Background: an optimization exercise with open tools, aiming at small area, a short achievable clock period and few clock cycles. Do not read the settings as production practice. In this exercise RTL edits were held to simulation tests only and were not proved equivalent to the original. Not every run is shown, and edits may drop behaviour that the tests do not exercise.

Figure 1. Floorplan with the power grid (run 1).
Pins as bars on the die edge. Tap cells in grey.
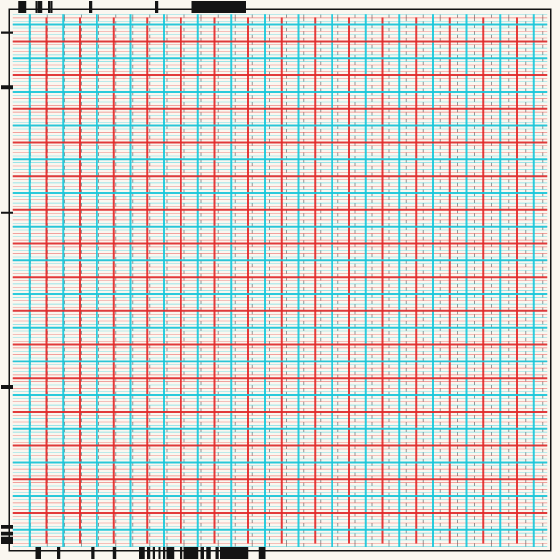
Figure 2. Cells coloured by class (run 1).
Bar = 100 um.
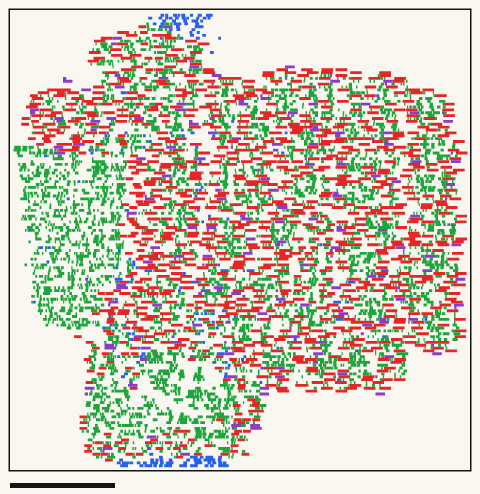
Figure 3. Clock wires, drivers and flops (run 1).
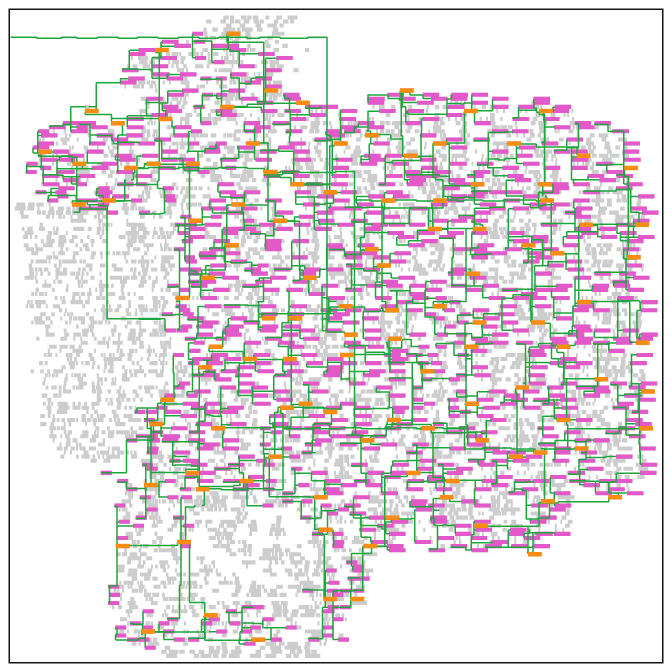
<file path="design/flow/offset_rom.mem">
11101001001011000
11001011000111111
01110001100110111
11001010111101010
10111111000000100
01011100011011101
00110000001000011
01100101001101100
11111111101101011
11100011110110100
00000100111010110
11111101011111110
10011111101100111
00111110100011000
01111000100001011
01101010110111111
11011100111101110
10010001111000001
10001010101110100
10100101011010100
11001100011010001
10110111001101000
00011101101100001
10100110001010000
10111100011000111
11100010011100000
01001100010010010
01000110011011001
11000101001010101
00011100110001100
00100001101010101
00110001011011110
10101011101110111
11101111011000001
01110100001110111
01011001111001000
11101100100010001
11000111100101000
00110001111101101
01011110011110010
10101011101101001
10110110111101111
01011101000010110
00011100101010111
11001100100011111
10111100011001011
01010000000110111
11001100001000011
10010101111010000
00010000110000101
00001101100110000
11001000010000111
11100111101110011
00001001100010010
00000011101110100
01000001101100001
10011011001011101
10100101100010101
11000000101011110
10101110001001110
11001011111110101
10011111110011000
11011000100001001
11111100100000100
11001010010100000
01100100001110101
11010011100110010
00000100000100100
11011001001111001
10001111001011001
11101101100010010
01010000111000110
10011101000110100
01101011111010110
11011010010001110
00111110011100111
11010111001000001
00010000000010101
11101011110011011
11000111111100111
11000000011010100
10100000001111011
11000111101111000
11111111101100101
10111100010010001
10100010000001010
11111100110001100
00010000100000010
10010111001100100
10110111100010010
00101111011101100
10000010011011011
10111110001110010
01101010011011100
01101001100001101
11100001010101011
11001110001101101
11110110010110001
00001100100011001
00100000101110010
10011111100110010
11101010001001111
00100111111000100
11111011000100001
11010111000010100
11000000111100001
11001010001001111
01111001001001011
10100111001110110
00011101100111110
01111011100000111
11100010000011111
10011110010010111
00000010101111101
10110001001001111
00111110001001100
10011000011001011
10110000101101110
11011001100011110
11111010000001001
10011011101010000
10011000111111010
01000001100011110
11111001101011011
11100101110001101
00011100110110010
10011001110110111
10010101001011000
</file>
<file path="design/flow/run.sh">
#!/bin/bash
# synth_recipe.tcl (not shown) runs the flow's synth.tcl, then flattens the netlist and writes it again
# the make line also repeats each setting of config.mk as NAME=value (left out here)
make -C /OpenROAD-flow-scripts/flow DESIGN_CONFIG=/design/flow/config.mk WORK_HOME=/design/flow/orfs CLKGATE_MAP_FILE= SYNTH_SCRIPT=/design/flow/synth_recipe.tcl finish
</file>
<file path="design/flow/config.mk">
export PLATFORM = sky130hd
export DESIGN_NAME = LighthousePulseDecoder
export DESIGN_NICKNAME = LighthousePulseDecoder
export VERILOG_FILES = /design/flow/design.v
export SDC_FILE = /design/flow/constraint.sdc
export NUM_CORES = 4
export LEC_CHECK = 0
export CAP_MARGIN = 20
export CORE_MARGIN = 2
export CORE_UTILIZATION = 30
export GPL_ROUTABILITY_DRIVEN = 1
export PLACE_DENSITY = 0.45
export SLEW_MARGIN = 20
</file>
<file path="design/flow/constraint.sdc">
create_clock -name core_clock -period 8.0 [get_ports {clk}]
set_input_delay 1.6000 -clock core_clock [delete_from_list [all_inputs] [get_ports {clk}]]
set_output_delay 1.6000 -clock core_clock [all_outputs]
set_load 0.01 [all_outputs]
</file>
<file path="design/flow/design.v">
module PolyFinder (
      input  [16:0] io_startState,
      input  [16:0] io_targetState,
      input  [9:0] io_maxTick,
      input   io_start_valid,
      output  io_start_ready,
      output  io_found,
      output [4:0] io_polyFound,
      output  io_done_valid,
      input   io_done_ready,
      input   reset,
      input   Slow_clk);
  wire  _zz_96_;
  wire  _zz_97_;
  wire  _zz_98_;
  wire  _zz_99_;
  wire  _zz_100_;
  wire  _zz_101_;
  wire  _zz_102_;
  wire  _zz_103_;
  wire  _zz_104_;
  wire  _zz_105_;
  wire  _zz_106_;
  wire  _zz_107_;
  wire  _zz_108_;
  wire  _zz_109_;
  wire  _zz_110_;
  wire  _zz_111_;
  wire  _zz_112_;
  wire  _zz_113_;
  wire  _zz_114_;
  wire  _zz_115_;
  wire  _zz_116_;
  wire  _zz_117_;
  wire  _zz_118_;
  wire  _zz_119_;
  wire  _zz_120_;
  wire  _zz_121_;
  wire  _zz_122_;
  wire  _zz_123_;
  wire  _zz_124_;
  wire  _zz_125_;
  wire  _zz_126_;
  wire  _zz_127_;
  wire  _zz_128_;
  wire  _zz_129_;
  wire  _zz_130_;
  wire  _zz_131_;
  wire  _zz_132_;
  wire  _zz_133_;
  wire  _zz_134_;
  wire  _zz_135_;
  wire  _zz_136_;
  wire  _zz_137_;
  wire  _zz_138_;
  wire  _zz_139_;
  wire  _zz_140_;
  wire  _zz_141_;
  wire  _zz_142_;
  wire  _zz_143_;
  wire  _zz_144_;
  wire  _zz_145_;
  wire  _zz_146_;
  wire  _zz_147_;
  wire  _zz_148_;
  wire  _zz_149_;
  wire  _zz_150_;
  wire  _zz_151_;
  wire  _zz_152_;
  wire  _zz_153_;
  wire  _zz_154_;
  wire  _zz_155_;
  wire  _zz_156_;
  wire  _zz_157_;
  wire  _zz_158_;
  wire  _zz_159_;
  reg  searching;
  reg [31:0] found;
  wire  _zz_1_;
  wire  _zz_2_;
  wire  _zz_3_;
  wire  _zz_4_;
  wire  _zz_5_;
  wire  _zz_6_;
  wire  _zz_7_;
  wire  _zz_8_;
  wire  _zz_9_;
  wire  _zz_10_;
  wire  _zz_11_;
  wire  _zz_12_;
  wire  _zz_13_;
  wire  _zz_14_;
  wire  _zz_15_;
  wire  _zz_16_;
  wire  _zz_17_;
  wire  _zz_18_;
  wire  _zz_19_;
  wire  _zz_20_;
  wire  _zz_21_;
  wire  _zz_22_;
  wire  _zz_23_;
  wire  _zz_24_;
  wire  _zz_25_;
  wire  _zz_26_;
  wire  _zz_27_;
  wire  _zz_28_;
  wire  _zz_29_;
  wire  _zz_30_;
  wire  _zz_31_;
  reg  searching_regNext;
  reg [9:0] counter;
  wire [16:0] states_0;
  wire [16:0] states_1;
  wire [16:0] states_2;
  wire [16:0] states_3;
  wire [16:0] states_4;
  wire [16:0] states_5;
  wire [16:0] states_6;
  wire [16:0] states_7;
  wire [16:0] states_8;
  wire [16:0] states_9;
  wire [16:0] states_10;
  wire [16:0] states_11;
  wire [16:0] states_12;
  wire [16:0] states_13;
  wire [16:0] states_14;
  wire [16:0] states_15;
  wire [16:0] states_16;
  wire [16:0] states_17;
  wire [16:0] states_18;
  wire [16:0] states_19;
  wire [16:0] states_20;
  wire [16:0] states_21;
  wire [16:0] states_22;
  wire [16:0] states_23;
  wire [16:0] states_24;
  wire [16:0] states_25;
  wire [16:0] states_26;
  wire [16:0] states_27;
  wire [16:0] states_28;
  wire [16:0] states_29;
  wire [16:0] states_30;
  wire [16:0] states_31;
  reg [16:0] _zz_32_;
  wire [16:0] _zz_33_;
  reg [16:0] _zz_34_;
  wire [16:0] _zz_35_;
  reg [16:0] _zz_36_;
  wire [16:0] _zz_37_;
  reg [16:0] _zz_38_;
  wire [16:0] _zz_39_;
  reg [16:0] _zz_40_;
  wire [16:0] _zz_41_;
  reg [16:0] _zz_42_;
  wire [16:0] _zz_43_;
  reg [16:0] _zz_44_;
  wire [16:0] _zz_45_;
  reg [16:0] _zz_46_;
  wire [16:0] _zz_47_;
  reg [16:0] _zz_48_;
  wire [16:0] _zz_49_;
  reg [16:0] _zz_50_;
  wire [16:0] _zz_51_;
  reg [16:0] _zz_52_;
  wire [16:0] _zz_53_;
  reg [16:0] _zz_54_;
  wire [16:0] _zz_55_;
  reg [16:0] _zz_56_;
  wire [16:0] _zz_57_;
  reg [16:0] _zz_58_;
  wire [16:0] _zz_59_;
  reg [16:0] _zz_60_;
  wire [16:0] _zz_61_;
  reg [16:0] _zz_62_;
  wire [16:0] _zz_63_;
  reg [16:0] _zz_64_;
  wire [16:0] _zz_65_;
  reg [16:0] _zz_66_;
  wire [16:0] _zz_67_;
  reg [16:0] _zz_68_;
  wire [16:0] _zz_69_;
  reg [16:0] _zz_70_;
  wire [16:0] _zz_71_;
  reg [16:0] _zz_72_;
  wire [16:0] _zz_73_;
  reg [16:0] _zz_74_;
  wire [16:0] _zz_75_;
  reg [16:0] _zz_76_;
  wire [16:0] _zz_77_;
  reg [16:0] _zz_78_;
  wire [16:0] _zz_79_;
  reg [16:0] _zz_80_;
  wire [16:0] _zz_81_;
  reg [16:0] _zz_82_;
  wire [16:0] _zz_83_;
  reg [16:0] _zz_84_;
  wire [16:0] _zz_85_;
  reg [16:0] _zz_86_;
  wire [16:0] _zz_87_;
  reg [16:0] _zz_88_;
  wire [16:0] _zz_89_;
  reg [16:0] _zz_90_;
  wire [16:0] _zz_91_;
  reg [16:0] _zz_92_;
  wire [16:0] _zz_93_;
  reg [16:0] _zz_94_;
  wire [16:0] _zz_95_;
  assign _zz_96_ = ((_zz_33_[0] ^ _zz_33_[1]) ^ _zz_33_[2]);
  assign _zz_97_ = _zz_33_[3];
  assign _zz_98_ = ((_zz_35_[0] ^ _zz_35_[1]) ^ _zz_35_[2]);
  assign _zz_99_ = _zz_35_[3];
  assign _zz_100_ = ((_zz_37_[0] ^ _zz_37_[1]) ^ _zz_37_[2]);
  assign _zz_101_ = _zz_37_[3];
  assign _zz_102_ = ((_zz_39_[0] ^ _zz_39_[1]) ^ _zz_39_[2]);
  assign _zz_103_ = _zz_39_[3];
  assign _zz_104_ = ((_zz_41_[0] ^ _zz_41_[1]) ^ _zz_41_[2]);
  assign _zz_105_ = _zz_41_[3];
  assign _zz_106_ = ((_zz_43_[0] ^ _zz_43_[1]) ^ _zz_43_[2]);
  assign _zz_107_ = _zz_43_[3];
  assign _zz_108_ = ((_zz_45_[0] ^ _zz_45_[1]) ^ _zz_45_[2]);
  assign _zz_109_ = _zz_45_[3];
  assign _zz_110_ = ((_zz_47_[0] ^ _zz_47_[1]) ^ _zz_47_[2]);
  assign _zz_111_ = _zz_47_[3];
  assign _zz_112_ = ((_zz_49_[0] ^ _zz_49_[1]) ^ _zz_49_[2]);
  assign _zz_113_ = _zz_49_[3];
  assign _zz_114_ = ((_zz_51_[0] ^ _zz_51_[1]) ^ _zz_51_[2]);
  assign _zz_115_ = _zz_51_[3];
  assign _zz_116_ = ((_zz_53_[0] ^ _zz_53_[1]) ^ _zz_53_[2]);
  assign _zz_117_ = _zz_53_[3];
  assign _zz_118_ = ((_zz_55_[0] ^ _zz_55_[1]) ^ _zz_55_[2]);
  assign _zz_119_ = _zz_55_[3];
  assign _zz_120_ = ((_zz_57_[0] ^ _zz_57_[1]) ^ _zz_57_[2]);
  assign _zz_121_ = _zz_57_[3];
  assign _zz_122_ = ((_zz_59_[0] ^ _zz_59_[1]) ^ _zz_59_[2]);
  assign _zz_123_ = _zz_59_[3];
  assign _zz_124_ = ((_zz_61_[0] ^ _zz_61_[1]) ^ _zz_61_[2]);
  assign _zz_125_ = _zz_61_[3];
  assign _zz_126_ = ((_zz_63_[0] ^ _zz_63_[1]) ^ _zz_63_[2]);
  assign _zz_127_ = _zz_63_[3];
  assign _zz_128_ = ((_zz_65_[0] ^ _zz_65_[1]) ^ _zz_65_[2]);
  assign _zz_129_ = _zz_65_[3];
  assign _zz_130_ = ((_zz_67_[0] ^ _zz_67_[1]) ^ _zz_67_[2]);
  assign _zz_131_ = _zz_67_[3];
  assign _zz_132_ = ((_zz_69_[0] ^ _zz_69_[1]) ^ _zz_69_[2]);
  assign _zz_133_ = _zz_69_[3];
  assign _zz_134_ = ((_zz_71_[0] ^ _zz_71_[1]) ^ _zz_71_[2]);
  assign _zz_135_ = _zz_71_[3];
  assign _zz_136_ = ((_zz_73_[0] ^ _zz_73_[1]) ^ _zz_73_[2]);
  assign _zz_137_ = _zz_73_[3];
  assign _zz_138_ = ((_zz_75_[0] ^ _zz_75_[1]) ^ _zz_75_[2]);
  assign _zz_139_ = _zz_75_[3];
  assign _zz_140_ = ((_zz_77_[0] ^ _zz_77_[1]) ^ _zz_77_[2]);
  assign _zz_141_ = _zz_77_[3];
  assign _zz_142_ = ((_zz_79_[0] ^ _zz_79_[1]) ^ _zz_79_[2]);
  assign _zz_143_ = _zz_79_[3];
  assign _zz_144_ = ((_zz_81_[0] ^ _zz_81_[1]) ^ _zz_81_[2]);
  assign _zz_145_ = _zz_81_[3];
  assign _zz_146_ = ((_zz_83_[0] ^ _zz_83_[1]) ^ _zz_83_[2]);
  assign _zz_147_ = _zz_83_[3];
  assign _zz_148_ = ((_zz_85_[0] ^ _zz_85_[1]) ^ _zz_85_[2]);
  assign _zz_149_ = _zz_85_[3];
  assign _zz_150_ = ((_zz_87_[0] ^ _zz_87_[1]) ^ _zz_87_[2]);
  assign _zz_151_ = _zz_87_[3];
  assign _zz_152_ = ((_zz_89_[0] ^ _zz_89_[1]) ^ _zz_89_[2]);
  assign _zz_153_ = _zz_89_[3];
  assign _zz_154_ = ((_zz_91_[0] ^ _zz_91_[1]) ^ _zz_91_[2]);
  assign _zz_155_ = _zz_91_[3];
  assign _zz_156_ = ((_zz_93_[0] ^ _zz_93_[1]) ^ _zz_93_[2]);
  assign _zz_157_ = _zz_93_[3];
  assign _zz_158_ = ((_zz_95_[0] ^ _zz_95_[1]) ^ _zz_95_[2]);
  assign _zz_159_ = _zz_95_[3];
  assign _zz_1_ = found[3];
  assign _zz_2_ = found[5];
  assign _zz_3_ = found[6];
  assign _zz_4_ = found[7];
  assign _zz_5_ = found[9];
  assign _zz_6_ = found[10];
  assign _zz_7_ = found[11];
  assign _zz_8_ = found[12];
  assign _zz_9_ = found[13];
  assign _zz_10_ = found[14];
  assign _zz_11_ = found[15];
  assign _zz_12_ = found[17];
  assign _zz_13_ = found[18];
  assign _zz_14_ = found[19];
  assign _zz_15_ = found[20];
  assign _zz_16_ = found[21];
  assign _zz_17_ = found[22];
  assign _zz_18_ = found[23];
  assign _zz_19_ = found[24];
  assign _zz_20_ = found[25];
  assign _zz_21_ = found[26];
  assign _zz_22_ = found[27];
  assign _zz_23_ = found[28];
  assign _zz_24_ = found[29];
  assign _zz_25_ = found[30];
  assign _zz_26_ = found[31];
  assign _zz_27_ = (((((((((((((((found[1] || _zz_1_) || _zz_2_) || _zz_4_) || _zz_5_) || _zz_7_) || _zz_9_) || _zz_11_) || _zz_12_) || _zz_14_) || _zz_16_) || _zz_18_) || _zz_20_) || _zz_22_) || _zz_24_) || _zz_26_);
  assign _zz_28_ = (((((((((((((((found[2] || _zz_1_) || _zz_3_) || _zz_4_) || _zz_6_) || _zz_7_) || _zz_10_) || _zz_11_) || _zz_13_) || _zz_14_) || _zz_17_) || _zz_18_) || _zz_21_) || _zz_22_) || _zz_25_) || _zz_26_);
  assign _zz_29_ = (((((((((((((((found[4] || _zz_2_) || _zz_3_) || _zz_4_) || _zz_8_) || _zz_9_) || _zz_10_) || _zz_11_) || _zz_15_) || _zz_16_) || _zz_17_) || _zz_18_) || _zz_23_) || _zz_24_) || _zz_25_) || _zz_26_);
  assign _zz_30_ = (((((((((((((((found[8] || _zz_5_) || _zz_6_) || _zz_7_) || _zz_8_) || _zz_9_) || _zz_10_) || _zz_11_) || _zz_19_) || _zz_20_) || _zz_21_) || _zz_22_) || _zz_23_) || _zz_24_) || _zz_25_) || _zz_26_);
  assign _zz_31_ = (((((((((((((((found[16] || _zz_12_) || _zz_13_) || _zz_14_) || _zz_15_) || _zz_16_) || _zz_17_) || _zz_18_) || _zz_19_) || _zz_20_) || _zz_21_) || _zz_22_) || _zz_23_) || _zz_24_) || _zz_25_) || _zz_26_);
  assign io_polyFound = {_zz_31_,{_zz_30_,{_zz_29_,{_zz_28_,_zz_27_}}}};
  assign io_done_valid = ((! searching) && searching_regNext);
  assign io_found = (found != (32'b00000000000000000000000000000000));
  assign io_start_ready = 1'b1;
  assign states_0 = _zz_32_;
  assign _zz_33_ = (_zz_32_ & (17'b11101001001011000));
  assign states_1 = _zz_34_;
  assign _zz_35_ = (_zz_34_ & (17'b10111111000000100));
  assign states_2 = _zz_36_;
  assign _zz_37_ = (_zz_36_ & (17'b11111111101101011));
  assign states_3 = _zz_38_;
  assign _zz_39_ = (_zz_38_ & (17'b10011111101100111));
  assign states_4 = _zz_40_;
  assign _zz_41_ = (_zz_40_ & (17'b11011100111101110));
  assign states_5 = _zz_42_;
  assign _zz_43_ = (_zz_42_ & (17'b11001100011010001));
  assign states_6 = _zz_44_;
  assign _zz_45_ = (_zz_44_ & (17'b10111100011000111));
  assign states_7 = _zz_46_;
  assign _zz_47_ = (_zz_46_ & (17'b11000101001010101));
  assign states_8 = _zz_48_;
  assign _zz_49_ = (_zz_48_ & (17'b10101011101110111));
  assign states_9 = _zz_50_;
  assign _zz_51_ = (_zz_50_ & (17'b11101100100010001));
  assign states_10 = _zz_52_;
  assign _zz_53_ = (_zz_52_ & (17'b10101011101101001));
  assign states_11 = _zz_54_;
  assign _zz_55_ = (_zz_54_ & (17'b11001100100011111));
  assign states_12 = _zz_56_;
  assign _zz_57_ = (_zz_56_ & (17'b10010101111010000));
  assign states_13 = _zz_58_;
  assign _zz_59_ = (_zz_58_ & (17'b11100111101110011));
  assign states_14 = _zz_60_;
  assign _zz_61_ = (_zz_60_ & (17'b10011011001011101));
  assign states_15 = _zz_62_;
  assign _zz_63_ = (_zz_62_ & (17'b11001011111110101));
  assign states_16 = _zz_64_;
  assign _zz_65_ = (_zz_64_ & (17'b11001010010100000));
  assign states_17 = _zz_66_;
  assign _zz_67_ = (_zz_66_ & (17'b11011001001111001));
  assign states_18 = _zz_68_;
  assign _zz_69_ = (_zz_68_ & (17'b10011101000110100));
  assign states_19 = _zz_70_;
  assign _zz_71_ = (_zz_70_ & (17'b11010111001000001));
  assign states_20 = _zz_72_;
  assign _zz_73_ = (_zz_72_ & (17'b11000000011010100));
  assign states_21 = _zz_74_;
  assign _zz_75_ = (_zz_74_ & (17'b10111100010010001));
  assign states_22 = _zz_76_;
  assign _zz_77_ = (_zz_76_ & (17'b10010111001100100));
  assign states_23 = _zz_78_;
  assign _zz_79_ = (_zz_78_ & (17'b10111110001110010));
  assign states_24 = _zz_80_;
  assign _zz_81_ = (_zz_80_ & (17'b11001110001101101));
  assign states_25 = _zz_82_;
  assign _zz_83_ = (_zz_82_ & (17'b10011111100110010));
  assign states_26 = _zz_84_;
  assign _zz_85_ = (_zz_84_ & (17'b11010111000010100));
  assign states_27 = _zz_86_;
  assign _zz_87_ = (_zz_86_ & (17'b10100111001110110));
  assign states_28 = _zz_88_;
  assign _zz_89_ = (_zz_88_ & (17'b10011110010010111));
  assign states_29 = _zz_90_;
  assign _zz_91_ = (_zz_90_ & (17'b10011000011001011));
  assign states_30 = _zz_92_;
  assign _zz_93_ = (_zz_92_ & (17'b10011011101010000));
  assign states_31 = _zz_94_;
  assign _zz_95_ = (_zz_94_ & (17'b11100101110001101));
  always @ (posedge Slow_clk) begin
    if(searching)begin
      counter <= (counter - (10'b0000000001));
      if((counter == (10'b0000000000)))begin
        searching <= 1'b0;
        found <= (32'b00000000000000000000000000000000);
      end
    end else begin
      counter <= io_maxTick;
    end
    if((io_start_valid && io_start_ready))begin
      searching <= 1'b1;
      found <= (32'b00000000000000000000000000000000);
    end
    if((io_start_valid && io_start_ready))begin
      _zz_32_ <= io_startState;
    end
    if(searching)begin
      _zz_32_ <= {_zz_32_[15 : 0],((((((((((((((_zz_96_ ^ _zz_97_) ^ _zz_33_[4]) ^ _zz_33_[5]) ^ _zz_33_[6]) ^ _zz_33_[7]) ^ _zz_33_[8]) ^ _zz_33_[9]) ^ _zz_33_[10]) ^ _zz_33_[11]) ^ _zz_33_[12]) ^ _zz_33_[13]) ^ _zz_33_[14]) ^ _zz_33_[15]) ^ _zz_33_[16])};
      if(((counter[9 : 2] == (8'b00000000)) && (_zz_32_ == io_targetState)))begin
        found[0] <= 1'b1;
        searching <= 1'b0;
      end
    end
    if((io_start_valid && io_start_ready))begin
      _zz_34_ <= io_startState;
    end
    if(searching)begin
      _zz_34_ <= {_zz_34_[15 : 0],((((((((((((((_zz_98_ ^ _zz_99_) ^ _zz_35_[4]) ^ _zz_35_[5]) ^ _zz_35_[6]) ^ _zz_35_[7]) ^ _zz_35_[8]) ^ _zz_35_[9]) ^ _zz_35_[10]) ^ _zz_35_[11]) ^ _zz_35_[12]) ^ _zz_35_[13]) ^ _zz_35_[14]) ^ _zz_35_[15]) ^ _zz_35_[16])};
      if(((counter[9 : 2] == (8'b00000000)) && (_zz_34_ == io_targetState)))begin
        found[1] <= 1'b1;
        searching <= 1'b0;
      end
    end
    if((io_start_valid && io_start_ready))begin
      _zz_36_ <= io_startState;
    end
    if(searching)begin
      _zz_36_ <= {_zz_36_[15 : 0],((((((((((((((_zz_100_ ^ _zz_101_) ^ _zz_37_[4]) ^ _zz_37_[5]) ^ _zz_37_[6]) ^ _zz_37_[7]) ^ _zz_37_[8]) ^ _zz_37_[9]) ^ _zz_37_[10]) ^ _zz_37_[11]) ^ _zz_37_[12]) ^ _zz_37_[13]) ^ _zz_37_[14]) ^ _zz_37_[15]) ^ _zz_37_[16])};
      if(((counter[9 : 2] == (8'b00000000)) && (_zz_36_ == io_targetState)))begin
        found[2] <= 1'b1;
        searching <= 1'b0;
      end
    end
    if((io_start_valid && io_start_ready))begin
      _zz_38_ <= io_startState;
    end
    if(searching)begin
      _zz_38_ <= {_zz_38_[15 : 0],((((((((((((((_zz_102_ ^ _zz_103_) ^ _zz_39_[4]) ^ _zz_39_[5]) ^ _zz_39_[6]) ^ _zz_39_[7]) ^ _zz_39_[8]) ^ _zz_39_[9]) ^ _zz_39_[10]) ^ _zz_39_[11]) ^ _zz_39_[12]) ^ _zz_39_[13]) ^ _zz_39_[14]) ^ _zz_39_[15]) ^ _zz_39_[16])};
      if(((counter[9 : 2] == (8'b00000000)) && (_zz_38_ == io_targetState)))begin
        found[3] <= 1'b1;
        searching <= 1'b0;
      end
    end
    if((io_start_valid && io_start_ready))begin
      _zz_40_ <= io_startState;
    end
    if(searching)begin
      _zz_40_ <= {_zz_40_[15 : 0],((((((((((((((_zz_104_ ^ _zz_105_) ^ _zz_41_[4]) ^ _zz_41_[5]) ^ _zz_41_[6]) ^ _zz_41_[7]) ^ _zz_41_[8]) ^ _zz_41_[9]) ^ _zz_41_[10]) ^ _zz_41_[11]) ^ _zz_41_[12]) ^ _zz_41_[13]) ^ _zz_41_[14]) ^ _zz_41_[15]) ^ _zz_41_[16])};
      if(((counter[9 : 2] == (8'b00000000)) && (_zz_40_ == io_targetState)))begin
        found[4] <= 1'b1;
        searching <= 1'b0;
      end
    end
    if((io_start_valid && io_start_ready))begin
      _zz_42_ <= io_startState;
    end
    if(searching)begin
      _zz_42_ <= {_zz_42_[15 : 0],((((((((((((((_zz_106_ ^ _zz_107_) ^ _zz_43_[4]) ^ _zz_43_[5]) ^ _zz_43_[6]) ^ _zz_43_[7]) ^ _zz_43_[8]) ^ _zz_43_[9]) ^ _zz_43_[10]) ^ _zz_43_[11]) ^ _zz_43_[12]) ^ _zz_43_[13]) ^ _zz_43_[14]) ^ _zz_43_[15]) ^ _zz_43_[16])};
      if(((counter[9 : 2] == (8'b00000000)) && (_zz_42_ == io_targetState)))begin
        found[5] <= 1'b1;
        searching <= 1'b0;
      end
    end
    if((io_start_valid && io_start_ready))begin
      _zz_44_ <= io_startState;
    end
    if(searching)begin
      _zz_44_ <= {_zz_44_[15 : 0],((((((((((((((_zz_108_ ^ _zz_109_) ^ _zz_45_[4]) ^ _zz_45_[5]) ^ _zz_45_[6]) ^ _zz_45_[7]) ^ _zz_45_[8]) ^ _zz_45_[9]) ^ _zz_45_[10]) ^ _zz_45_[11]) ^ _zz_45_[12]) ^ _zz_45_[13]) ^ _zz_45_[14]) ^ _zz_45_[15]) ^ _zz_45_[16])};
      if(((counter[9 : 2] == (8'b00000000)) && (_zz_44_ == io_targetState)))begin
        found[6] <= 1'b1;
        searching <= 1'b0;
      end
    end
    if((io_start_valid && io_start_ready))begin
      _zz_46_ <= io_startState;
    end
    if(searching)begin
      _zz_46_ <= {_zz_46_[15 : 0],((((((((((((((_zz_110_ ^ _zz_111_) ^ _zz_47_[4]) ^ _zz_47_[5]) ^ _zz_47_[6]) ^ _zz_47_[7]) ^ _zz_47_[8]) ^ _zz_47_[9]) ^ _zz_47_[10]) ^ _zz_47_[11]) ^ _zz_47_[12]) ^ _zz_47_[13]) ^ _zz_47_[14]) ^ _zz_47_[15]) ^ _zz_47_[16])};
      if(((counter[9 : 2] == (8'b00000000)) && (_zz_46_ == io_targetState)))begin
        found[7] <= 1'b1;
        searching <= 1'b0;
      end
    end
    if((io_start_valid && io_start_ready))begin
      _zz_48_ <= io_startState;
    end
    if(searching)begin
      _zz_48_ <= {_zz_48_[15 : 0],((((((((((((((_zz_112_ ^ _zz_113_) ^ _zz_49_[4]) ^ _zz_49_[5]) ^ _zz_49_[6]) ^ _zz_49_[7]) ^ _zz_49_[8]) ^ _zz_49_[9]) ^ _zz_49_[10]) ^ _zz_49_[11]) ^ _zz_49_[12]) ^ _zz_49_[13]) ^ _zz_49_[14]) ^ _zz_49_[15]) ^ _zz_49_[16])};
      if(((counter[9 : 2] == (8'b00000000)) && (_zz_48_ == io_targetState)))begin
        found[8] <= 1'b1;
        searching <= 1'b0;
      end
    end
    if((io_start_valid && io_start_ready))begin
      _zz_50_ <= io_startState;
    end
    if(searching)begin
      _zz_50_ <= {_zz_50_[15 : 0],((((((((((((((_zz_114_ ^ _zz_115_) ^ _zz_51_[4]) ^ _zz_51_[5]) ^ _zz_51_[6]) ^ _zz_51_[7]) ^ _zz_51_[8]) ^ _zz_51_[9]) ^ _zz_51_[10]) ^ _zz_51_[11]) ^ _zz_51_[12]) ^ _zz_51_[13]) ^ _zz_51_[14]) ^ _zz_51_[15]) ^ _zz_51_[16])};
      if(((counter[9 : 2] == (8'b00000000)) && (_zz_50_ == io_targetState)))begin
        found[9] <= 1'b1;
        searching <= 1'b0;
      end
    end
    if((io_start_valid && io_start_ready))begin
      _zz_52_ <= io_startState;
    end
    if(searching)begin
      _zz_52_ <= {_zz_52_[15 : 0],((((((((((((((_zz_116_ ^ _zz_117_) ^ _zz_53_[4]) ^ _zz_53_[5]) ^ _zz_53_[6]) ^ _zz_53_[7]) ^ _zz_53_[8]) ^ _zz_53_[9]) ^ _zz_53_[10]) ^ _zz_53_[11]) ^ _zz_53_[12]) ^ _zz_53_[13]) ^ _zz_53_[14]) ^ _zz_53_[15]) ^ _zz_53_[16])};
      if(((counter[9 : 2] == (8'b00000000)) && (_zz_52_ == io_targetState)))begin
        found[10] <= 1'b1;
        searching <= 1'b0;
      end
    end
    if((io_start_valid && io_start_ready))begin
      _zz_54_ <= io_startState;
    end
    if(searching)begin
      _zz_54_ <= {_zz_54_[15 : 0],((((((((((((((_zz_118_ ^ _zz_119_) ^ _zz_55_[4]) ^ _zz_55_[5]) ^ _zz_55_[6]) ^ _zz_55_[7]) ^ _zz_55_[8]) ^ _zz_55_[9]) ^ _zz_55_[10]) ^ _zz_55_[11]) ^ _zz_55_[12]) ^ _zz_55_[13]) ^ _zz_55_[14]) ^ _zz_55_[15]) ^ _zz_55_[16])};
      if(((counter[9 : 2] == (8'b00000000)) && (_zz_54_ == io_targetState)))begin
        found[11] <= 1'b1;
        searching <= 1'b0;
      end
    end
    if((io_start_valid && io_start_ready))begin
      _zz_56_ <= io_startState;
    end
    if(searching)begin
      _zz_56_ <= {_zz_56_[15 : 0],((((((((((((((_zz_120_ ^ _zz_121_) ^ _zz_57_[4]) ^ _zz_57_[5]) ^ _zz_57_[6]) ^ _zz_57_[7]) ^ _zz_57_[8]) ^ _zz_57_[9]) ^ _zz_57_[10]) ^ _zz_57_[11]) ^ _zz_57_[12]) ^ _zz_57_[13]) ^ _zz_57_[14]) ^ _zz_57_[15]) ^ _zz_57_[16])};
      if(((counter[9 : 2] == (8'b00000000)) && (_zz_56_ == io_targetState)))begin
        found[12] <= 1'b1;
        searching <= 1'b0;
      end
    end
    if((io_start_valid && io_start_ready))begin
      _zz_58_ <= io_startState;
    end
    if(searching)begin
      _zz_58_ <= {_zz_58_[15 : 0],((((((((((((((_zz_122_ ^ _zz_123_) ^ _zz_59_[4]) ^ _zz_59_[5]) ^ _zz_59_[6]) ^ _zz_59_[7]) ^ _zz_59_[8]) ^ _zz_59_[9]) ^ _zz_59_[10]) ^ _zz_59_[11]) ^ _zz_59_[12]) ^ _zz_59_[13]) ^ _zz_59_[14]) ^ _zz_59_[15]) ^ _zz_59_[16])};
      if(((counter[9 : 2] == (8'b00000000)) && (_zz_58_ == io_targetState)))begin
        found[13] <= 1'b1;
        searching <= 1'b0;
      end
    end
    if((io_start_valid && io_start_ready))begin
      _zz_60_ <= io_startState;
    end
    if(searching)begin
      _zz_60_ <= {_zz_60_[15 : 0],((((((((((((((_zz_124_ ^ _zz_125_) ^ _zz_61_[4]) ^ _zz_61_[5]) ^ _zz_61_[6]) ^ _zz_61_[7]) ^ _zz_61_[8]) ^ _zz_61_[9]) ^ _zz_61_[10]) ^ _zz_61_[11]) ^ _zz_61_[12]) ^ _zz_61_[13]) ^ _zz_61_[14]) ^ _zz_61_[15]) ^ _zz_61_[16])};
      if(((counter[9 : 2] == (8'b00000000)) && (_zz_60_ == io_targetState)))begin
        found[14] <= 1'b1;
        searching <= 1'b0;
      end
    end
    if((io_start_valid && io_start_ready))begin
      _zz_62_ <= io_startState;
    end
    if(searching)begin
      _zz_62_ <= {_zz_62_[15 : 0],((((((((((((((_zz_126_ ^ _zz_127_) ^ _zz_63_[4]) ^ _zz_63_[5]) ^ _zz_63_[6]) ^ _zz_63_[7]) ^ _zz_63_[8]) ^ _zz_63_[9]) ^ _zz_63_[10]) ^ _zz_63_[11]) ^ _zz_63_[12]) ^ _zz_63_[13]) ^ _zz_63_[14]) ^ _zz_63_[15]) ^ _zz_63_[16])};
      if(((counter[9 : 2] == (8'b00000000)) && (_zz_62_ == io_targetState)))begin
        found[15] <= 1'b1;
        searching <= 1'b0;
      end
    end
    if((io_start_valid && io_start_ready))begin
      _zz_64_ <= io_startState;
    end
    if(searching)begin
      _zz_64_ <= {_zz_64_[15 : 0],((((((((((((((_zz_128_ ^ _zz_129_) ^ _zz_65_[4]) ^ _zz_65_[5]) ^ _zz_65_[6]) ^ _zz_65_[7]) ^ _zz_65_[8]) ^ _zz_65_[9]) ^ _zz_65_[10]) ^ _zz_65_[11]) ^ _zz_65_[12]) ^ _zz_65_[13]) ^ _zz_65_[14]) ^ _zz_65_[15]) ^ _zz_65_[16])};
      if(((counter[9 : 2] == (8'b00000000)) && (_zz_64_ == io_targetState)))begin
        found[16] <= 1'b1;
        searching <= 1'b0;
      end
    end
    if((io_start_valid && io_start_ready))begin
      _zz_66_ <= io_startState;
    end
    if(searching)begin
      _zz_66_ <= {_zz_66_[15 : 0],((((((((((((((_zz_130_ ^ _zz_131_) ^ _zz_67_[4]) ^ _zz_67_[5]) ^ _zz_67_[6]) ^ _zz_67_[7]) ^ _zz_67_[8]) ^ _zz_67_[9]) ^ _zz_67_[10]) ^ _zz_67_[11]) ^ _zz_67_[12]) ^ _zz_67_[13]) ^ _zz_67_[14]) ^ _zz_67_[15]) ^ _zz_67_[16])};
      if(((counter[9 : 2] == (8'b00000000)) && (_zz_66_ == io_targetState)))begin
        found[17] <= 1'b1;
        searching <= 1'b0;
      end
    end
    if((io_start_valid && io_start_ready))begin
      _zz_68_ <= io_startState;
    end
    if(searching)begin
      _zz_68_ <= {_zz_68_[15 : 0],((((((((((((((_zz_132_ ^ _zz_133_) ^ _zz_69_[4]) ^ _zz_69_[5]) ^ _zz_69_[6]) ^ _zz_69_[7]) ^ _zz_69_[8]) ^ _zz_69_[9]) ^ _zz_69_[10]) ^ _zz_69_[11]) ^ _zz_69_[12]) ^ _zz_69_[13]) ^ _zz_69_[14]) ^ _zz_69_[15]) ^ _zz_69_[16])};
      if(((counter[9 : 2] == (8'b00000000)) && (_zz_68_ == io_targetState)))begin
        found[18] <= 1'b1;
        searching <= 1'b0;
      end
    end
    if((io_start_valid && io_start_ready))begin
      _zz_70_ <= io_startState;
    end
    if(searching)begin
      _zz_70_ <= {_zz_70_[15 : 0],((((((((((((((_zz_134_ ^ _zz_135_) ^ _zz_71_[4]) ^ _zz_71_[5]) ^ _zz_71_[6]) ^ _zz_71_[7]) ^ _zz_71_[8]) ^ _zz_71_[9]) ^ _zz_71_[10]) ^ _zz_71_[11]) ^ _zz_71_[12]) ^ _zz_71_[13]) ^ _zz_71_[14]) ^ _zz_71_[15]) ^ _zz_71_[16])};
      if(((counter[9 : 2] == (8'b00000000)) && (_zz_70_ == io_targetState)))begin
        found[19] <= 1'b1;
        searching <= 1'b0;
      end
    end
    if((io_start_valid && io_start_ready))begin
      _zz_72_ <= io_startState;
    end
    if(searching)begin
      _zz_72_ <= {_zz_72_[15 : 0],((((((((((((((_zz_136_ ^ _zz_137_) ^ _zz_73_[4]) ^ _zz_73_[5]) ^ _zz_73_[6]) ^ _zz_73_[7]) ^ _zz_73_[8]) ^ _zz_73_[9]) ^ _zz_73_[10]) ^ _zz_73_[11]) ^ _zz_73_[12]) ^ _zz_73_[13]) ^ _zz_73_[14]) ^ _zz_73_[15]) ^ _zz_73_[16])};
      if(((counter[9 : 2] == (8'b00000000)) && (_zz_72_ == io_targetState)))begin
        found[20] <= 1'b1;
        searching <= 1'b0;
      end
    end
    if((io_start_valid && io_start_ready))begin
      _zz_74_ <= io_startState;
    end
    if(searching)begin
      _zz_74_ <= {_zz_74_[15 : 0],((((((((((((((_zz_138_ ^ _zz_139_) ^ _zz_75_[4]) ^ _zz_75_[5]) ^ _zz_75_[6]) ^ _zz_75_[7]) ^ _zz_75_[8]) ^ _zz_75_[9]) ^ _zz_75_[10]) ^ _zz_75_[11]) ^ _zz_75_[12]) ^ _zz_75_[13]) ^ _zz_75_[14]) ^ _zz_75_[15]) ^ _zz_75_[16])};
      if(((counter[9 : 2] == (8'b00000000)) && (_zz_74_ == io_targetState)))begin
        found[21] <= 1'b1;
        searching <= 1'b0;
      end
    end
    if((io_start_valid && io_start_ready))begin
      _zz_76_ <= io_startState;
    end
    if(searching)begin
      _zz_76_ <= {_zz_76_[15 : 0],((((((((((((((_zz_140_ ^ _zz_141_) ^ _zz_77_[4]) ^ _zz_77_[5]) ^ _zz_77_[6]) ^ _zz_77_[7]) ^ _zz_77_[8]) ^ _zz_77_[9]) ^ _zz_77_[10]) ^ _zz_77_[11]) ^ _zz_77_[12]) ^ _zz_77_[13]) ^ _zz_77_[14]) ^ _zz_77_[15]) ^ _zz_77_[16])};
      if(((counter[9 : 2] == (8'b00000000)) && (_zz_76_ == io_targetState)))begin
        found[22] <= 1'b1;
        searching <= 1'b0;
      end
    end
    if((io_start_valid && io_start_ready))begin
      _zz_78_ <= io_startState;
    end
    if(searching)begin
      _zz_78_ <= {_zz_78_[15 : 0],((((((((((((((_zz_142_ ^ _zz_143_) ^ _zz_79_[4]) ^ _zz_79_[5]) ^ _zz_79_[6]) ^ _zz_79_[7]) ^ _zz_79_[8]) ^ _zz_79_[9]) ^ _zz_79_[10]) ^ _zz_79_[11]) ^ _zz_79_[12]) ^ _zz_79_[13]) ^ _zz_79_[14]) ^ _zz_79_[15]) ^ _zz_79_[16])};
      if(((counter[9 : 2] == (8'b00000000)) && (_zz_78_ == io_targetState)))begin
        found[23] <= 1'b1;
        searching <= 1'b0;
      end
    end
    if((io_start_valid && io_start_ready))begin
      _zz_80_ <= io_startState;
    end
    if(searching)begin
      _zz_80_ <= {_zz_80_[15 : 0],((((((((((((((_zz_144_ ^ _zz_145_) ^ _zz_81_[4]) ^ _zz_81_[5]) ^ _zz_81_[6]) ^ _zz_81_[7]) ^ _zz_81_[8]) ^ _zz_81_[9]) ^ _zz_81_[10]) ^ _zz_81_[11]) ^ _zz_81_[12]) ^ _zz_81_[13]) ^ _zz_81_[14]) ^ _zz_81_[15]) ^ _zz_81_[16])};
      if(((counter[9 : 2] == (8'b00000000)) && (_zz_80_ == io_targetState)))begin
        found[24] <= 1'b1;
        searching <= 1'b0;
      end
    end
    if((io_start_valid && io_start_ready))begin
      _zz_82_ <= io_startState;
    end
    if(searching)begin
      _zz_82_ <= {_zz_82_[15 : 0],((((((((((((((_zz_146_ ^ _zz_147_) ^ _zz_83_[4]) ^ _zz_83_[5]) ^ _zz_83_[6]) ^ _zz_83_[7]) ^ _zz_83_[8]) ^ _zz_83_[9]) ^ _zz_83_[10]) ^ _zz_83_[11]) ^ _zz_83_[12]) ^ _zz_83_[13]) ^ _zz_83_[14]) ^ _zz_83_[15]) ^ _zz_83_[16])};
      if(((counter[9 : 2] == (8'b00000000)) && (_zz_82_ == io_targetState)))begin
        found[25] <= 1'b1;
        searching <= 1'b0;
      end
    end
    if((io_start_valid && io_start_ready))begin
      _zz_84_ <= io_startState;
    end
    if(searching)begin
      _zz_84_ <= {_zz_84_[15 : 0],((((((((((((((_zz_148_ ^ _zz_149_) ^ _zz_85_[4]) ^ _zz_85_[5]) ^ _zz_85_[6]) ^ _zz_85_[7]) ^ _zz_85_[8]) ^ _zz_85_[9]) ^ _zz_85_[10]) ^ _zz_85_[11]) ^ _zz_85_[12]) ^ _zz_85_[13]) ^ _zz_85_[14]) ^ _zz_85_[15]) ^ _zz_85_[16])};
      if(((counter[9 : 2] == (8'b00000000)) && (_zz_84_ == io_targetState)))begin
        found[26] <= 1'b1;
        searching <= 1'b0;
      end
    end
    if((io_start_valid && io_start_ready))begin
      _zz_86_ <= io_startState;
    end
    if(searching)begin
      _zz_86_ <= {_zz_86_[15 : 0],((((((((((((((_zz_150_ ^ _zz_151_) ^ _zz_87_[4]) ^ _zz_87_[5]) ^ _zz_87_[6]) ^ _zz_87_[7]) ^ _zz_87_[8]) ^ _zz_87_[9]) ^ _zz_87_[10]) ^ _zz_87_[11]) ^ _zz_87_[12]) ^ _zz_87_[13]) ^ _zz_87_[14]) ^ _zz_87_[15]) ^ _zz_87_[16])};
      if(((counter[9 : 2] == (8'b00000000)) && (_zz_86_ == io_targetState)))begin
        found[27] <= 1'b1;
        searching <= 1'b0;
      end
    end
    if((io_start_valid && io_start_ready))begin
      _zz_88_ <= io_startState;
    end
    if(searching)begin
      _zz_88_ <= {_zz_88_[15 : 0],((((((((((((((_zz_152_ ^ _zz_153_) ^ _zz_89_[4]) ^ _zz_89_[5]) ^ _zz_89_[6]) ^ _zz_89_[7]) ^ _zz_89_[8]) ^ _zz_89_[9]) ^ _zz_89_[10]) ^ _zz_89_[11]) ^ _zz_89_[12]) ^ _zz_89_[13]) ^ _zz_89_[14]) ^ _zz_89_[15]) ^ _zz_89_[16])};
      if(((counter[9 : 2] == (8'b00000000)) && (_zz_88_ == io_targetState)))begin
        found[28] <= 1'b1;
        searching <= 1'b0;
      end
    end
    if((io_start_valid && io_start_ready))begin
      _zz_90_ <= io_startState;
    end
    if(searching)begin
      _zz_90_ <= {_zz_90_[15 : 0],((((((((((((((_zz_154_ ^ _zz_155_) ^ _zz_91_[4]) ^ _zz_91_[5]) ^ _zz_91_[6]) ^ _zz_91_[7]) ^ _zz_91_[8]) ^ _zz_91_[9]) ^ _zz_91_[10]) ^ _zz_91_[11]) ^ _zz_91_[12]) ^ _zz_91_[13]) ^ _zz_91_[14]) ^ _zz_91_[15]) ^ _zz_91_[16])};
      if(((counter[9 : 2] == (8'b00000000)) && (_zz_90_ == io_targetState)))begin
        found[29] <= 1'b1;
        searching <= 1'b0;
      end
    end
    if((io_start_valid && io_start_ready))begin
      _zz_92_ <= io_startState;
    end
    if(searching)begin
      _zz_92_ <= {_zz_92_[15 : 0],((((((((((((((_zz_156_ ^ _zz_157_) ^ _zz_93_[4]) ^ _zz_93_[5]) ^ _zz_93_[6]) ^ _zz_93_[7]) ^ _zz_93_[8]) ^ _zz_93_[9]) ^ _zz_93_[10]) ^ _zz_93_[11]) ^ _zz_93_[12]) ^ _zz_93_[13]) ^ _zz_93_[14]) ^ _zz_93_[15]) ^ _zz_93_[16])};
      if(((counter[9 : 2] == (8'b00000000)) && (_zz_92_ == io_targetState)))begin
        found[30] <= 1'b1;
        searching <= 1'b0;
      end
    end
    if((io_start_valid && io_start_ready))begin
      _zz_94_ <= io_startState;
    end
    if(searching)begin
      _zz_94_ <= {_zz_94_[15 : 0],((((((((((((((_zz_158_ ^ _zz_159_) ^ _zz_95_[4]) ^ _zz_95_[5]) ^ _zz_95_[6]) ^ _zz_95_[7]) ^ _zz_95_[8]) ^ _zz_95_[9]) ^ _zz_95_[10]) ^ _zz_95_[11]) ^ _zz_95_[12]) ^ _zz_95_[13]) ^ _zz_95_[14]) ^ _zz_95_[15]) ^ _zz_95_[16])};
      if(((counter[9 : 2] == (8'b00000000)) && (_zz_94_ == io_targetState)))begin
        found[31] <= 1'b1;
        searching <= 1'b0;
      end
    end
    if(reset)begin
      searching <= 1'b0;
      found <= (32'b00000000000000000000000000000000);
    end
  end
  always @ (posedge Slow_clk) begin
    searching_regNext <= searching;
    if(reset)begin
      searching_regNext <= 1'b0;
    end
  end
endmodule
module OffsetFinder (
      input   io_start,
      output  io_done,
      input   io_reset,
      input  [4:0] io_nPoly,
      input  [16:0] io_targetState,
      output  io_found,
      output [16:0] io_offset,
      input   reset,
      input   Slow_clk);
  reg [16:0] _zz_37_;
  reg [16:0] _zz_38_;
  reg [16:0] _zz_39_;
  reg [16:0] _zz_40_;
  wire  _zz_41_;
  wire  _zz_42_;
  wire  _zz_43_;
  wire  _zz_44_;
  wire  _zz_45_;
  wire  _zz_46_;
  wire  _zz_47_;
  wire  _zz_48_;
  wire [6:0] _zz_49_;
  wire [6:0] _zz_50_;
  wire [6:0] _zz_51_;
  wire  _zz_52_;
  wire  _zz_53_;
  wire  _zz_54_;
  wire  _zz_55_;
  wire  _zz_56_;
  wire  _zz_57_;
  wire  _zz_58_;
  wire  _zz_59_;
  wire  _zz_60_;
  wire  _zz_61_;
  wire  _zz_62_;
  wire  _zz_63_;
  wire [16:0] lfsrLut_0;
  wire [16:0] lfsrLut_1;
  wire [16:0] lfsrLut_2;
  wire [16:0] lfsrLut_3;
  wire [16:0] lfsrLut_4;
  wire [16:0] lfsrLut_5;
  wire [16:0] lfsrLut_6;
  wire [16:0] lfsrLut_7;
  wire [16:0] lfsrLut_8;
  wire [16:0] lfsrLut_9;
  wire [16:0] lfsrLut_10;
  wire [16:0] lfsrLut_11;
  wire [16:0] lfsrLut_12;
  wire [16:0] lfsrLut_13;
  wire [16:0] lfsrLut_14;
  wire [16:0] lfsrLut_15;
  wire [16:0] lfsrLut_16;
  wire [16:0] lfsrLut_17;
  wire [16:0] lfsrLut_18;
  wire [16:0] lfsrLut_19;
  wire [16:0] lfsrLut_20;
  wire [16:0] lfsrLut_21;
  wire [16:0] lfsrLut_22;
  wire [16:0] lfsrLut_23;
  wire [16:0] lfsrLut_24;
  wire [16:0] lfsrLut_25;
  wire [16:0] lfsrLut_26;
  wire [16:0] lfsrLut_27;
  wire [16:0] lfsrLut_28;
  wire [16:0] lfsrLut_29;
  wire [16:0] lfsrLut_30;
  wire [16:0] lfsrLut_31;
  wire [16:0] lfsrLut_32;
  wire [16:0] lfsrLut_33;
  wire [16:0] lfsrLut_34;
  wire [16:0] lfsrLut_35;
  wire [16:0] lfsrLut_36;
  wire [16:0] lfsrLut_37;
  wire [16:0] lfsrLut_38;
  wire [16:0] lfsrLut_39;
  wire [16:0] lfsrLut_40;
  wire [16:0] lfsrLut_41;
  wire [16:0] lfsrLut_42;
  wire [16:0] lfsrLut_43;
  wire [16:0] lfsrLut_44;
  wire [16:0] lfsrLut_45;
  wire [16:0] lfsrLut_46;
  wire [16:0] lfsrLut_47;
  wire [16:0] lfsrLut_48;
  wire [16:0] lfsrLut_49;
  wire [16:0] lfsrLut_50;
  wire [16:0] lfsrLut_51;
  wire [16:0] lfsrLut_52;
  wire [16:0] lfsrLut_53;
  wire [16:0] lfsrLut_54;
  wire [16:0] lfsrLut_55;
  wire [16:0] lfsrLut_56;
  wire [16:0] lfsrLut_57;
  wire [16:0] lfsrLut_58;
  wire [16:0] lfsrLut_59;
  wire [16:0] lfsrLut_60;
  wire [16:0] lfsrLut_61;
  wire [16:0] lfsrLut_62;
  wire [16:0] lfsrLut_63;
  wire [16:0] lfsrLut_64;
  wire [16:0] lfsrLut_65;
  wire [16:0] lfsrLut_66;
  wire [16:0] lfsrLut_67;
  wire [16:0] lfsrLut_68;
  wire [16:0] lfsrLut_69;
  wire [16:0] lfsrLut_70;
  wire [16:0] lfsrLut_71;
  wire [16:0] lfsrLut_72;
  wire [16:0] lfsrLut_73;
  wire [16:0] lfsrLut_74;
  wire [16:0] lfsrLut_75;
  wire [16:0] lfsrLut_76;
  wire [16:0] lfsrLut_77;
  wire [16:0] lfsrLut_78;
  wire [16:0] lfsrLut_79;
  wire [16:0] lfsrLut_80;
  wire [16:0] lfsrLut_81;
  wire [16:0] lfsrLut_82;
  wire [16:0] lfsrLut_83;
  wire [16:0] lfsrLut_84;
  wire [16:0] lfsrLut_85;
  wire [16:0] lfsrLut_86;
  wire [16:0] lfsrLut_87;
  wire [16:0] lfsrLut_88;
  wire [16:0] lfsrLut_89;
  wire [16:0] lfsrLut_90;
  wire [16:0] lfsrLut_91;
  wire [16:0] lfsrLut_92;
  wire [16:0] lfsrLut_93;
  wire [16:0] lfsrLut_94;
  wire [16:0] lfsrLut_95;
  wire [16:0] lfsrLut_96;
  wire [16:0] lfsrLut_97;
  wire [16:0] lfsrLut_98;
  wire [16:0] lfsrLut_99;
  wire [16:0] lfsrLut_100;
  wire [16:0] lfsrLut_101;
  wire [16:0] lfsrLut_102;
  wire [16:0] lfsrLut_103;
  wire [16:0] lfsrLut_104;
  wire [16:0] lfsrLut_105;
  wire [16:0] lfsrLut_106;
  wire [16:0] lfsrLut_107;
  wire [16:0] lfsrLut_108;
  wire [16:0] lfsrLut_109;
  wire [16:0] lfsrLut_110;
  wire [16:0] lfsrLut_111;
  wire [16:0] lfsrLut_112;
  wire [16:0] lfsrLut_113;
  wire [16:0] lfsrLut_114;
  wire [16:0] lfsrLut_115;
  wire [16:0] lfsrLut_116;
  wire [16:0] lfsrLut_117;
  wire [16:0] lfsrLut_118;
  wire [16:0] lfsrLut_119;
  wire [16:0] lfsrLut_120;
  wire [16:0] lfsrLut_121;
  wire [16:0] lfsrLut_122;
  wire [16:0] lfsrLut_123;
  wire [16:0] lfsrLut_124;
  wire [16:0] lfsrLut_125;
  wire [16:0] lfsrLut_126;
  wire [16:0] lfsrLut_127;
  reg [3:0] done;
  reg  found;
  reg [16:0] offset;
  reg [6:0] _zz_2_;
  wire [16:0] _zz_3_;
  reg [16:0] _zz_4_;
  reg [16:0] _zz_5_;
  reg [14:0] _zz_6_;
  reg [6:0] _zz_8_;
  wire [16:0] _zz_9_;
  reg [16:0] _zz_10_;
  reg [16:0] _zz_11_;
  reg [14:0] _zz_12_;
  reg [6:0] _zz_14_;
  wire [16:0] _zz_15_;
  reg [16:0] _zz_16_;
  reg [16:0] _zz_17_;
  reg [14:0] _zz_18_;
  reg [6:0] _zz_20_;
  wire [16:0] _zz_21_;
  reg [16:0] _zz_22_;
  reg [16:0] _zz_23_;
  reg [14:0] _zz_24_;
  reg [2:0] _zz_25_;
  reg [2:0] _zz_26_;
  wire [16:0] _zz_27_;
  reg [2:0] _zz_28_;
  reg [2:0] _zz_29_;
  wire [16:0] _zz_30_;
  reg [2:0] _zz_31_;
  reg [2:0] _zz_32_;
  wire [16:0] _zz_33_;
  reg [2:0] _zz_34_;
  reg [2:0] _zz_35_;
  wire [16:0] _zz_36_;
  reg [16:0] _zz_1_ [0:127];
  reg [16:0] _zz_7_ [0:127];
  reg [16:0] _zz_13_ [0:127];
  reg [16:0] _zz_19_ [0:127];
  assign _zz_41_ = (_zz_5_ == io_targetState);
  assign _zz_42_ = ((_zz_6_ == (15'b111111111111111)) || found);
  assign _zz_43_ = (_zz_11_ == io_targetState);
  assign _zz_44_ = ((_zz_12_ == (15'b111111111111111)) || found);
  assign _zz_45_ = (_zz_17_ == io_targetState);
  assign _zz_46_ = ((_zz_18_ == (15'b111111111111111)) || found);
  assign _zz_47_ = (_zz_23_ == io_targetState);
  assign _zz_48_ = ((_zz_24_ == (15'b111111111111111)) || found);
  assign _zz_49_ = ({2'd0,io_nPoly} <<< 2);
  assign _zz_50_ = ({2'd0,io_nPoly} <<< 2);
  assign _zz_51_ = ({2'd0,io_nPoly} <<< 2);
  assign _zz_52_ = 1'b1;
  assign _zz_53_ = 1'b1;
  assign _zz_54_ = 1'b1;
  assign _zz_55_ = 1'b1;
  assign _zz_56_ = ((_zz_27_[0] ^ _zz_27_[1]) ^ _zz_27_[2]);
  assign _zz_57_ = _zz_27_[3];
  assign _zz_58_ = ((_zz_30_[0] ^ _zz_30_[1]) ^ _zz_30_[2]);
  assign _zz_59_ = _zz_30_[3];
  assign _zz_60_ = ((_zz_33_[0] ^ _zz_33_[1]) ^ _zz_33_[2]);
  assign _zz_61_ = _zz_33_[3];
  assign _zz_62_ = ((_zz_36_[0] ^ _zz_36_[1]) ^ _zz_36_[2]);
  assign _zz_63_ = _zz_36_[3];
  initial begin
    $readmemb("offset_rom.mem",_zz_1_);
  end
  always @ (posedge Slow_clk) begin
    if(_zz_52_) begin
      _zz_37_ <= _zz_1_[_zz_2_];
    end
  end
  initial begin
    $readmemb("offset_rom.mem",_zz_7_);
  end
  always @ (posedge Slow_clk) begin
    if(_zz_53_) begin
      _zz_38_ <= _zz_7_[_zz_8_];
    end
  end
  initial begin
    $readmemb("offset_rom.mem",_zz_13_);
  end
  always @ (posedge Slow_clk) begin
    if(_zz_54_) begin
      _zz_39_ <= _zz_13_[_zz_14_];
    end
  end
  initial begin
    $readmemb("offset_rom.mem",_zz_19_);
  end
  always @ (posedge Slow_clk) begin
    if(_zz_55_) begin
      _zz_40_ <= _zz_19_[_zz_20_];
    end
  end
  assign lfsrLut_0 = (17'b11101001001011000);
  assign lfsrLut_1 = (17'b11001011000111111);
  assign lfsrLut_2 = (17'b01110001100110111);
  assign lfsrLut_3 = (17'b11001010111101010);
  assign lfsrLut_4 = (17'b10111111000000100);
  assign lfsrLut_5 = (17'b01011100011011101);
  assign lfsrLut_6 = (17'b00110000001000011);
  assign lfsrLut_7 = (17'b01100101001101100);
  assign lfsrLut_8 = (17'b11111111101101011);
  assign lfsrLut_9 = (17'b11100011110110100);
  assign lfsrLut_10 = (17'b00000100111010110);
  assign lfsrLut_11 = (17'b11111101011111110);
  assign lfsrLut_12 = (17'b10011111101100111);
  assign lfsrLut_13 = (17'b00111110100011000);
  assign lfsrLut_14 = (17'b01111000100001011);
  assign lfsrLut_15 = (17'b01101010110111111);
  assign lfsrLut_16 = (17'b11011100111101110);
  assign lfsrLut_17 = (17'b10010001111000001);
  assign lfsrLut_18 = (17'b10001010101110100);
  assign lfsrLut_19 = (17'b10100101011010100);
  assign lfsrLut_20 = (17'b11001100011010001);
  assign lfsrLut_21 = (17'b10110111001101000);
  assign lfsrLut_22 = (17'b00011101101100001);
  assign lfsrLut_23 = (17'b10100110001010000);
  assign lfsrLut_24 = (17'b10111100011000111);
  assign lfsrLut_25 = (17'b11100010011100000);
  assign lfsrLut_26 = (17'b01001100010010010);
  assign lfsrLut_27 = (17'b01000110011011001);
  assign lfsrLut_28 = (17'b11000101001010101);
  assign lfsrLut_29 = (17'b00011100110001100);
  assign lfsrLut_30 = (17'b00100001101010101);
  assign lfsrLut_31 = (17'b00110001011011110);
  assign lfsrLut_32 = (17'b10101011101110111);
  assign lfsrLut_33 = (17'b11101111011000001);
  assign lfsrLut_34 = (17'b01110100001110111);
  assign lfsrLut_35 = (17'b01011001111001000);
  assign lfsrLut_36 = (17'b11101100100010001);
  assign lfsrLut_37 = (17'b11000111100101000);
  assign lfsrLut_38 = (17'b00110001111101101);
  assign lfsrLut_39 = (17'b01011110011110010);
  assign lfsrLut_40 = (17'b10101011101101001);
  assign lfsrLut_41 = (17'b10110110111101111);
  assign lfsrLut_42 = (17'b01011101000010110);
  assign lfsrLut_43 = (17'b00011100101010111);
  assign lfsrLut_44 = (17'b11001100100011111);
  assign lfsrLut_45 = (17'b10111100011001011);
  assign lfsrLut_46 = (17'b01010000000110111);
  assign lfsrLut_47 = (17'b11001100001000011);
  assign lfsrLut_48 = (17'b10010101111010000);
  assign lfsrLut_49 = (17'b00010000110000101);
  assign lfsrLut_50 = (17'b00001101100110000);
  assign lfsrLut_51 = (17'b11001000010000111);
  assign lfsrLut_52 = (17'b11100111101110011);
  assign lfsrLut_53 = (17'b00001001100010010);
  assign lfsrLut_54 = (17'b00000011101110100);
  assign lfsrLut_55 = (17'b01000001101100001);
  assign lfsrLut_56 = (17'b10011011001011101);
  assign lfsrLut_57 = (17'b10100101100010101);
  assign lfsrLut_58 = (17'b11000000101011110);
  assign lfsrLut_59 = (17'b10101110001001110);
  assign lfsrLut_60 = (17'b11001011111110101);
  assign lfsrLut_61 = (17'b10011111110011000);
  assign lfsrLut_62 = (17'b11011000100001001);
  assign lfsrLut_63 = (17'b11111100100000100);
  assign lfsrLut_64 = (17'b11001010010100000);
  assign lfsrLut_65 = (17'b01100100001110101);
  assign lfsrLut_66 = (17'b11010011100110010);
  assign lfsrLut_67 = (17'b00000100000100100);
  assign lfsrLut_68 = (17'b11011001001111001);
  assign lfsrLut_69 = (17'b10001111001011001);
  assign lfsrLut_70 = (17'b11101101100010010);
  assign lfsrLut_71 = (17'b01010000111000110);
  assign lfsrLut_72 = (17'b10011101000110100);
  assign lfsrLut_73 = (17'b01101011111010110);
  assign lfsrLut_74 = (17'b11011010010001110);
  assign lfsrLut_75 = (17'b00111110011100111);
  assign lfsrLut_76 = (17'b11010111001000001);
  assign lfsrLut_77 = (17'b00010000000010101);
  assign lfsrLut_78 = (17'b11101011110011011);
  assign lfsrLut_79 = (17'b11000111111100111);
  assign lfsrLut_80 = (17'b11000000011010100);
  assign lfsrLut_81 = (17'b10100000001111011);
  assign lfsrLut_82 = (17'b11000111101111000);
  assign lfsrLut_83 = (17'b11111111101100101);
  assign lfsrLut_84 = (17'b10111100010010001);
  assign lfsrLut_85 = (17'b10100010000001010);
  assign lfsrLut_86 = (17'b11111100110001100);
  assign lfsrLut_87 = (17'b00010000100000010);
  assign lfsrLut_88 = (17'b10010111001100100);
  assign lfsrLut_89 = (17'b10110111100010010);
  assign lfsrLut_90 = (17'b00101111011101100);
  assign lfsrLut_91 = (17'b10000010011011011);
  assign lfsrLut_92 = (17'b10111110001110010);
  assign lfsrLut_93 = (17'b01101010011011100);
  assign lfsrLut_94 = (17'b01101001100001101);
  assign lfsrLut_95 = (17'b11100001010101011);
  assign lfsrLut_96 = (17'b11001110001101101);
  assign lfsrLut_97 = (17'b11110110010110001);
  assign lfsrLut_98 = (17'b00001100100011001);
  assign lfsrLut_99 = (17'b00100000101110010);
  assign lfsrLut_100 = (17'b10011111100110010);
  assign lfsrLut_101 = (17'b11101010001001111);
  assign lfsrLut_102 = (17'b00100111111000100);
  assign lfsrLut_103 = (17'b11111011000100001);
  assign lfsrLut_104 = (17'b11010111000010100);
  assign lfsrLut_105 = (17'b11000000111100001);
  assign lfsrLut_106 = (17'b11001010001001111);
  assign lfsrLut_107 = (17'b01111001001001011);
  assign lfsrLut_108 = (17'b10100111001110110);
  assign lfsrLut_109 = (17'b00011101100111110);
  assign lfsrLut_110 = (17'b01111011100000111);
  assign lfsrLut_111 = (17'b11100010000011111);
  assign lfsrLut_112 = (17'b10011110010010111);
  assign lfsrLut_113 = (17'b00000010101111101);
  assign lfsrLut_114 = (17'b10110001001001111);
  assign lfsrLut_115 = (17'b00111110001001100);
  assign lfsrLut_116 = (17'b10011000011001011);
  assign lfsrLut_117 = (17'b10110000101101110);
  assign lfsrLut_118 = (17'b11011001100011110);
  assign lfsrLut_119 = (17'b11111010000001001);
  assign lfsrLut_120 = (17'b10011011101010000);
  assign lfsrLut_121 = (17'b10011000111111010);
  assign lfsrLut_122 = (17'b01000001100011110);
  assign lfsrLut_123 = (17'b11111001101011011);
  assign lfsrLut_124 = (17'b11100101110001101);
  assign lfsrLut_125 = (17'b00011100110110010);
  assign lfsrLut_126 = (17'b10011001110110111);
  assign lfsrLut_127 = (17'b10010101001011000);
  always @ (*) begin
    done = (4'b0000);
    case(_zz_25_)
      3'b001 : begin
      end
      3'b010 : begin
      end
      3'b011 : begin
      end
      3'b100 : begin
      end
      3'b101 : begin
        done[0] = 1'b1;
      end
      default : begin
      end
    endcase
    case(_zz_28_)
      3'b001 : begin
      end
      3'b010 : begin
      end
      3'b011 : begin
      end
      3'b100 : begin
      end
      3'b101 : begin
        done[1] = 1'b1;
      end
      default : begin
      end
    endcase
    case(_zz_31_)
      3'b001 : begin
      end
      3'b010 : begin
      end
      3'b011 : begin
      end
      3'b100 : begin
      end
      3'b101 : begin
        done[2] = 1'b1;
      end
      default : begin
      end
    endcase
    case(_zz_34_)
      3'b001 : begin
      end
      3'b010 : begin
      end
      3'b011 : begin
      end
      3'b100 : begin
      end
      3'b101 : begin
        done[3] = 1'b1;
      end
      default : begin
      end
    endcase
  end
  assign io_done = (done != (4'b0000));
  assign io_found = found;
  assign io_offset = offset;
  assign _zz_3_ = _zz_37_;
  always @ (*) begin
    _zz_2_ = (7'b0000000);
    case(_zz_25_)
      3'b001 : begin
        _zz_2_ = ({2'd0,io_nPoly} <<< 2);
      end
      3'b010 : begin
      end
      3'b011 : begin
      end
      3'b100 : begin
      end
      3'b101 : begin
        _zz_2_ = ({2'd0,io_nPoly} <<< 2);
      end
      default : begin
      end
    endcase
  end
  assign _zz_9_ = _zz_38_;
  always @ (*) begin
    _zz_8_ = (7'b0000000);
    case(_zz_28_)
      3'b001 : begin
        _zz_8_ = ({2'd0,io_nPoly} <<< 2);
      end
      3'b010 : begin
        _zz_8_ = (_zz_49_ | (7'b0000001));
      end
      3'b011 : begin
      end
      3'b100 : begin
      end
      3'b101 : begin
        _zz_8_ = ({2'd0,io_nPoly} <<< 2);
      end
      default : begin
      end
    endcase
  end
  assign _zz_15_ = _zz_39_;
  always @ (*) begin
    _zz_14_ = (7'b0000000);
    case(_zz_31_)
      3'b001 : begin
        _zz_14_ = ({2'd0,io_nPoly} <<< 2);
      end
      3'b010 : begin
        _zz_14_ = (_zz_50_ | (7'b0000010));
      end
      3'b011 : begin
      end
      3'b100 : begin
      end
      3'b101 : begin
        _zz_14_ = ({2'd0,io_nPoly} <<< 2);
      end
      default : begin
      end
    endcase
  end
  assign _zz_21_ = _zz_40_;
  always @ (*) begin
    _zz_20_ = (7'b0000000);
    case(_zz_34_)
      3'b001 : begin
        _zz_20_ = ({2'd0,io_nPoly} <<< 2);
      end
      3'b010 : begin
        _zz_20_ = (_zz_51_ | (7'b0000011));
      end
      3'b011 : begin
      end
      3'b100 : begin
      end
      3'b101 : begin
        _zz_20_ = ({2'd0,io_nPoly} <<< 2);
      end
      default : begin
      end
    endcase
  end
  always @ (*) begin
    _zz_26_ = _zz_25_;
    case(_zz_25_)
      3'b001 : begin
        if(io_start)begin
          _zz_26_ = 3'b010;
        end
      end
      3'b010 : begin
        _zz_26_ = 3'b100;
      end
      3'b011 : begin
        _zz_26_ = 3'b100;
      end
      3'b100 : begin
        if(_zz_41_)begin
          _zz_26_ = 3'b101;
        end else begin
          if(_zz_42_)begin
            _zz_26_ = 3'b101;
          end
        end
      end
      3'b101 : begin
        if(io_start)begin
          _zz_26_ = 3'b010;
        end
        if(io_reset)begin
          _zz_26_ = 3'b001;
        end
      end
      default : begin
        _zz_26_ = 3'b001;
      end
    endcase
  end
  assign _zz_27_ = (_zz_5_ & _zz_4_);
  always @ (*) begin
    _zz_29_ = _zz_28_;
    case(_zz_28_)
      3'b001 : begin
        if(io_start)begin
          _zz_29_ = 3'b010;
        end
      end
      3'b010 : begin
        _zz_29_ = 3'b011;
      end
      3'b011 : begin
        _zz_29_ = 3'b100;
      end
      3'b100 : begin
        if(_zz_43_)begin
          _zz_29_ = 3'b101;
        end else begin
          if(_zz_44_)begin
            _zz_29_ = 3'b101;
          end
        end
      end
      3'b101 : begin
        if(io_start)begin
          _zz_29_ = 3'b010;
        end
        if(io_reset)begin
          _zz_29_ = 3'b001;
        end
      end
      default : begin
        _zz_29_ = 3'b001;
      end
    endcase
  end
  assign _zz_30_ = (_zz_11_ & _zz_10_);
  always @ (*) begin
    _zz_32_ = _zz_31_;
    case(_zz_31_)
      3'b001 : begin
        if(io_start)begin
          _zz_32_ = 3'b010;
        end
      end
      3'b010 : begin
        _zz_32_ = 3'b011;
      end
      3'b011 : begin
        _zz_32_ = 3'b100;
      end
      3'b100 : begin
        if(_zz_45_)begin
          _zz_32_ = 3'b101;
        end else begin
          if(_zz_46_)begin
            _zz_32_ = 3'b101;
          end
        end
      end
      3'b101 : begin
        if(io_start)begin
          _zz_32_ = 3'b010;
        end
        if(io_reset)begin
          _zz_32_ = 3'b001;
        end
      end
      default : begin
        _zz_32_ = 3'b001;
      end
    endcase
  end
  assign _zz_33_ = (_zz_17_ & _zz_16_);
  always @ (*) begin
    _zz_35_ = _zz_34_;
    case(_zz_34_)
      3'b001 : begin
        if(io_start)begin
          _zz_35_ = 3'b010;
        end
      end
      3'b010 : begin
        _zz_35_ = 3'b011;
      end
      3'b011 : begin
        _zz_35_ = 3'b100;
      end
      3'b100 : begin
        if(_zz_47_)begin
          _zz_35_ = 3'b101;
        end else begin
          if(_zz_48_)begin
            _zz_35_ = 3'b101;
          end
        end
      end
      3'b101 : begin
        if(io_start)begin
          _zz_35_ = 3'b010;
        end
        if(io_reset)begin
          _zz_35_ = 3'b001;
        end
      end
      default : begin
        _zz_35_ = 3'b001;
      end
    endcase
  end
  assign _zz_36_ = (_zz_23_ & _zz_22_);
  always @ (posedge Slow_clk) begin
    _zz_25_ <= _zz_26_;
    if(reset)begin
      _zz_25_ <= 3'b000;
    end
    case(_zz_25_)
      3'b001 : begin
        found <= 1'b0;
      end
      3'b010 : begin
      end
      3'b011 : begin
      end
      3'b100 : begin
        if(_zz_41_)begin
          found <= 1'b1;
          offset <= {(2'b00),_zz_6_};
        end
      end
      3'b101 : begin
        if(io_start)begin
          found <= 1'b0;
        end
      end
      default : begin
      end
    endcase
    _zz_28_ <= _zz_29_;
    if(reset)begin
      _zz_28_ <= 3'b000;
    end
    case(_zz_28_)
      3'b001 : begin
        found <= 1'b0;
      end
      3'b010 : begin
      end
      3'b011 : begin
      end
      3'b100 : begin
        if(_zz_43_)begin
          found <= 1'b1;
          offset <= {(2'b01),_zz_12_};
        end
      end
      3'b101 : begin
        if(io_start)begin
          found <= 1'b0;
        end
      end
      default : begin
      end
    endcase
    _zz_31_ <= _zz_32_;
    if(reset)begin
      _zz_31_ <= 3'b000;
    end
    case(_zz_31_)
      3'b001 : begin
        found <= 1'b0;
      end
      3'b010 : begin
      end
      3'b011 : begin
      end
      3'b100 : begin
        if(_zz_45_)begin
          found <= 1'b1;
          offset <= {(2'b10),_zz_18_};
        end
      end
      3'b101 : begin
        if(io_start)begin
          found <= 1'b0;
        end
      end
      default : begin
      end
    endcase
    _zz_34_ <= _zz_35_;
    if(reset)begin
      _zz_34_ <= 3'b000;
    end
    case(_zz_34_)
      3'b001 : begin
        found <= 1'b0;
      end
      3'b010 : begin
      end
      3'b011 : begin
      end
      3'b100 : begin
        if(_zz_47_)begin
          found <= 1'b1;
          offset <= {(2'b11),_zz_24_};
        end
      end
      3'b101 : begin
        if(io_start)begin
          found <= 1'b0;
        end
      end
      default : begin
      end
    endcase
    if(reset)begin
      found <= 1'b0;
    end
  end
  always @ (posedge Slow_clk) begin
    case(_zz_25_)
      3'b001 : begin
        _zz_6_ <= (15'b000000000000000);
      end
      3'b010 : begin
        _zz_4_ <= _zz_3_;
        _zz_5_ <= (17'b00000000000000001);
      end
      3'b011 : begin
        _zz_5_ <= _zz_3_;
      end
      3'b100 : begin
        if(! _zz_41_) begin
          if(! _zz_42_) begin
            _zz_6_ <= (_zz_6_ + (15'b000000000000001));
            _zz_5_ <= {_zz_5_[15 : 0],((((((((((((((_zz_56_ ^ _zz_57_) ^ _zz_27_[4]) ^ _zz_27_[5]) ^ _zz_27_[6]) ^ _zz_27_[7]) ^ _zz_27_[8]) ^ _zz_27_[9]) ^ _zz_27_[10]) ^ _zz_27_[11]) ^ _zz_27_[12]) ^ _zz_27_[13]) ^ _zz_27_[14]) ^ _zz_27_[15]) ^ _zz_27_[16])};
          end
        end
      end
      3'b101 : begin
      end
      default : begin
      end
    endcase
    case(_zz_28_)
      3'b001 : begin
        _zz_12_ <= (15'b000000000000000);
      end
      3'b010 : begin
        _zz_10_ <= _zz_9_;
      end
      3'b011 : begin
        _zz_11_ <= _zz_9_;
      end
      3'b100 : begin
        if(! _zz_43_) begin
          if(! _zz_44_) begin
            _zz_12_ <= (_zz_12_ + (15'b000000000000001));
            _zz_11_ <= {_zz_11_[15 : 0],((((((((((((((_zz_58_ ^ _zz_59_) ^ _zz_30_[4]) ^ _zz_30_[5]) ^ _zz_30_[6]) ^ _zz_30_[7]) ^ _zz_30_[8]) ^ _zz_30_[9]) ^ _zz_30_[10]) ^ _zz_30_[11]) ^ _zz_30_[12]) ^ _zz_30_[13]) ^ _zz_30_[14]) ^ _zz_30_[15]) ^ _zz_30_[16])};
          end
        end
      end
      3'b101 : begin
      end
      default : begin
      end
    endcase
    case(_zz_31_)
      3'b001 : begin
        _zz_18_ <= (15'b000000000000000);
      end
      3'b010 : begin
        _zz_16_ <= _zz_15_;
      end
      3'b011 : begin
        _zz_17_ <= _zz_15_;
      end
      3'b100 : begin
        if(! _zz_45_) begin
          if(! _zz_46_) begin
            _zz_18_ <= (_zz_18_ + (15'b000000000000001));
            _zz_17_ <= {_zz_17_[15 : 0],((((((((((((((_zz_60_ ^ _zz_61_) ^ _zz_33_[4]) ^ _zz_33_[5]) ^ _zz_33_[6]) ^ _zz_33_[7]) ^ _zz_33_[8]) ^ _zz_33_[9]) ^ _zz_33_[10]) ^ _zz_33_[11]) ^ _zz_33_[12]) ^ _zz_33_[13]) ^ _zz_33_[14]) ^ _zz_33_[15]) ^ _zz_33_[16])};
          end
        end
      end
      3'b101 : begin
      end
      default : begin
      end
    endcase
    case(_zz_34_)
      3'b001 : begin
        _zz_24_ <= (15'b000000000000000);
      end
      3'b010 : begin
        _zz_22_ <= _zz_21_;
      end
      3'b011 : begin
        _zz_23_ <= _zz_21_;
      end
      3'b100 : begin
        if(! _zz_47_) begin
          if(! _zz_48_) begin
            _zz_24_ <= (_zz_24_ + (15'b000000000000001));
            _zz_23_ <= {_zz_23_[15 : 0],((((((((((((((_zz_62_ ^ _zz_63_) ^ _zz_36_[4]) ^ _zz_36_[5]) ^ _zz_36_[6]) ^ _zz_36_[7]) ^ _zz_36_[8]) ^ _zz_36_[9]) ^ _zz_36_[10]) ^ _zz_36_[11]) ^ _zz_36_[12]) ^ _zz_36_[13]) ^ _zz_36_[14]) ^ _zz_36_[15]) ^ _zz_36_[16])};
          end
        end
      end
      3'b101 : begin
      end
      default : begin
      end
    endcase
  end
endmodule
module PulseIdentifier (
      input   io_pulseIn_valid,
      output reg  io_pulseIn_ready,
      input  [1:0] io_pulseIn_payload_id,
      input  [15:0] io_pulseIn_payload_pulse_width,
      input  [23:0] io_pulseIn_payload_pulse_timestamp,
      input  [16:0] io_pulseIn_payload_beamWord,
      output reg  io_pulseOut_valid,
      input   io_pulseOut_ready,
      output [5:0] io_pulseOut_payload_npoly,
      output [15:0] io_pulseOut_payload_pulse_width,
      output [23:0] io_pulseOut_payload_pulse_timestamp,
      output [16:0] io_pulseOut_payload_beamWord,
      output [1:0] io_pulseOut_payload_id,
      input   reset,
      input   Slow_clk);
  wire [9:0] _zz_1_;
  reg  _zz_2_;
  wire  _zz_3_;
  wire  polyFinder_1__io_start_ready;
  wire  polyFinder_1__io_found;
  wire [4:0] polyFinder_1__io_polyFound;
  wire  polyFinder_1__io_done_valid;
  wire  _zz_4_;
  wire  _zz_5_;
  wire  _zz_6_;
  wire [21:0] _zz_7_;
  wire [21:0] _zz_8_;
  wire [21:0] _zz_9_;
  reg [16:0] lastState;
  reg [23:0] lastTimestamp;
  wire [23:0] pulseDelta;
  reg [5:0] nPoly;
  wire  fsm_wantExit;
  reg [2:0] fsm_stateReg;
  reg [2:0] fsm_stateNext;
  assign _zz_4_ = (io_pulseOut_valid && io_pulseOut_ready);
  assign _zz_5_ = (_zz_9_ < (22'b0000000000010000000000));
  assign _zz_6_ = (polyFinder_1__io_done_valid && _zz_3_);
  assign _zz_7_ = (_zz_8_ + (22'b0000000000000000000010));
  assign _zz_8_ = (pulseDelta >>> 2);
  assign _zz_9_ = (pulseDelta >>> 2);
  PolyFinder polyFinder_1_ (
    .io_startState(lastState),
    .io_targetState(io_pulseIn_payload_beamWord),
    .io_maxTick(_zz_1_),
    .io_start_valid(_zz_2_),
    .io_start_ready(polyFinder_1__io_start_ready),
    .io_found(polyFinder_1__io_found),
    .io_polyFound(polyFinder_1__io_polyFound),
    .io_done_valid(polyFinder_1__io_done_valid),
    .io_done_ready(_zz_3_),
    .reset(reset),
    .Slow_clk(Slow_clk)
  );
  assign _zz_3_ = 1'b1;
  assign pulseDelta = (io_pulseIn_payload_pulse_timestamp - lastTimestamp);
  assign _zz_1_ = _zz_7_[9:0];
  assign io_pulseOut_payload_npoly = nPoly;
  assign io_pulseOut_payload_pulse_width = io_pulseIn_payload_pulse_width;
  assign io_pulseOut_payload_pulse_timestamp = io_pulseIn_payload_pulse_timestamp;
  assign io_pulseOut_payload_beamWord = io_pulseIn_payload_beamWord;
  assign io_pulseOut_payload_id = io_pulseIn_payload_id;
  assign fsm_wantExit = 1'b0;
  always @ (*) begin
    io_pulseOut_valid = 1'b0;
    case(fsm_stateReg)
      3'b001 : begin
      end
      3'b010 : begin
      end
      3'b011 : begin
      end
      3'b100 : begin
        io_pulseOut_valid = 1'b1;
      end
      default : begin
      end
    endcase
  end
  always @ (*) begin
    io_pulseIn_ready = 1'b0;
    case(fsm_stateReg)
      3'b001 : begin
      end
      3'b010 : begin
      end
      3'b011 : begin
      end
      3'b100 : begin
        if(_zz_4_)begin
          io_pulseIn_ready = 1'b1;
        end
      end
      default : begin
      end
    endcase
  end
  always @ (*) begin
    _zz_2_ = 1'b0;
    case(fsm_stateReg)
      3'b001 : begin
      end
      3'b010 : begin
        if(_zz_5_)begin
          _zz_2_ = 1'b1;
        end
      end
      3'b011 : begin
      end
      3'b100 : begin
      end
      default : begin
      end
    endcase
    if(((! (fsm_stateReg == 3'b011)) && (fsm_stateNext == 3'b011)))begin
      _zz_2_ = 1'b1;
    end
  end
  always @ (*) begin
    fsm_stateNext = fsm_stateReg;
    case(fsm_stateReg)
      3'b001 : begin
        if(io_pulseIn_valid)begin
          fsm_stateNext = 3'b010;
        end
      end
      3'b010 : begin
        if(_zz_5_)begin
          fsm_stateNext = 3'b011;
        end else begin
          fsm_stateNext = 3'b100;
        end
      end
      3'b011 : begin
        if(_zz_6_)begin
          fsm_stateNext = 3'b100;
        end
      end
      3'b100 : begin
        if(_zz_4_)begin
          fsm_stateNext = 3'b001;
        end
      end
      default : begin
        fsm_stateNext = 3'b001;
      end
    endcase
  end
  always @ (posedge Slow_clk) begin
    fsm_stateReg <= fsm_stateNext;
    if(reset)begin
      fsm_stateReg <= 3'b000;
    end
  end
  always @ (posedge Slow_clk) begin
    case(fsm_stateReg)
      3'b001 : begin
      end
      3'b010 : begin
        if(! _zz_5_) begin
          nPoly <= (6'b111111);
        end
      end
      3'b011 : begin
        if(_zz_6_)begin
          if(polyFinder_1__io_found)begin
            nPoly <= {1'd0, polyFinder_1__io_polyFound};
          end else begin
            nPoly <= (6'b111111);
          end
        end
      end
      3'b100 : begin
        lastTimestamp <= io_pulseIn_payload_pulse_timestamp;
        lastState <= io_pulseIn_payload_beamWord;
      end
      default : begin
      end
    endcase
    if(reset)begin
      lastTimestamp <= 24'h000000;
      lastState <= 17'h00000;
    end
  end
endmodule
module PulseOffsetFinder (
      input   io_pulseIn_valid,
      output reg  io_pulseIn_ready,
      input  [5:0] io_pulseIn_payload_npoly,
      input  [15:0] io_pulseIn_payload_pulse_width,
      input  [23:0] io_pulseIn_payload_pulse_timestamp,
      input  [16:0] io_pulseIn_payload_beamWord,
      input  [1:0] io_pulseIn_payload_id,
      output reg  io_pulseOut_valid,
      input   io_pulseOut_ready,
      output reg [16:0] io_pulseOut_payload_offset,
      output [5:0] io_pulseOut_payload_npoly,
      output [15:0] io_pulseOut_payload_pulse_width,
      output [23:0] io_pulseOut_payload_pulse_timestamp,
      output [16:0] io_pulseOut_payload_beamWord,
      output [1:0] io_pulseOut_payload_id,
      input   reset,
      input   Slow_clk);
  reg  _zz_1_;
  reg  _zz_2_;
  wire [4:0] _zz_3_;
  wire  offsetFinder_1__io_done;
  wire  offsetFinder_1__io_found;
  wire [16:0] offsetFinder_1__io_offset;
  wire  _zz_4_;
  wire  _zz_5_;
  wire [21:0] _zz_6_;
  reg [23:0] lastTimestamp;
  wire [23:0] pulseDelta;
  reg [5:0] lastNPoly;
  wire  fsm_wantExit;
  reg [2:0] fsm_stateReg;
  reg [2:0] fsm_stateNext;
  assign _zz_4_ = (io_pulseOut_valid && io_pulseOut_ready);
  assign _zz_5_ = ((io_pulseIn_payload_npoly != (6'b111111)) && (((22'b0000000000100000000000) < _zz_6_) || (io_pulseIn_payload_npoly != lastNPoly)));
  assign _zz_6_ = (pulseDelta >>> 2);
  OffsetFinder offsetFinder_1_ (
    .io_start(_zz_1_),
    .io_done(offsetFinder_1__io_done),
    .io_reset(_zz_2_),
    .io_nPoly(_zz_3_),
    .io_targetState(io_pulseIn_payload_beamWord),
    .io_found(offsetFinder_1__io_found),
    .io_offset(offsetFinder_1__io_offset),
    .reset(reset),
    .Slow_clk(Slow_clk)
  );
  assign _zz_3_ = io_pulseIn_payload_npoly[4:0];
  assign pulseDelta = (io_pulseIn_payload_pulse_timestamp - lastTimestamp);
  assign io_pulseOut_payload_pulse_width = io_pulseIn_payload_pulse_width;
  assign io_pulseOut_payload_pulse_timestamp = io_pulseIn_payload_pulse_timestamp;
  assign io_pulseOut_payload_beamWord = io_pulseIn_payload_beamWord;
  assign io_pulseOut_payload_id = io_pulseIn_payload_id;
  assign io_pulseOut_payload_npoly = io_pulseIn_payload_npoly;
  always @ (*) begin
    io_pulseOut_payload_offset = (17'b00000000000000000);
    if(offsetFinder_1__io_found)begin
      io_pulseOut_payload_offset = offsetFinder_1__io_offset;
    end
  end
  always @ (*) begin
    io_pulseOut_valid = 1'b0;
    case(fsm_stateReg)
      3'b001 : begin
      end
      3'b010 : begin
      end
      3'b011 : begin
      end
      3'b100 : begin
        io_pulseOut_valid = 1'b1;
      end
      default : begin
      end
    endcase
  end
  always @ (*) begin
    io_pulseIn_ready = 1'b0;
    case(fsm_stateReg)
      3'b001 : begin
      end
      3'b010 : begin
      end
      3'b011 : begin
      end
      3'b100 : begin
        if(_zz_4_)begin
          io_pulseIn_ready = 1'b1;
        end
      end
      default : begin
      end
    endcase
  end
  always @ (*) begin
    _zz_1_ = 1'b0;
    case(fsm_stateReg)
      3'b001 : begin
      end
      3'b010 : begin
        if(_zz_5_)begin
          _zz_1_ = 1'b1;
        end
      end
      3'b011 : begin
      end
      3'b100 : begin
      end
      default : begin
      end
    endcase
    if(((! (fsm_stateReg == 3'b011)) && (fsm_stateNext == 3'b011)))begin
      _zz_1_ = 1'b1;
    end
  end
  always @ (*) begin
    _zz_2_ = 1'b0;
    case(fsm_stateReg)
      3'b001 : begin
      end
      3'b010 : begin
        if(! _zz_5_) begin
          _zz_2_ = 1'b1;
        end
      end
      3'b011 : begin
      end
      3'b100 : begin
        if(_zz_4_)begin
          _zz_2_ = 1'b1;
        end
      end
      default : begin
      end
    endcase
  end
  assign fsm_wantExit = 1'b0;
  always @ (*) begin
    fsm_stateNext = fsm_stateReg;
    case(fsm_stateReg)
      3'b001 : begin
        if(io_pulseIn_valid)begin
          fsm_stateNext = 3'b010;
        end
      end
      3'b010 : begin
        if(_zz_5_)begin
          fsm_stateNext = 3'b011;
        end else begin
          fsm_stateNext = 3'b100;
        end
      end
      3'b011 : begin
        if(offsetFinder_1__io_done)begin
          fsm_stateNext = 3'b100;
        end
      end
      3'b100 : begin
        if(_zz_4_)begin
          fsm_stateNext = 3'b001;
        end
      end
      default : begin
        fsm_stateNext = 3'b001;
      end
    endcase
  end
  always @ (posedge Slow_clk) begin
    fsm_stateReg <= fsm_stateNext;
    if(reset)begin
      fsm_stateReg <= 3'b000;
    end
  end
  always @ (posedge Slow_clk) begin
    case(fsm_stateReg)
      3'b001 : begin
      end
      3'b010 : begin
      end
      3'b011 : begin
      end
      3'b100 : begin
        if(offsetFinder_1__io_found)begin
          lastTimestamp <= io_pulseIn_payload_pulse_timestamp;
        end
        lastNPoly <= io_pulseIn_payload_npoly;
      end
      default : begin
      end
    endcase
    if(reset)begin
      lastTimestamp <= 24'h000000;
      lastNPoly <= 6'h00;
    end
  end
endmodule
module LighthousePulseDecoder (
      input          clk,
      input          reset,
      input          in_valid,
      output         in_ready,
      input  [1:0]   in_id,
      input  [15:0]  in_width,
      input  [23:0]  in_timestamp,
      input  [16:0]  in_beamWord,
      output         out_valid,
      input          out_ready,
      output [16:0]  out_offset,
      output [5:0]   out_npoly,
      output [15:0]  out_width,
      output [23:0]  out_timestamp,
      output [16:0]  out_beamWord,
      output [1:0]   out_id);
  wire         ident_valid;
  wire         ident_ready;
  wire [5:0]   ident_npoly;
  wire [15:0]  ident_width;
  wire [23:0]  ident_timestamp;
  wire [16:0]  ident_beamWord;
  wire [1:0]   ident_id;
  PulseIdentifier pulseIdentifier (
    .io_pulseIn_valid(in_valid),
    .io_pulseIn_ready(in_ready),
    .io_pulseIn_payload_id(in_id),
    .io_pulseIn_payload_pulse_width(in_width),
    .io_pulseIn_payload_pulse_timestamp(in_timestamp),
    .io_pulseIn_payload_beamWord(in_beamWord),
    .io_pulseOut_valid(ident_valid),
    .io_pulseOut_ready(ident_ready),
    .io_pulseOut_payload_npoly(ident_npoly),
    .io_pulseOut_payload_pulse_width(ident_width),
    .io_pulseOut_payload_pulse_timestamp(ident_timestamp),
    .io_pulseOut_payload_beamWord(ident_beamWord),
    .io_pulseOut_payload_id(ident_id),
    .reset(reset),
    .Slow_clk(clk)
  );
  PulseOffsetFinder pulseOffsetFinder (
    .io_pulseIn_valid(ident_valid),
    .io_pulseIn_ready(ident_ready),
    .io_pulseIn_payload_npoly(ident_npoly),
    .io_pulseIn_payload_pulse_width(ident_width),
    .io_pulseIn_payload_pulse_timestamp(ident_timestamp),
    .io_pulseIn_payload_beamWord(ident_beamWord),
    .io_pulseIn_payload_id(ident_id),
    .io_pulseOut_valid(out_valid),
    .io_pulseOut_ready(out_ready),
    .io_pulseOut_payload_offset(out_offset),
    .io_pulseOut_payload_npoly(out_npoly),
    .io_pulseOut_payload_pulse_width(out_width),
    .io_pulseOut_payload_pulse_timestamp(out_timestamp),
    .io_pulseOut_payload_beamWord(out_beamWord),
    .io_pulseOut_payload_id(out_id),
    .reset(reset),
    .Slow_clk(clk)
  );
endmodule
</file>
==> summary.txt, run 1 <==
Worst setup path
  – Worst setup path start: in_timestamp[12]
  – Cell Chain, Critical Path: clkdlybuf4s50_1, ha_1, a21o_1, a21oi_1, o211ai_1, a311oi_2, o41ai_4, a221oi_2, xnor2_2, or4_4, o21ai_4, buf_12, buf_4
  – Crit path kind: in -> reg
  – CP endpoint: pulseIdentifier.polyFinder_1_._zz_48_[0]
  – CP required: approximately 8.4 ns

STA
  – Final-report max-slew violation count: 0
  – Unrepaired setup endpoints after global routing: no
  – Fin crit period: ~5.7 ns

Worst hold path
  – Worst hold start: pulseOffsetFinder.offsetFinder_1_._zz_37_[12]
  – Worst Hold Class: reg -> reg

Global route
  – Grt met3 use: roughly 2.4%
  – Pin count of the biggest net entering global routing: about 200

Synthesis
  – Simple-Gate Fraction of Synth Area: between 15 and 20%
  – Synth cell types: 84
  – Net Count, Synth: between 6000 and 7000
  – Most common cell in the netlist: nand2_1
  – Leading area contributor after synthesis: edfxtp_1

Layout
  – Max reg flops: 32
  – Signal inverters: 118
  – Most frequent cells in the layout: nand2_1 (1589), edfxtp_1 (745), xor2_1 (527)
  – Largest cell class by area: multi-input gates
  – Clock buf/inv share: 5.87%
  – Layout Cells excl Fill: roughly 8600
  – Multi-input logic area: 26900 sq um

Routing
  – WL final: about 200 mm
  – Avg WL per Cell: 23.3 um
  – DR WL met3: 10.3 mm

Place
  – Placed Cells incl. Taps: 8338

Floorplanning
  – Die area: approximately 190000 sq um

Clocking
  – Root buffer cell: clkbuf_16

Run status
  – Status: complete, no violations
Testbench counts for the RTL of run 1, summed over its fixed seeds: cycles 1,747,643.
-- Figure 1 (at the start) --
[red] VDD
[cyan] VSS
signal pins: 147
met4 straps: 31
met5 straps: 31
rows: 158
tap cells: 2480
Die Width: 436 um
core area: 185000 sq um
die height: 436 um

-- Figure 2 (at the start) --
[green] remaining logic cells | cells: 4675 | share of their area: 46%
[red] registers | cells: 963 | share of their area: 45%
[blue] remaining buffers and delay cells | cells: 220 | share of their area: 3.4%
[purple] clock drivers and dummy loads | cells: 210 | share of their area: 6.2%
Final Core Density: 34.0%
finished layout cell area: 63000 sq um

-- Figure 3 (at the start) --
[magenta] flip-flops | count: 963
[green] clock wires | length: 14900 um
[orange] clock-net drivers | count: 112
routed clock nets: 113
clock skew: 0.0318 ns
clock latency (worst-skew pair): 0.74 ns

--- run 2: outline of the changes from run 1 ---
design/flow/design.v: 2048 -> 1564 lines; modules unchanged: 0
  LhLanes: new, 1236 lines
  LhMask: new, 38 lines
  LighthousePulseDecoder: edited, 61 -> 290 lines
  removed: PolyFinder, OffsetFinder, PulseIdentifier, PulseOffsetFinder
==> module LhMask as of run 2 <==
module LhMask (input [4:0] n, output reg [16:0] t);
  always @(*) begin
    case (n)
      5'd0: t = 17'h1d258;
      5'd1: t = 17'h17e04;
      5'd2: t = 17'h1ff6b;
      5'd3: t = 17'h13f67;
      5'd4: t = 17'h1b9ee;
      5'd5: t = 17'h198d1;
      5'd6: t = 17'h178c7;
      5'd7: t = 17'h18a55;
      5'd8: t = 17'h15777;
      5'd9: t = 17'h1d911;
      5'd10: t = 17'h15769;
      5'd11: t = 17'h1991f;
      5'd12: t = 17'h12bd0;
      5'd13: t = 17'h1cf73;
      5'd14: t = 17'h1365d;
      5'd15: t = 17'h197f5;
      5'd16: t = 17'h194a0;
      5'd17: t = 17'h1b279;
      5'd18: t = 17'h13a34;
      5'd19: t = 17'h1ae41;
      5'd20: t = 17'h180d4;
      5'd21: t = 17'h17891;
      5'd22: t = 17'h12e64;
      5'd23: t = 17'h17c72;
      5'd24: t = 17'h19c6d;
      5'd25: t = 17'h13f32;
      5'd26: t = 17'h1ae14;
      5'd27: t = 17'h14e76;
      5'd28: t = 17'h13c97;
      5'd29: t = 17'h130cb;
      5'd30: t = 17'h13750;
      5'd31: t = 17'h1cb8d;
    endcase
  end
endmodule
--- a/design/flow/config.mk
+++ b/design/flow/config.mk
@@ -6,8 +6,11 @@
 export NUM_CORES = 4
 export LEC_CHECK = 0
-export CAP_MARGIN = 20
+export ABC_CLOCK_PERIOD_IN_PS = 3000
+export CAP_MARGIN = 40
 export CORE_MARGIN = 2
 export CORE_UTILIZATION = 30
 export GPL_ROUTABILITY_DRIVEN = 1
-export PLACE_DENSITY = 0.45
-export SLEW_MARGIN = 20
+export GPL_TIMING_DRIVEN = 1
+export PLACE_DENSITY = 0.42
+export SETUP_SLACK_MARGIN = 4.5
+export SLEW_MARGIN = 40
removed: design/flow/offset_rom.mem
Figure 4. Routing view (run 2).
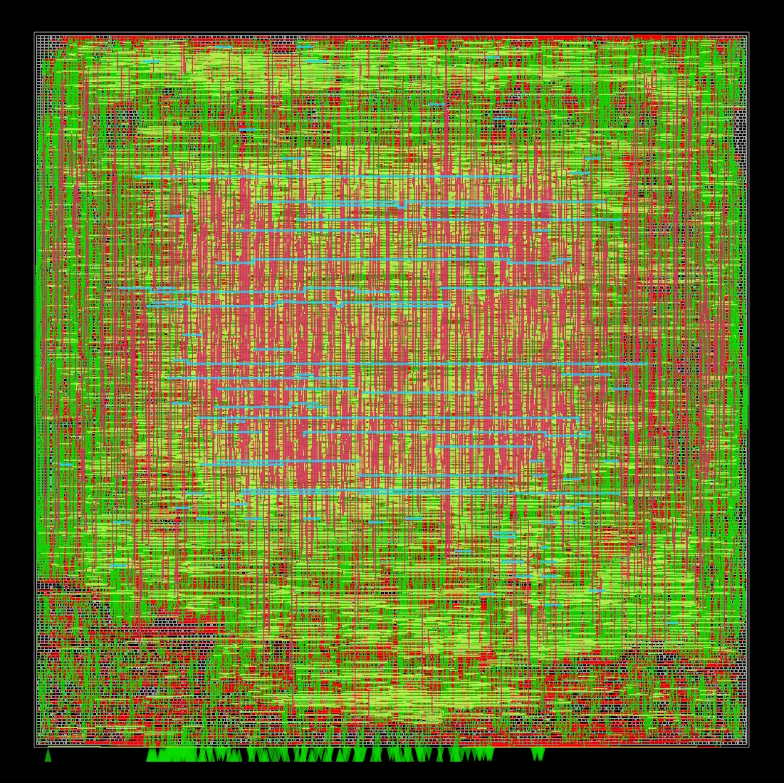
WL final: 1240 mm
GRT Overall Usage: 52.4%
DR WL met2: 458 mm

Figure 5. Metal layers overlaid (run 2).
Bar = 200 um.
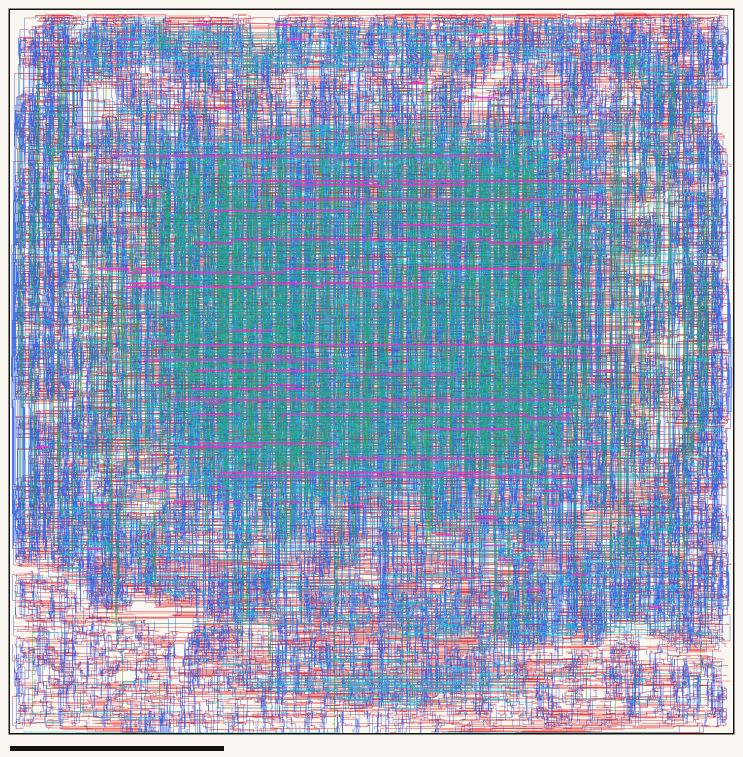
[red] M1 | wire length: 490 mm
[green] M4 | wire length: 111 mm
[magenta] M5 | wire length: 5950 um
[blue] M2 | wire length: 458 mm
[cyan] M3 | wire length: 176 mm
DR vias: 153000
Avg WL per Cell: 54.4 um

==> summary.txt, run 2 <==
Layout
  – Layout Cells excl Fill: 22800 (+170%)
  – Clock buf/inv share: 3.87% (-2.0 points)
  – Multi-input logic area: 104000 sq um (+280%)
  – Largest cell class by area: multi-input gates
  – Most frequent cells in the layout: xnor2_1 (3955), xor2_1 (3267), buf_4 (1052)
  – Signal inverters: 93 (-21%)

Synthesis
  – Leading area contributor after synthesis: xnor2_1
  – Net Count, Synth: 17000 (+170%)
  – Most common cell in the netlist: xnor2_1
  – Simple-Gate Fraction of Synth Area: 17.6% (-0.89 points)

Worst setup path
  – Crit path kind: reg -> reg
  – Startpoint types: flip-flop
  – CP required: 8.78 ns (+0.42 ns)
  – CP endpoint: lanes.ln9[7]
  – Worst Path Max Fanout: 40
  – Cell Chain, Critical Path: buf_12, or2_2, nor2_1, nand3_1, nor4_2, o21ai_0

Run status
  – Status: failed layout checks
  – Failed Checks: antenna violations

Floorplanning
  – Die height: 675 um (+55%)
  – Die area: 456000 sq um (+140%)
  – Die Width: 675 um (+55%)

STA
  – Final-report max-slew violation count: 0 (unchanged)
  – Unrepaired setup endpoints after global routing: yes

Global route
  – Grt met3 use: 30.0% (+28 points)
  – Pin count of the biggest net entering global routing: 114 (-42%)

Place
  – Placed Cells incl. Taps: 22100 (+160%)

Routing
  – Final ANT Viol Nets: 2
  – DR WL met3: 176 mm (+1600%)

Worst hold path
  – Worst hold start: a_k[1]
  – Worst Hold Class: reg -> reg

Clocking
  – Root buffer cell: clkbuf_16
Testbench counts for the RTL of run 2, summed over its fixed seeds: cycles 26,522.
Figure 6. Clock wires, drivers and flops (run 2).
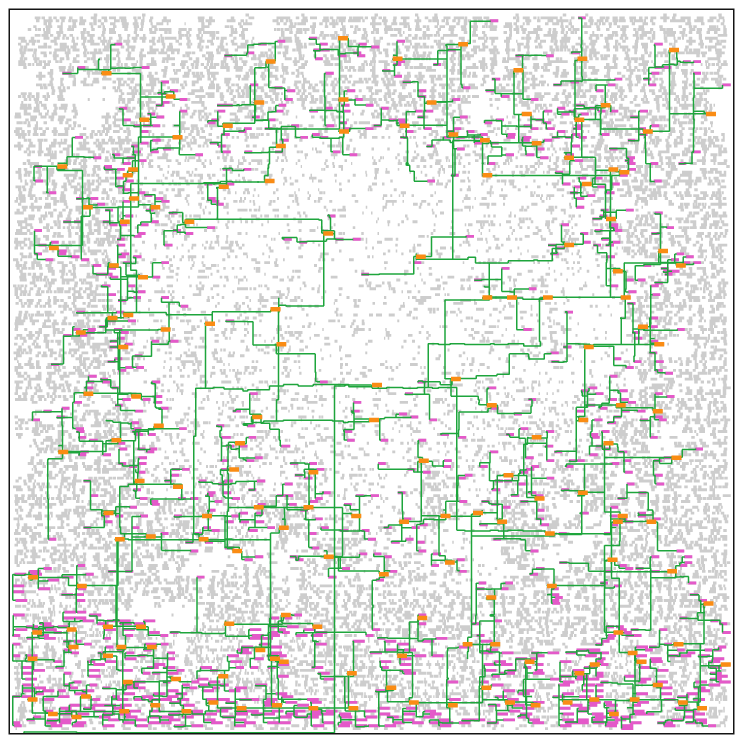
[orange] clock-net drivers | count: 175
[magenta] flip-flops | count: 1162
[green] clock wires | length: 26.4 mm
routed clock nets: 176
clock latency (worst-skew pair): 1.02 ns
clock skew: 0.0856 ns

Figure 7. Cells coloured by class (run 2).
Bar = 200 um.
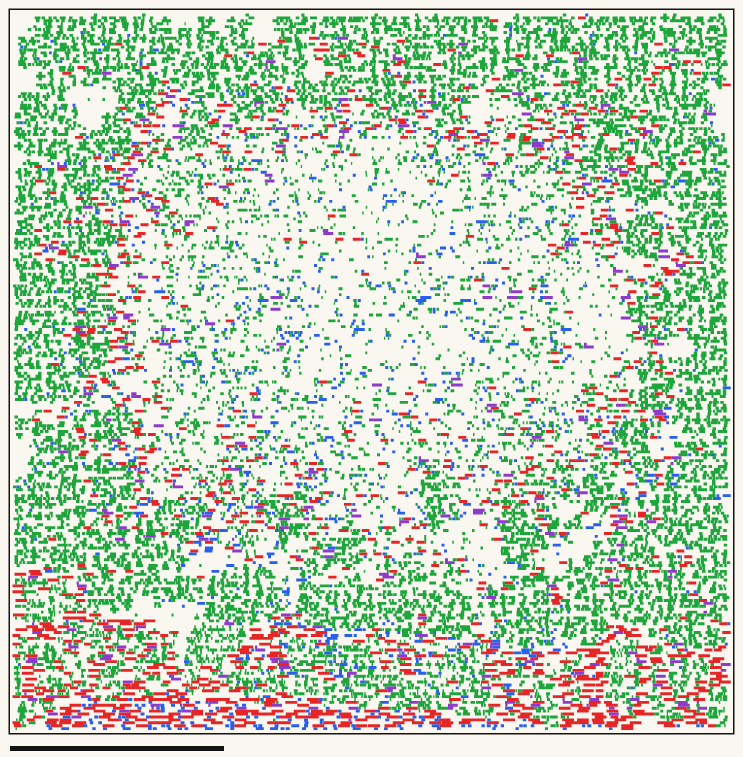
[blue] remaining buffers and delay cells | cells: 1357 | share of their area: 8.1%
[green] remaining logic cells | cells: 13681 | share of their area: 70%
[purple] clock drivers and dummy loads | cells: 321 | share of their area: 4.1%
[red] registers | cells: 1162 | share of their area: 18%
finished layout cell area: 158000 sq um
fraction of area in registers: 17.2%
core area: 449000 sq um
row cnt: 246
Final Core Density: 35.1%

==> inputs of run 3 (changes only) <==
==> design/flow/flow/run.sh (new file) <==
#!/bin/bash
{
  echo ""
  echo "export MAX_REPAIR_ANTENNAS_ITER_GRT = 20"
  echo "export MAX_REPAIR_ANTENNAS_ITER_DRT = 20"
} >> config.mk 2> run_config.log
export MAX_REPAIR_ANTENNAS_ITER_GRT=20
export MAX_REPAIR_ANTENNAS_ITER_DRT=20
bash standard.sh > standard.log 2>&1
==> design/flow/standard.sh (new file) <==
#!/bin/bash
# synth_recipe.tcl (not shown) runs the flow's synth.tcl, then flattens the netlist and writes it again
# the make line also repeats each setting of config.mk as NAME=value (left out here)
make -C /OpenROAD-flow-scripts/flow DESIGN_CONFIG=/design/flow/config.mk WORK_HOME=/design/flow/orfs CLKGATE_MAP_FILE= SYNTH_SCRIPT=/design/flow/synth_recipe.tcl "${@:-finish}"
--- a/design/flow/config.mk
+++ b/design/flow/config.mk
@@ -15,2 +15,5 @@
 export SETUP_SLACK_MARGIN = 4.5
 export SLEW_MARGIN = 40
+
+export MAX_REPAIR_ANTENNAS_ITER_GRT = 20
+export MAX_REPAIR_ANTENNAS_ITER_DRT = 20
removed: design/flow/run.sh
Figure 8. Metal layers overlaid (run 3).
Bar = 200 um.
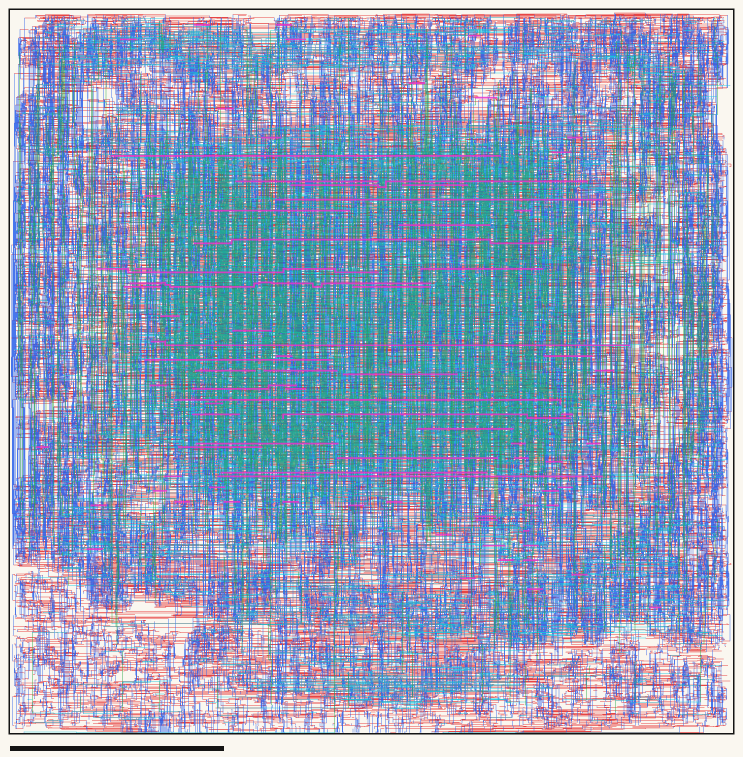
[cyan] M3 | wire length: 177 mm
[blue] M2 | wire length: 457 mm
[green] M4 | wire length: 112 mm
[magenta] M5 | wire length: 5950 um
[red] M1 | wire length: 489 mm
Avg WL per Cell: 54.4 um
WL final: 1240 mm
DR vias: 153000

Figure 9. Routing view (run 3).
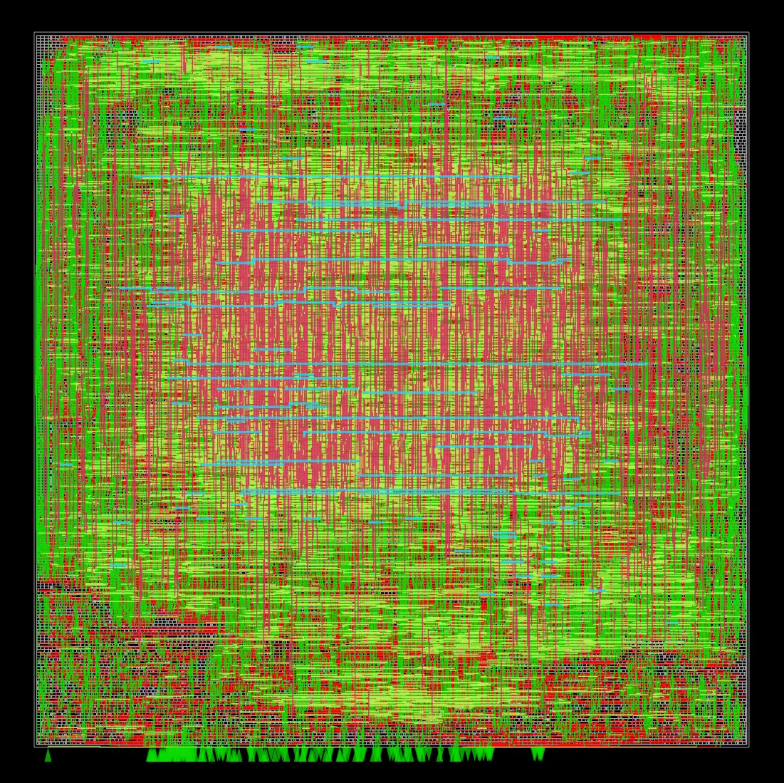
Max Used Layer: met5
DRT met1 WL: 489 mm
DR WL met3: 177 mm

==> summary.txt, run 3 <==
Run status
  – Status: complete, no violations

Worst setup path
  – Crit path kind: reg -> reg
  – Startpoint types: flip-flop
  – CP required: 8.78 ns (about the same)
  – Worst Path Max Fanout: 40 (unchanged)
  – Cell Chain, Critical Path: buf_12, or2_2, nor2_1, nand3_1, nor4_2, o21ai_0

Worst hold path
  – Worst Hold Class: reg -> reg
  – Worst hold start: a_k[1]

Layout
  – Most frequent cells in the layout: xnor2_1 (3955), xor2_1 (3267), buf_4 (1052)
  – Signal inverters: 93 (unchanged)
  – Layout Cells excl Fill: 22800 (+0.053%)
  – Finished layout cell area: 158000 sq um (about the same)
  – Largest cell class by area: multi-input gates
  – Clock buf/inv share: 3.87% (about the same)
  – Multi-input logic area: 104000 sq um (unchanged)

Floorplanning
  – Core area: 449000 sq um (unchanged)
  – Die area: 456000 sq um (unchanged)

Global route
  – Pin count of the biggest net entering global routing: 114 (unchanged)
  – Grt met3 use: 30.0% (unchanged)

Synthesis
  – Most common cell in the netlist: xnor2_1
  – Simple-Gate Fraction of Synth Area: 17.6% (unchanged)
  – Leading area contributor after synthesis: xnor2_1

STA
  – Final-report max-slew violation count: 0 (unchanged)

Routing
  – Final ANT Viol Nets: 0 (-2)
  – DR WL met2: 457 mm (-0.12%)

Place
  – Placed Cells incl. Taps: 22100 (unchanged)
Figure 10. Clock wires, drivers and flops (run 3).
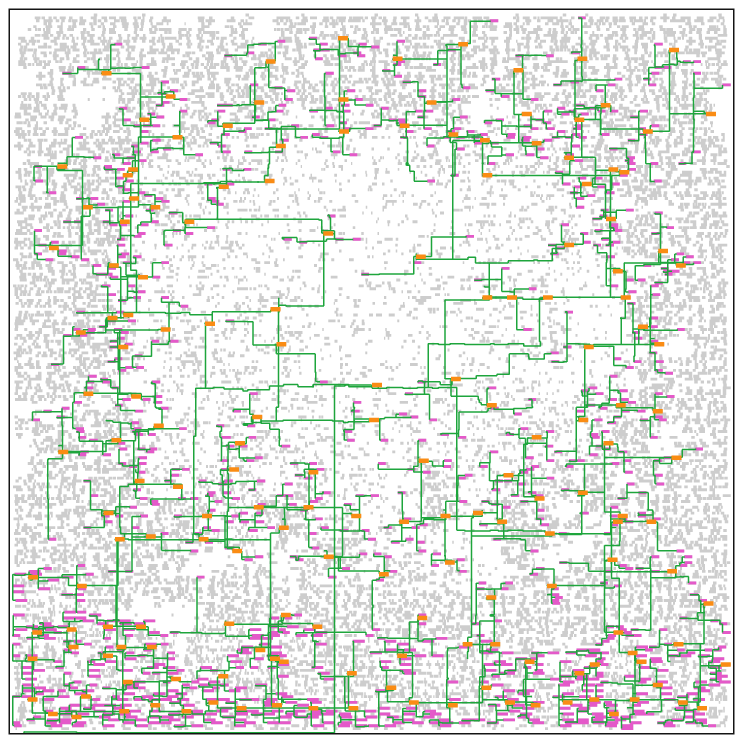
[green] clock wires | length: 26.4 mm
[orange] clock-net drivers | count: 175
[magenta] flip-flops | count: 1162
routed clock nets: 176
clock skew: 0.0855 ns
clock latency (worst-skew pair): 1.03 ns

Figure 11. Floorplan with the power grid (run 3).
Pins as bars on the die edge. Tap cells in grey.
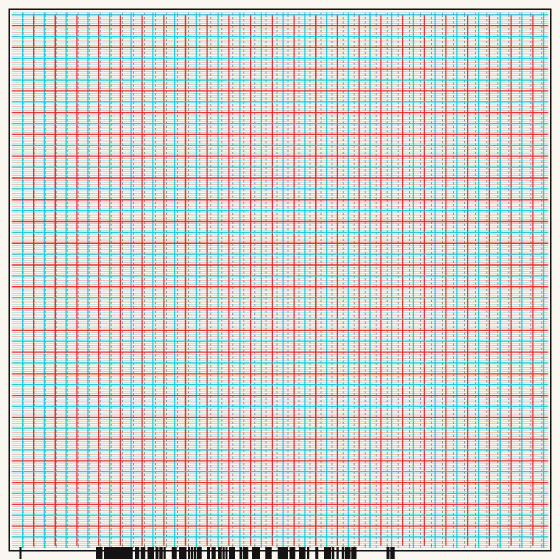
[red] VDD
[cyan] VSS
met1 rails: 247
met4 straps: 49
tap cells: 5952
signal pins: 147
rows: 246
Die Width: 675 um
die height: 675 um

port drivers added, routing unchanged:
Ports are ideal in the flow. The routed layouts listed here were re-timed in OpenROAD. Step 1 sets driving cells, clkbuf_16 on the clock port and buf_2 on the other inputs (assumed; they add their load-dependent delay and slew). Step 2 also shifts input and output timing later by t, the mid clock arrival at the registers, as if the neighbouring blocks saw the same clock. Slacks: ideal / step 1 / step 2; pairs: ideal / step 1.
run	t (ns)	setup WS [ns]	worst hold slack (ns)	latest minus earliest clock arrival (ns)	pins driven straight from the clock port
run 1	0.807	2.254 / 2.319 / 1.512	0.413 / 0.413 / 0.413	0.032 / 0.032	1
run 2	1.103	4.011 / 4.011 / 4.011	0.334 / 0.334 / 0.334	0.086 / 0.086	1
run 3	1.105	3.981 / 3.981 / 3.981	0.334 / 0.334 / 0.334	0.086 / 0.086	1
For run 1, which loses most, drivers alone change the setup slack by +0.065 ns; drivers and shift together by -0.742 ns.
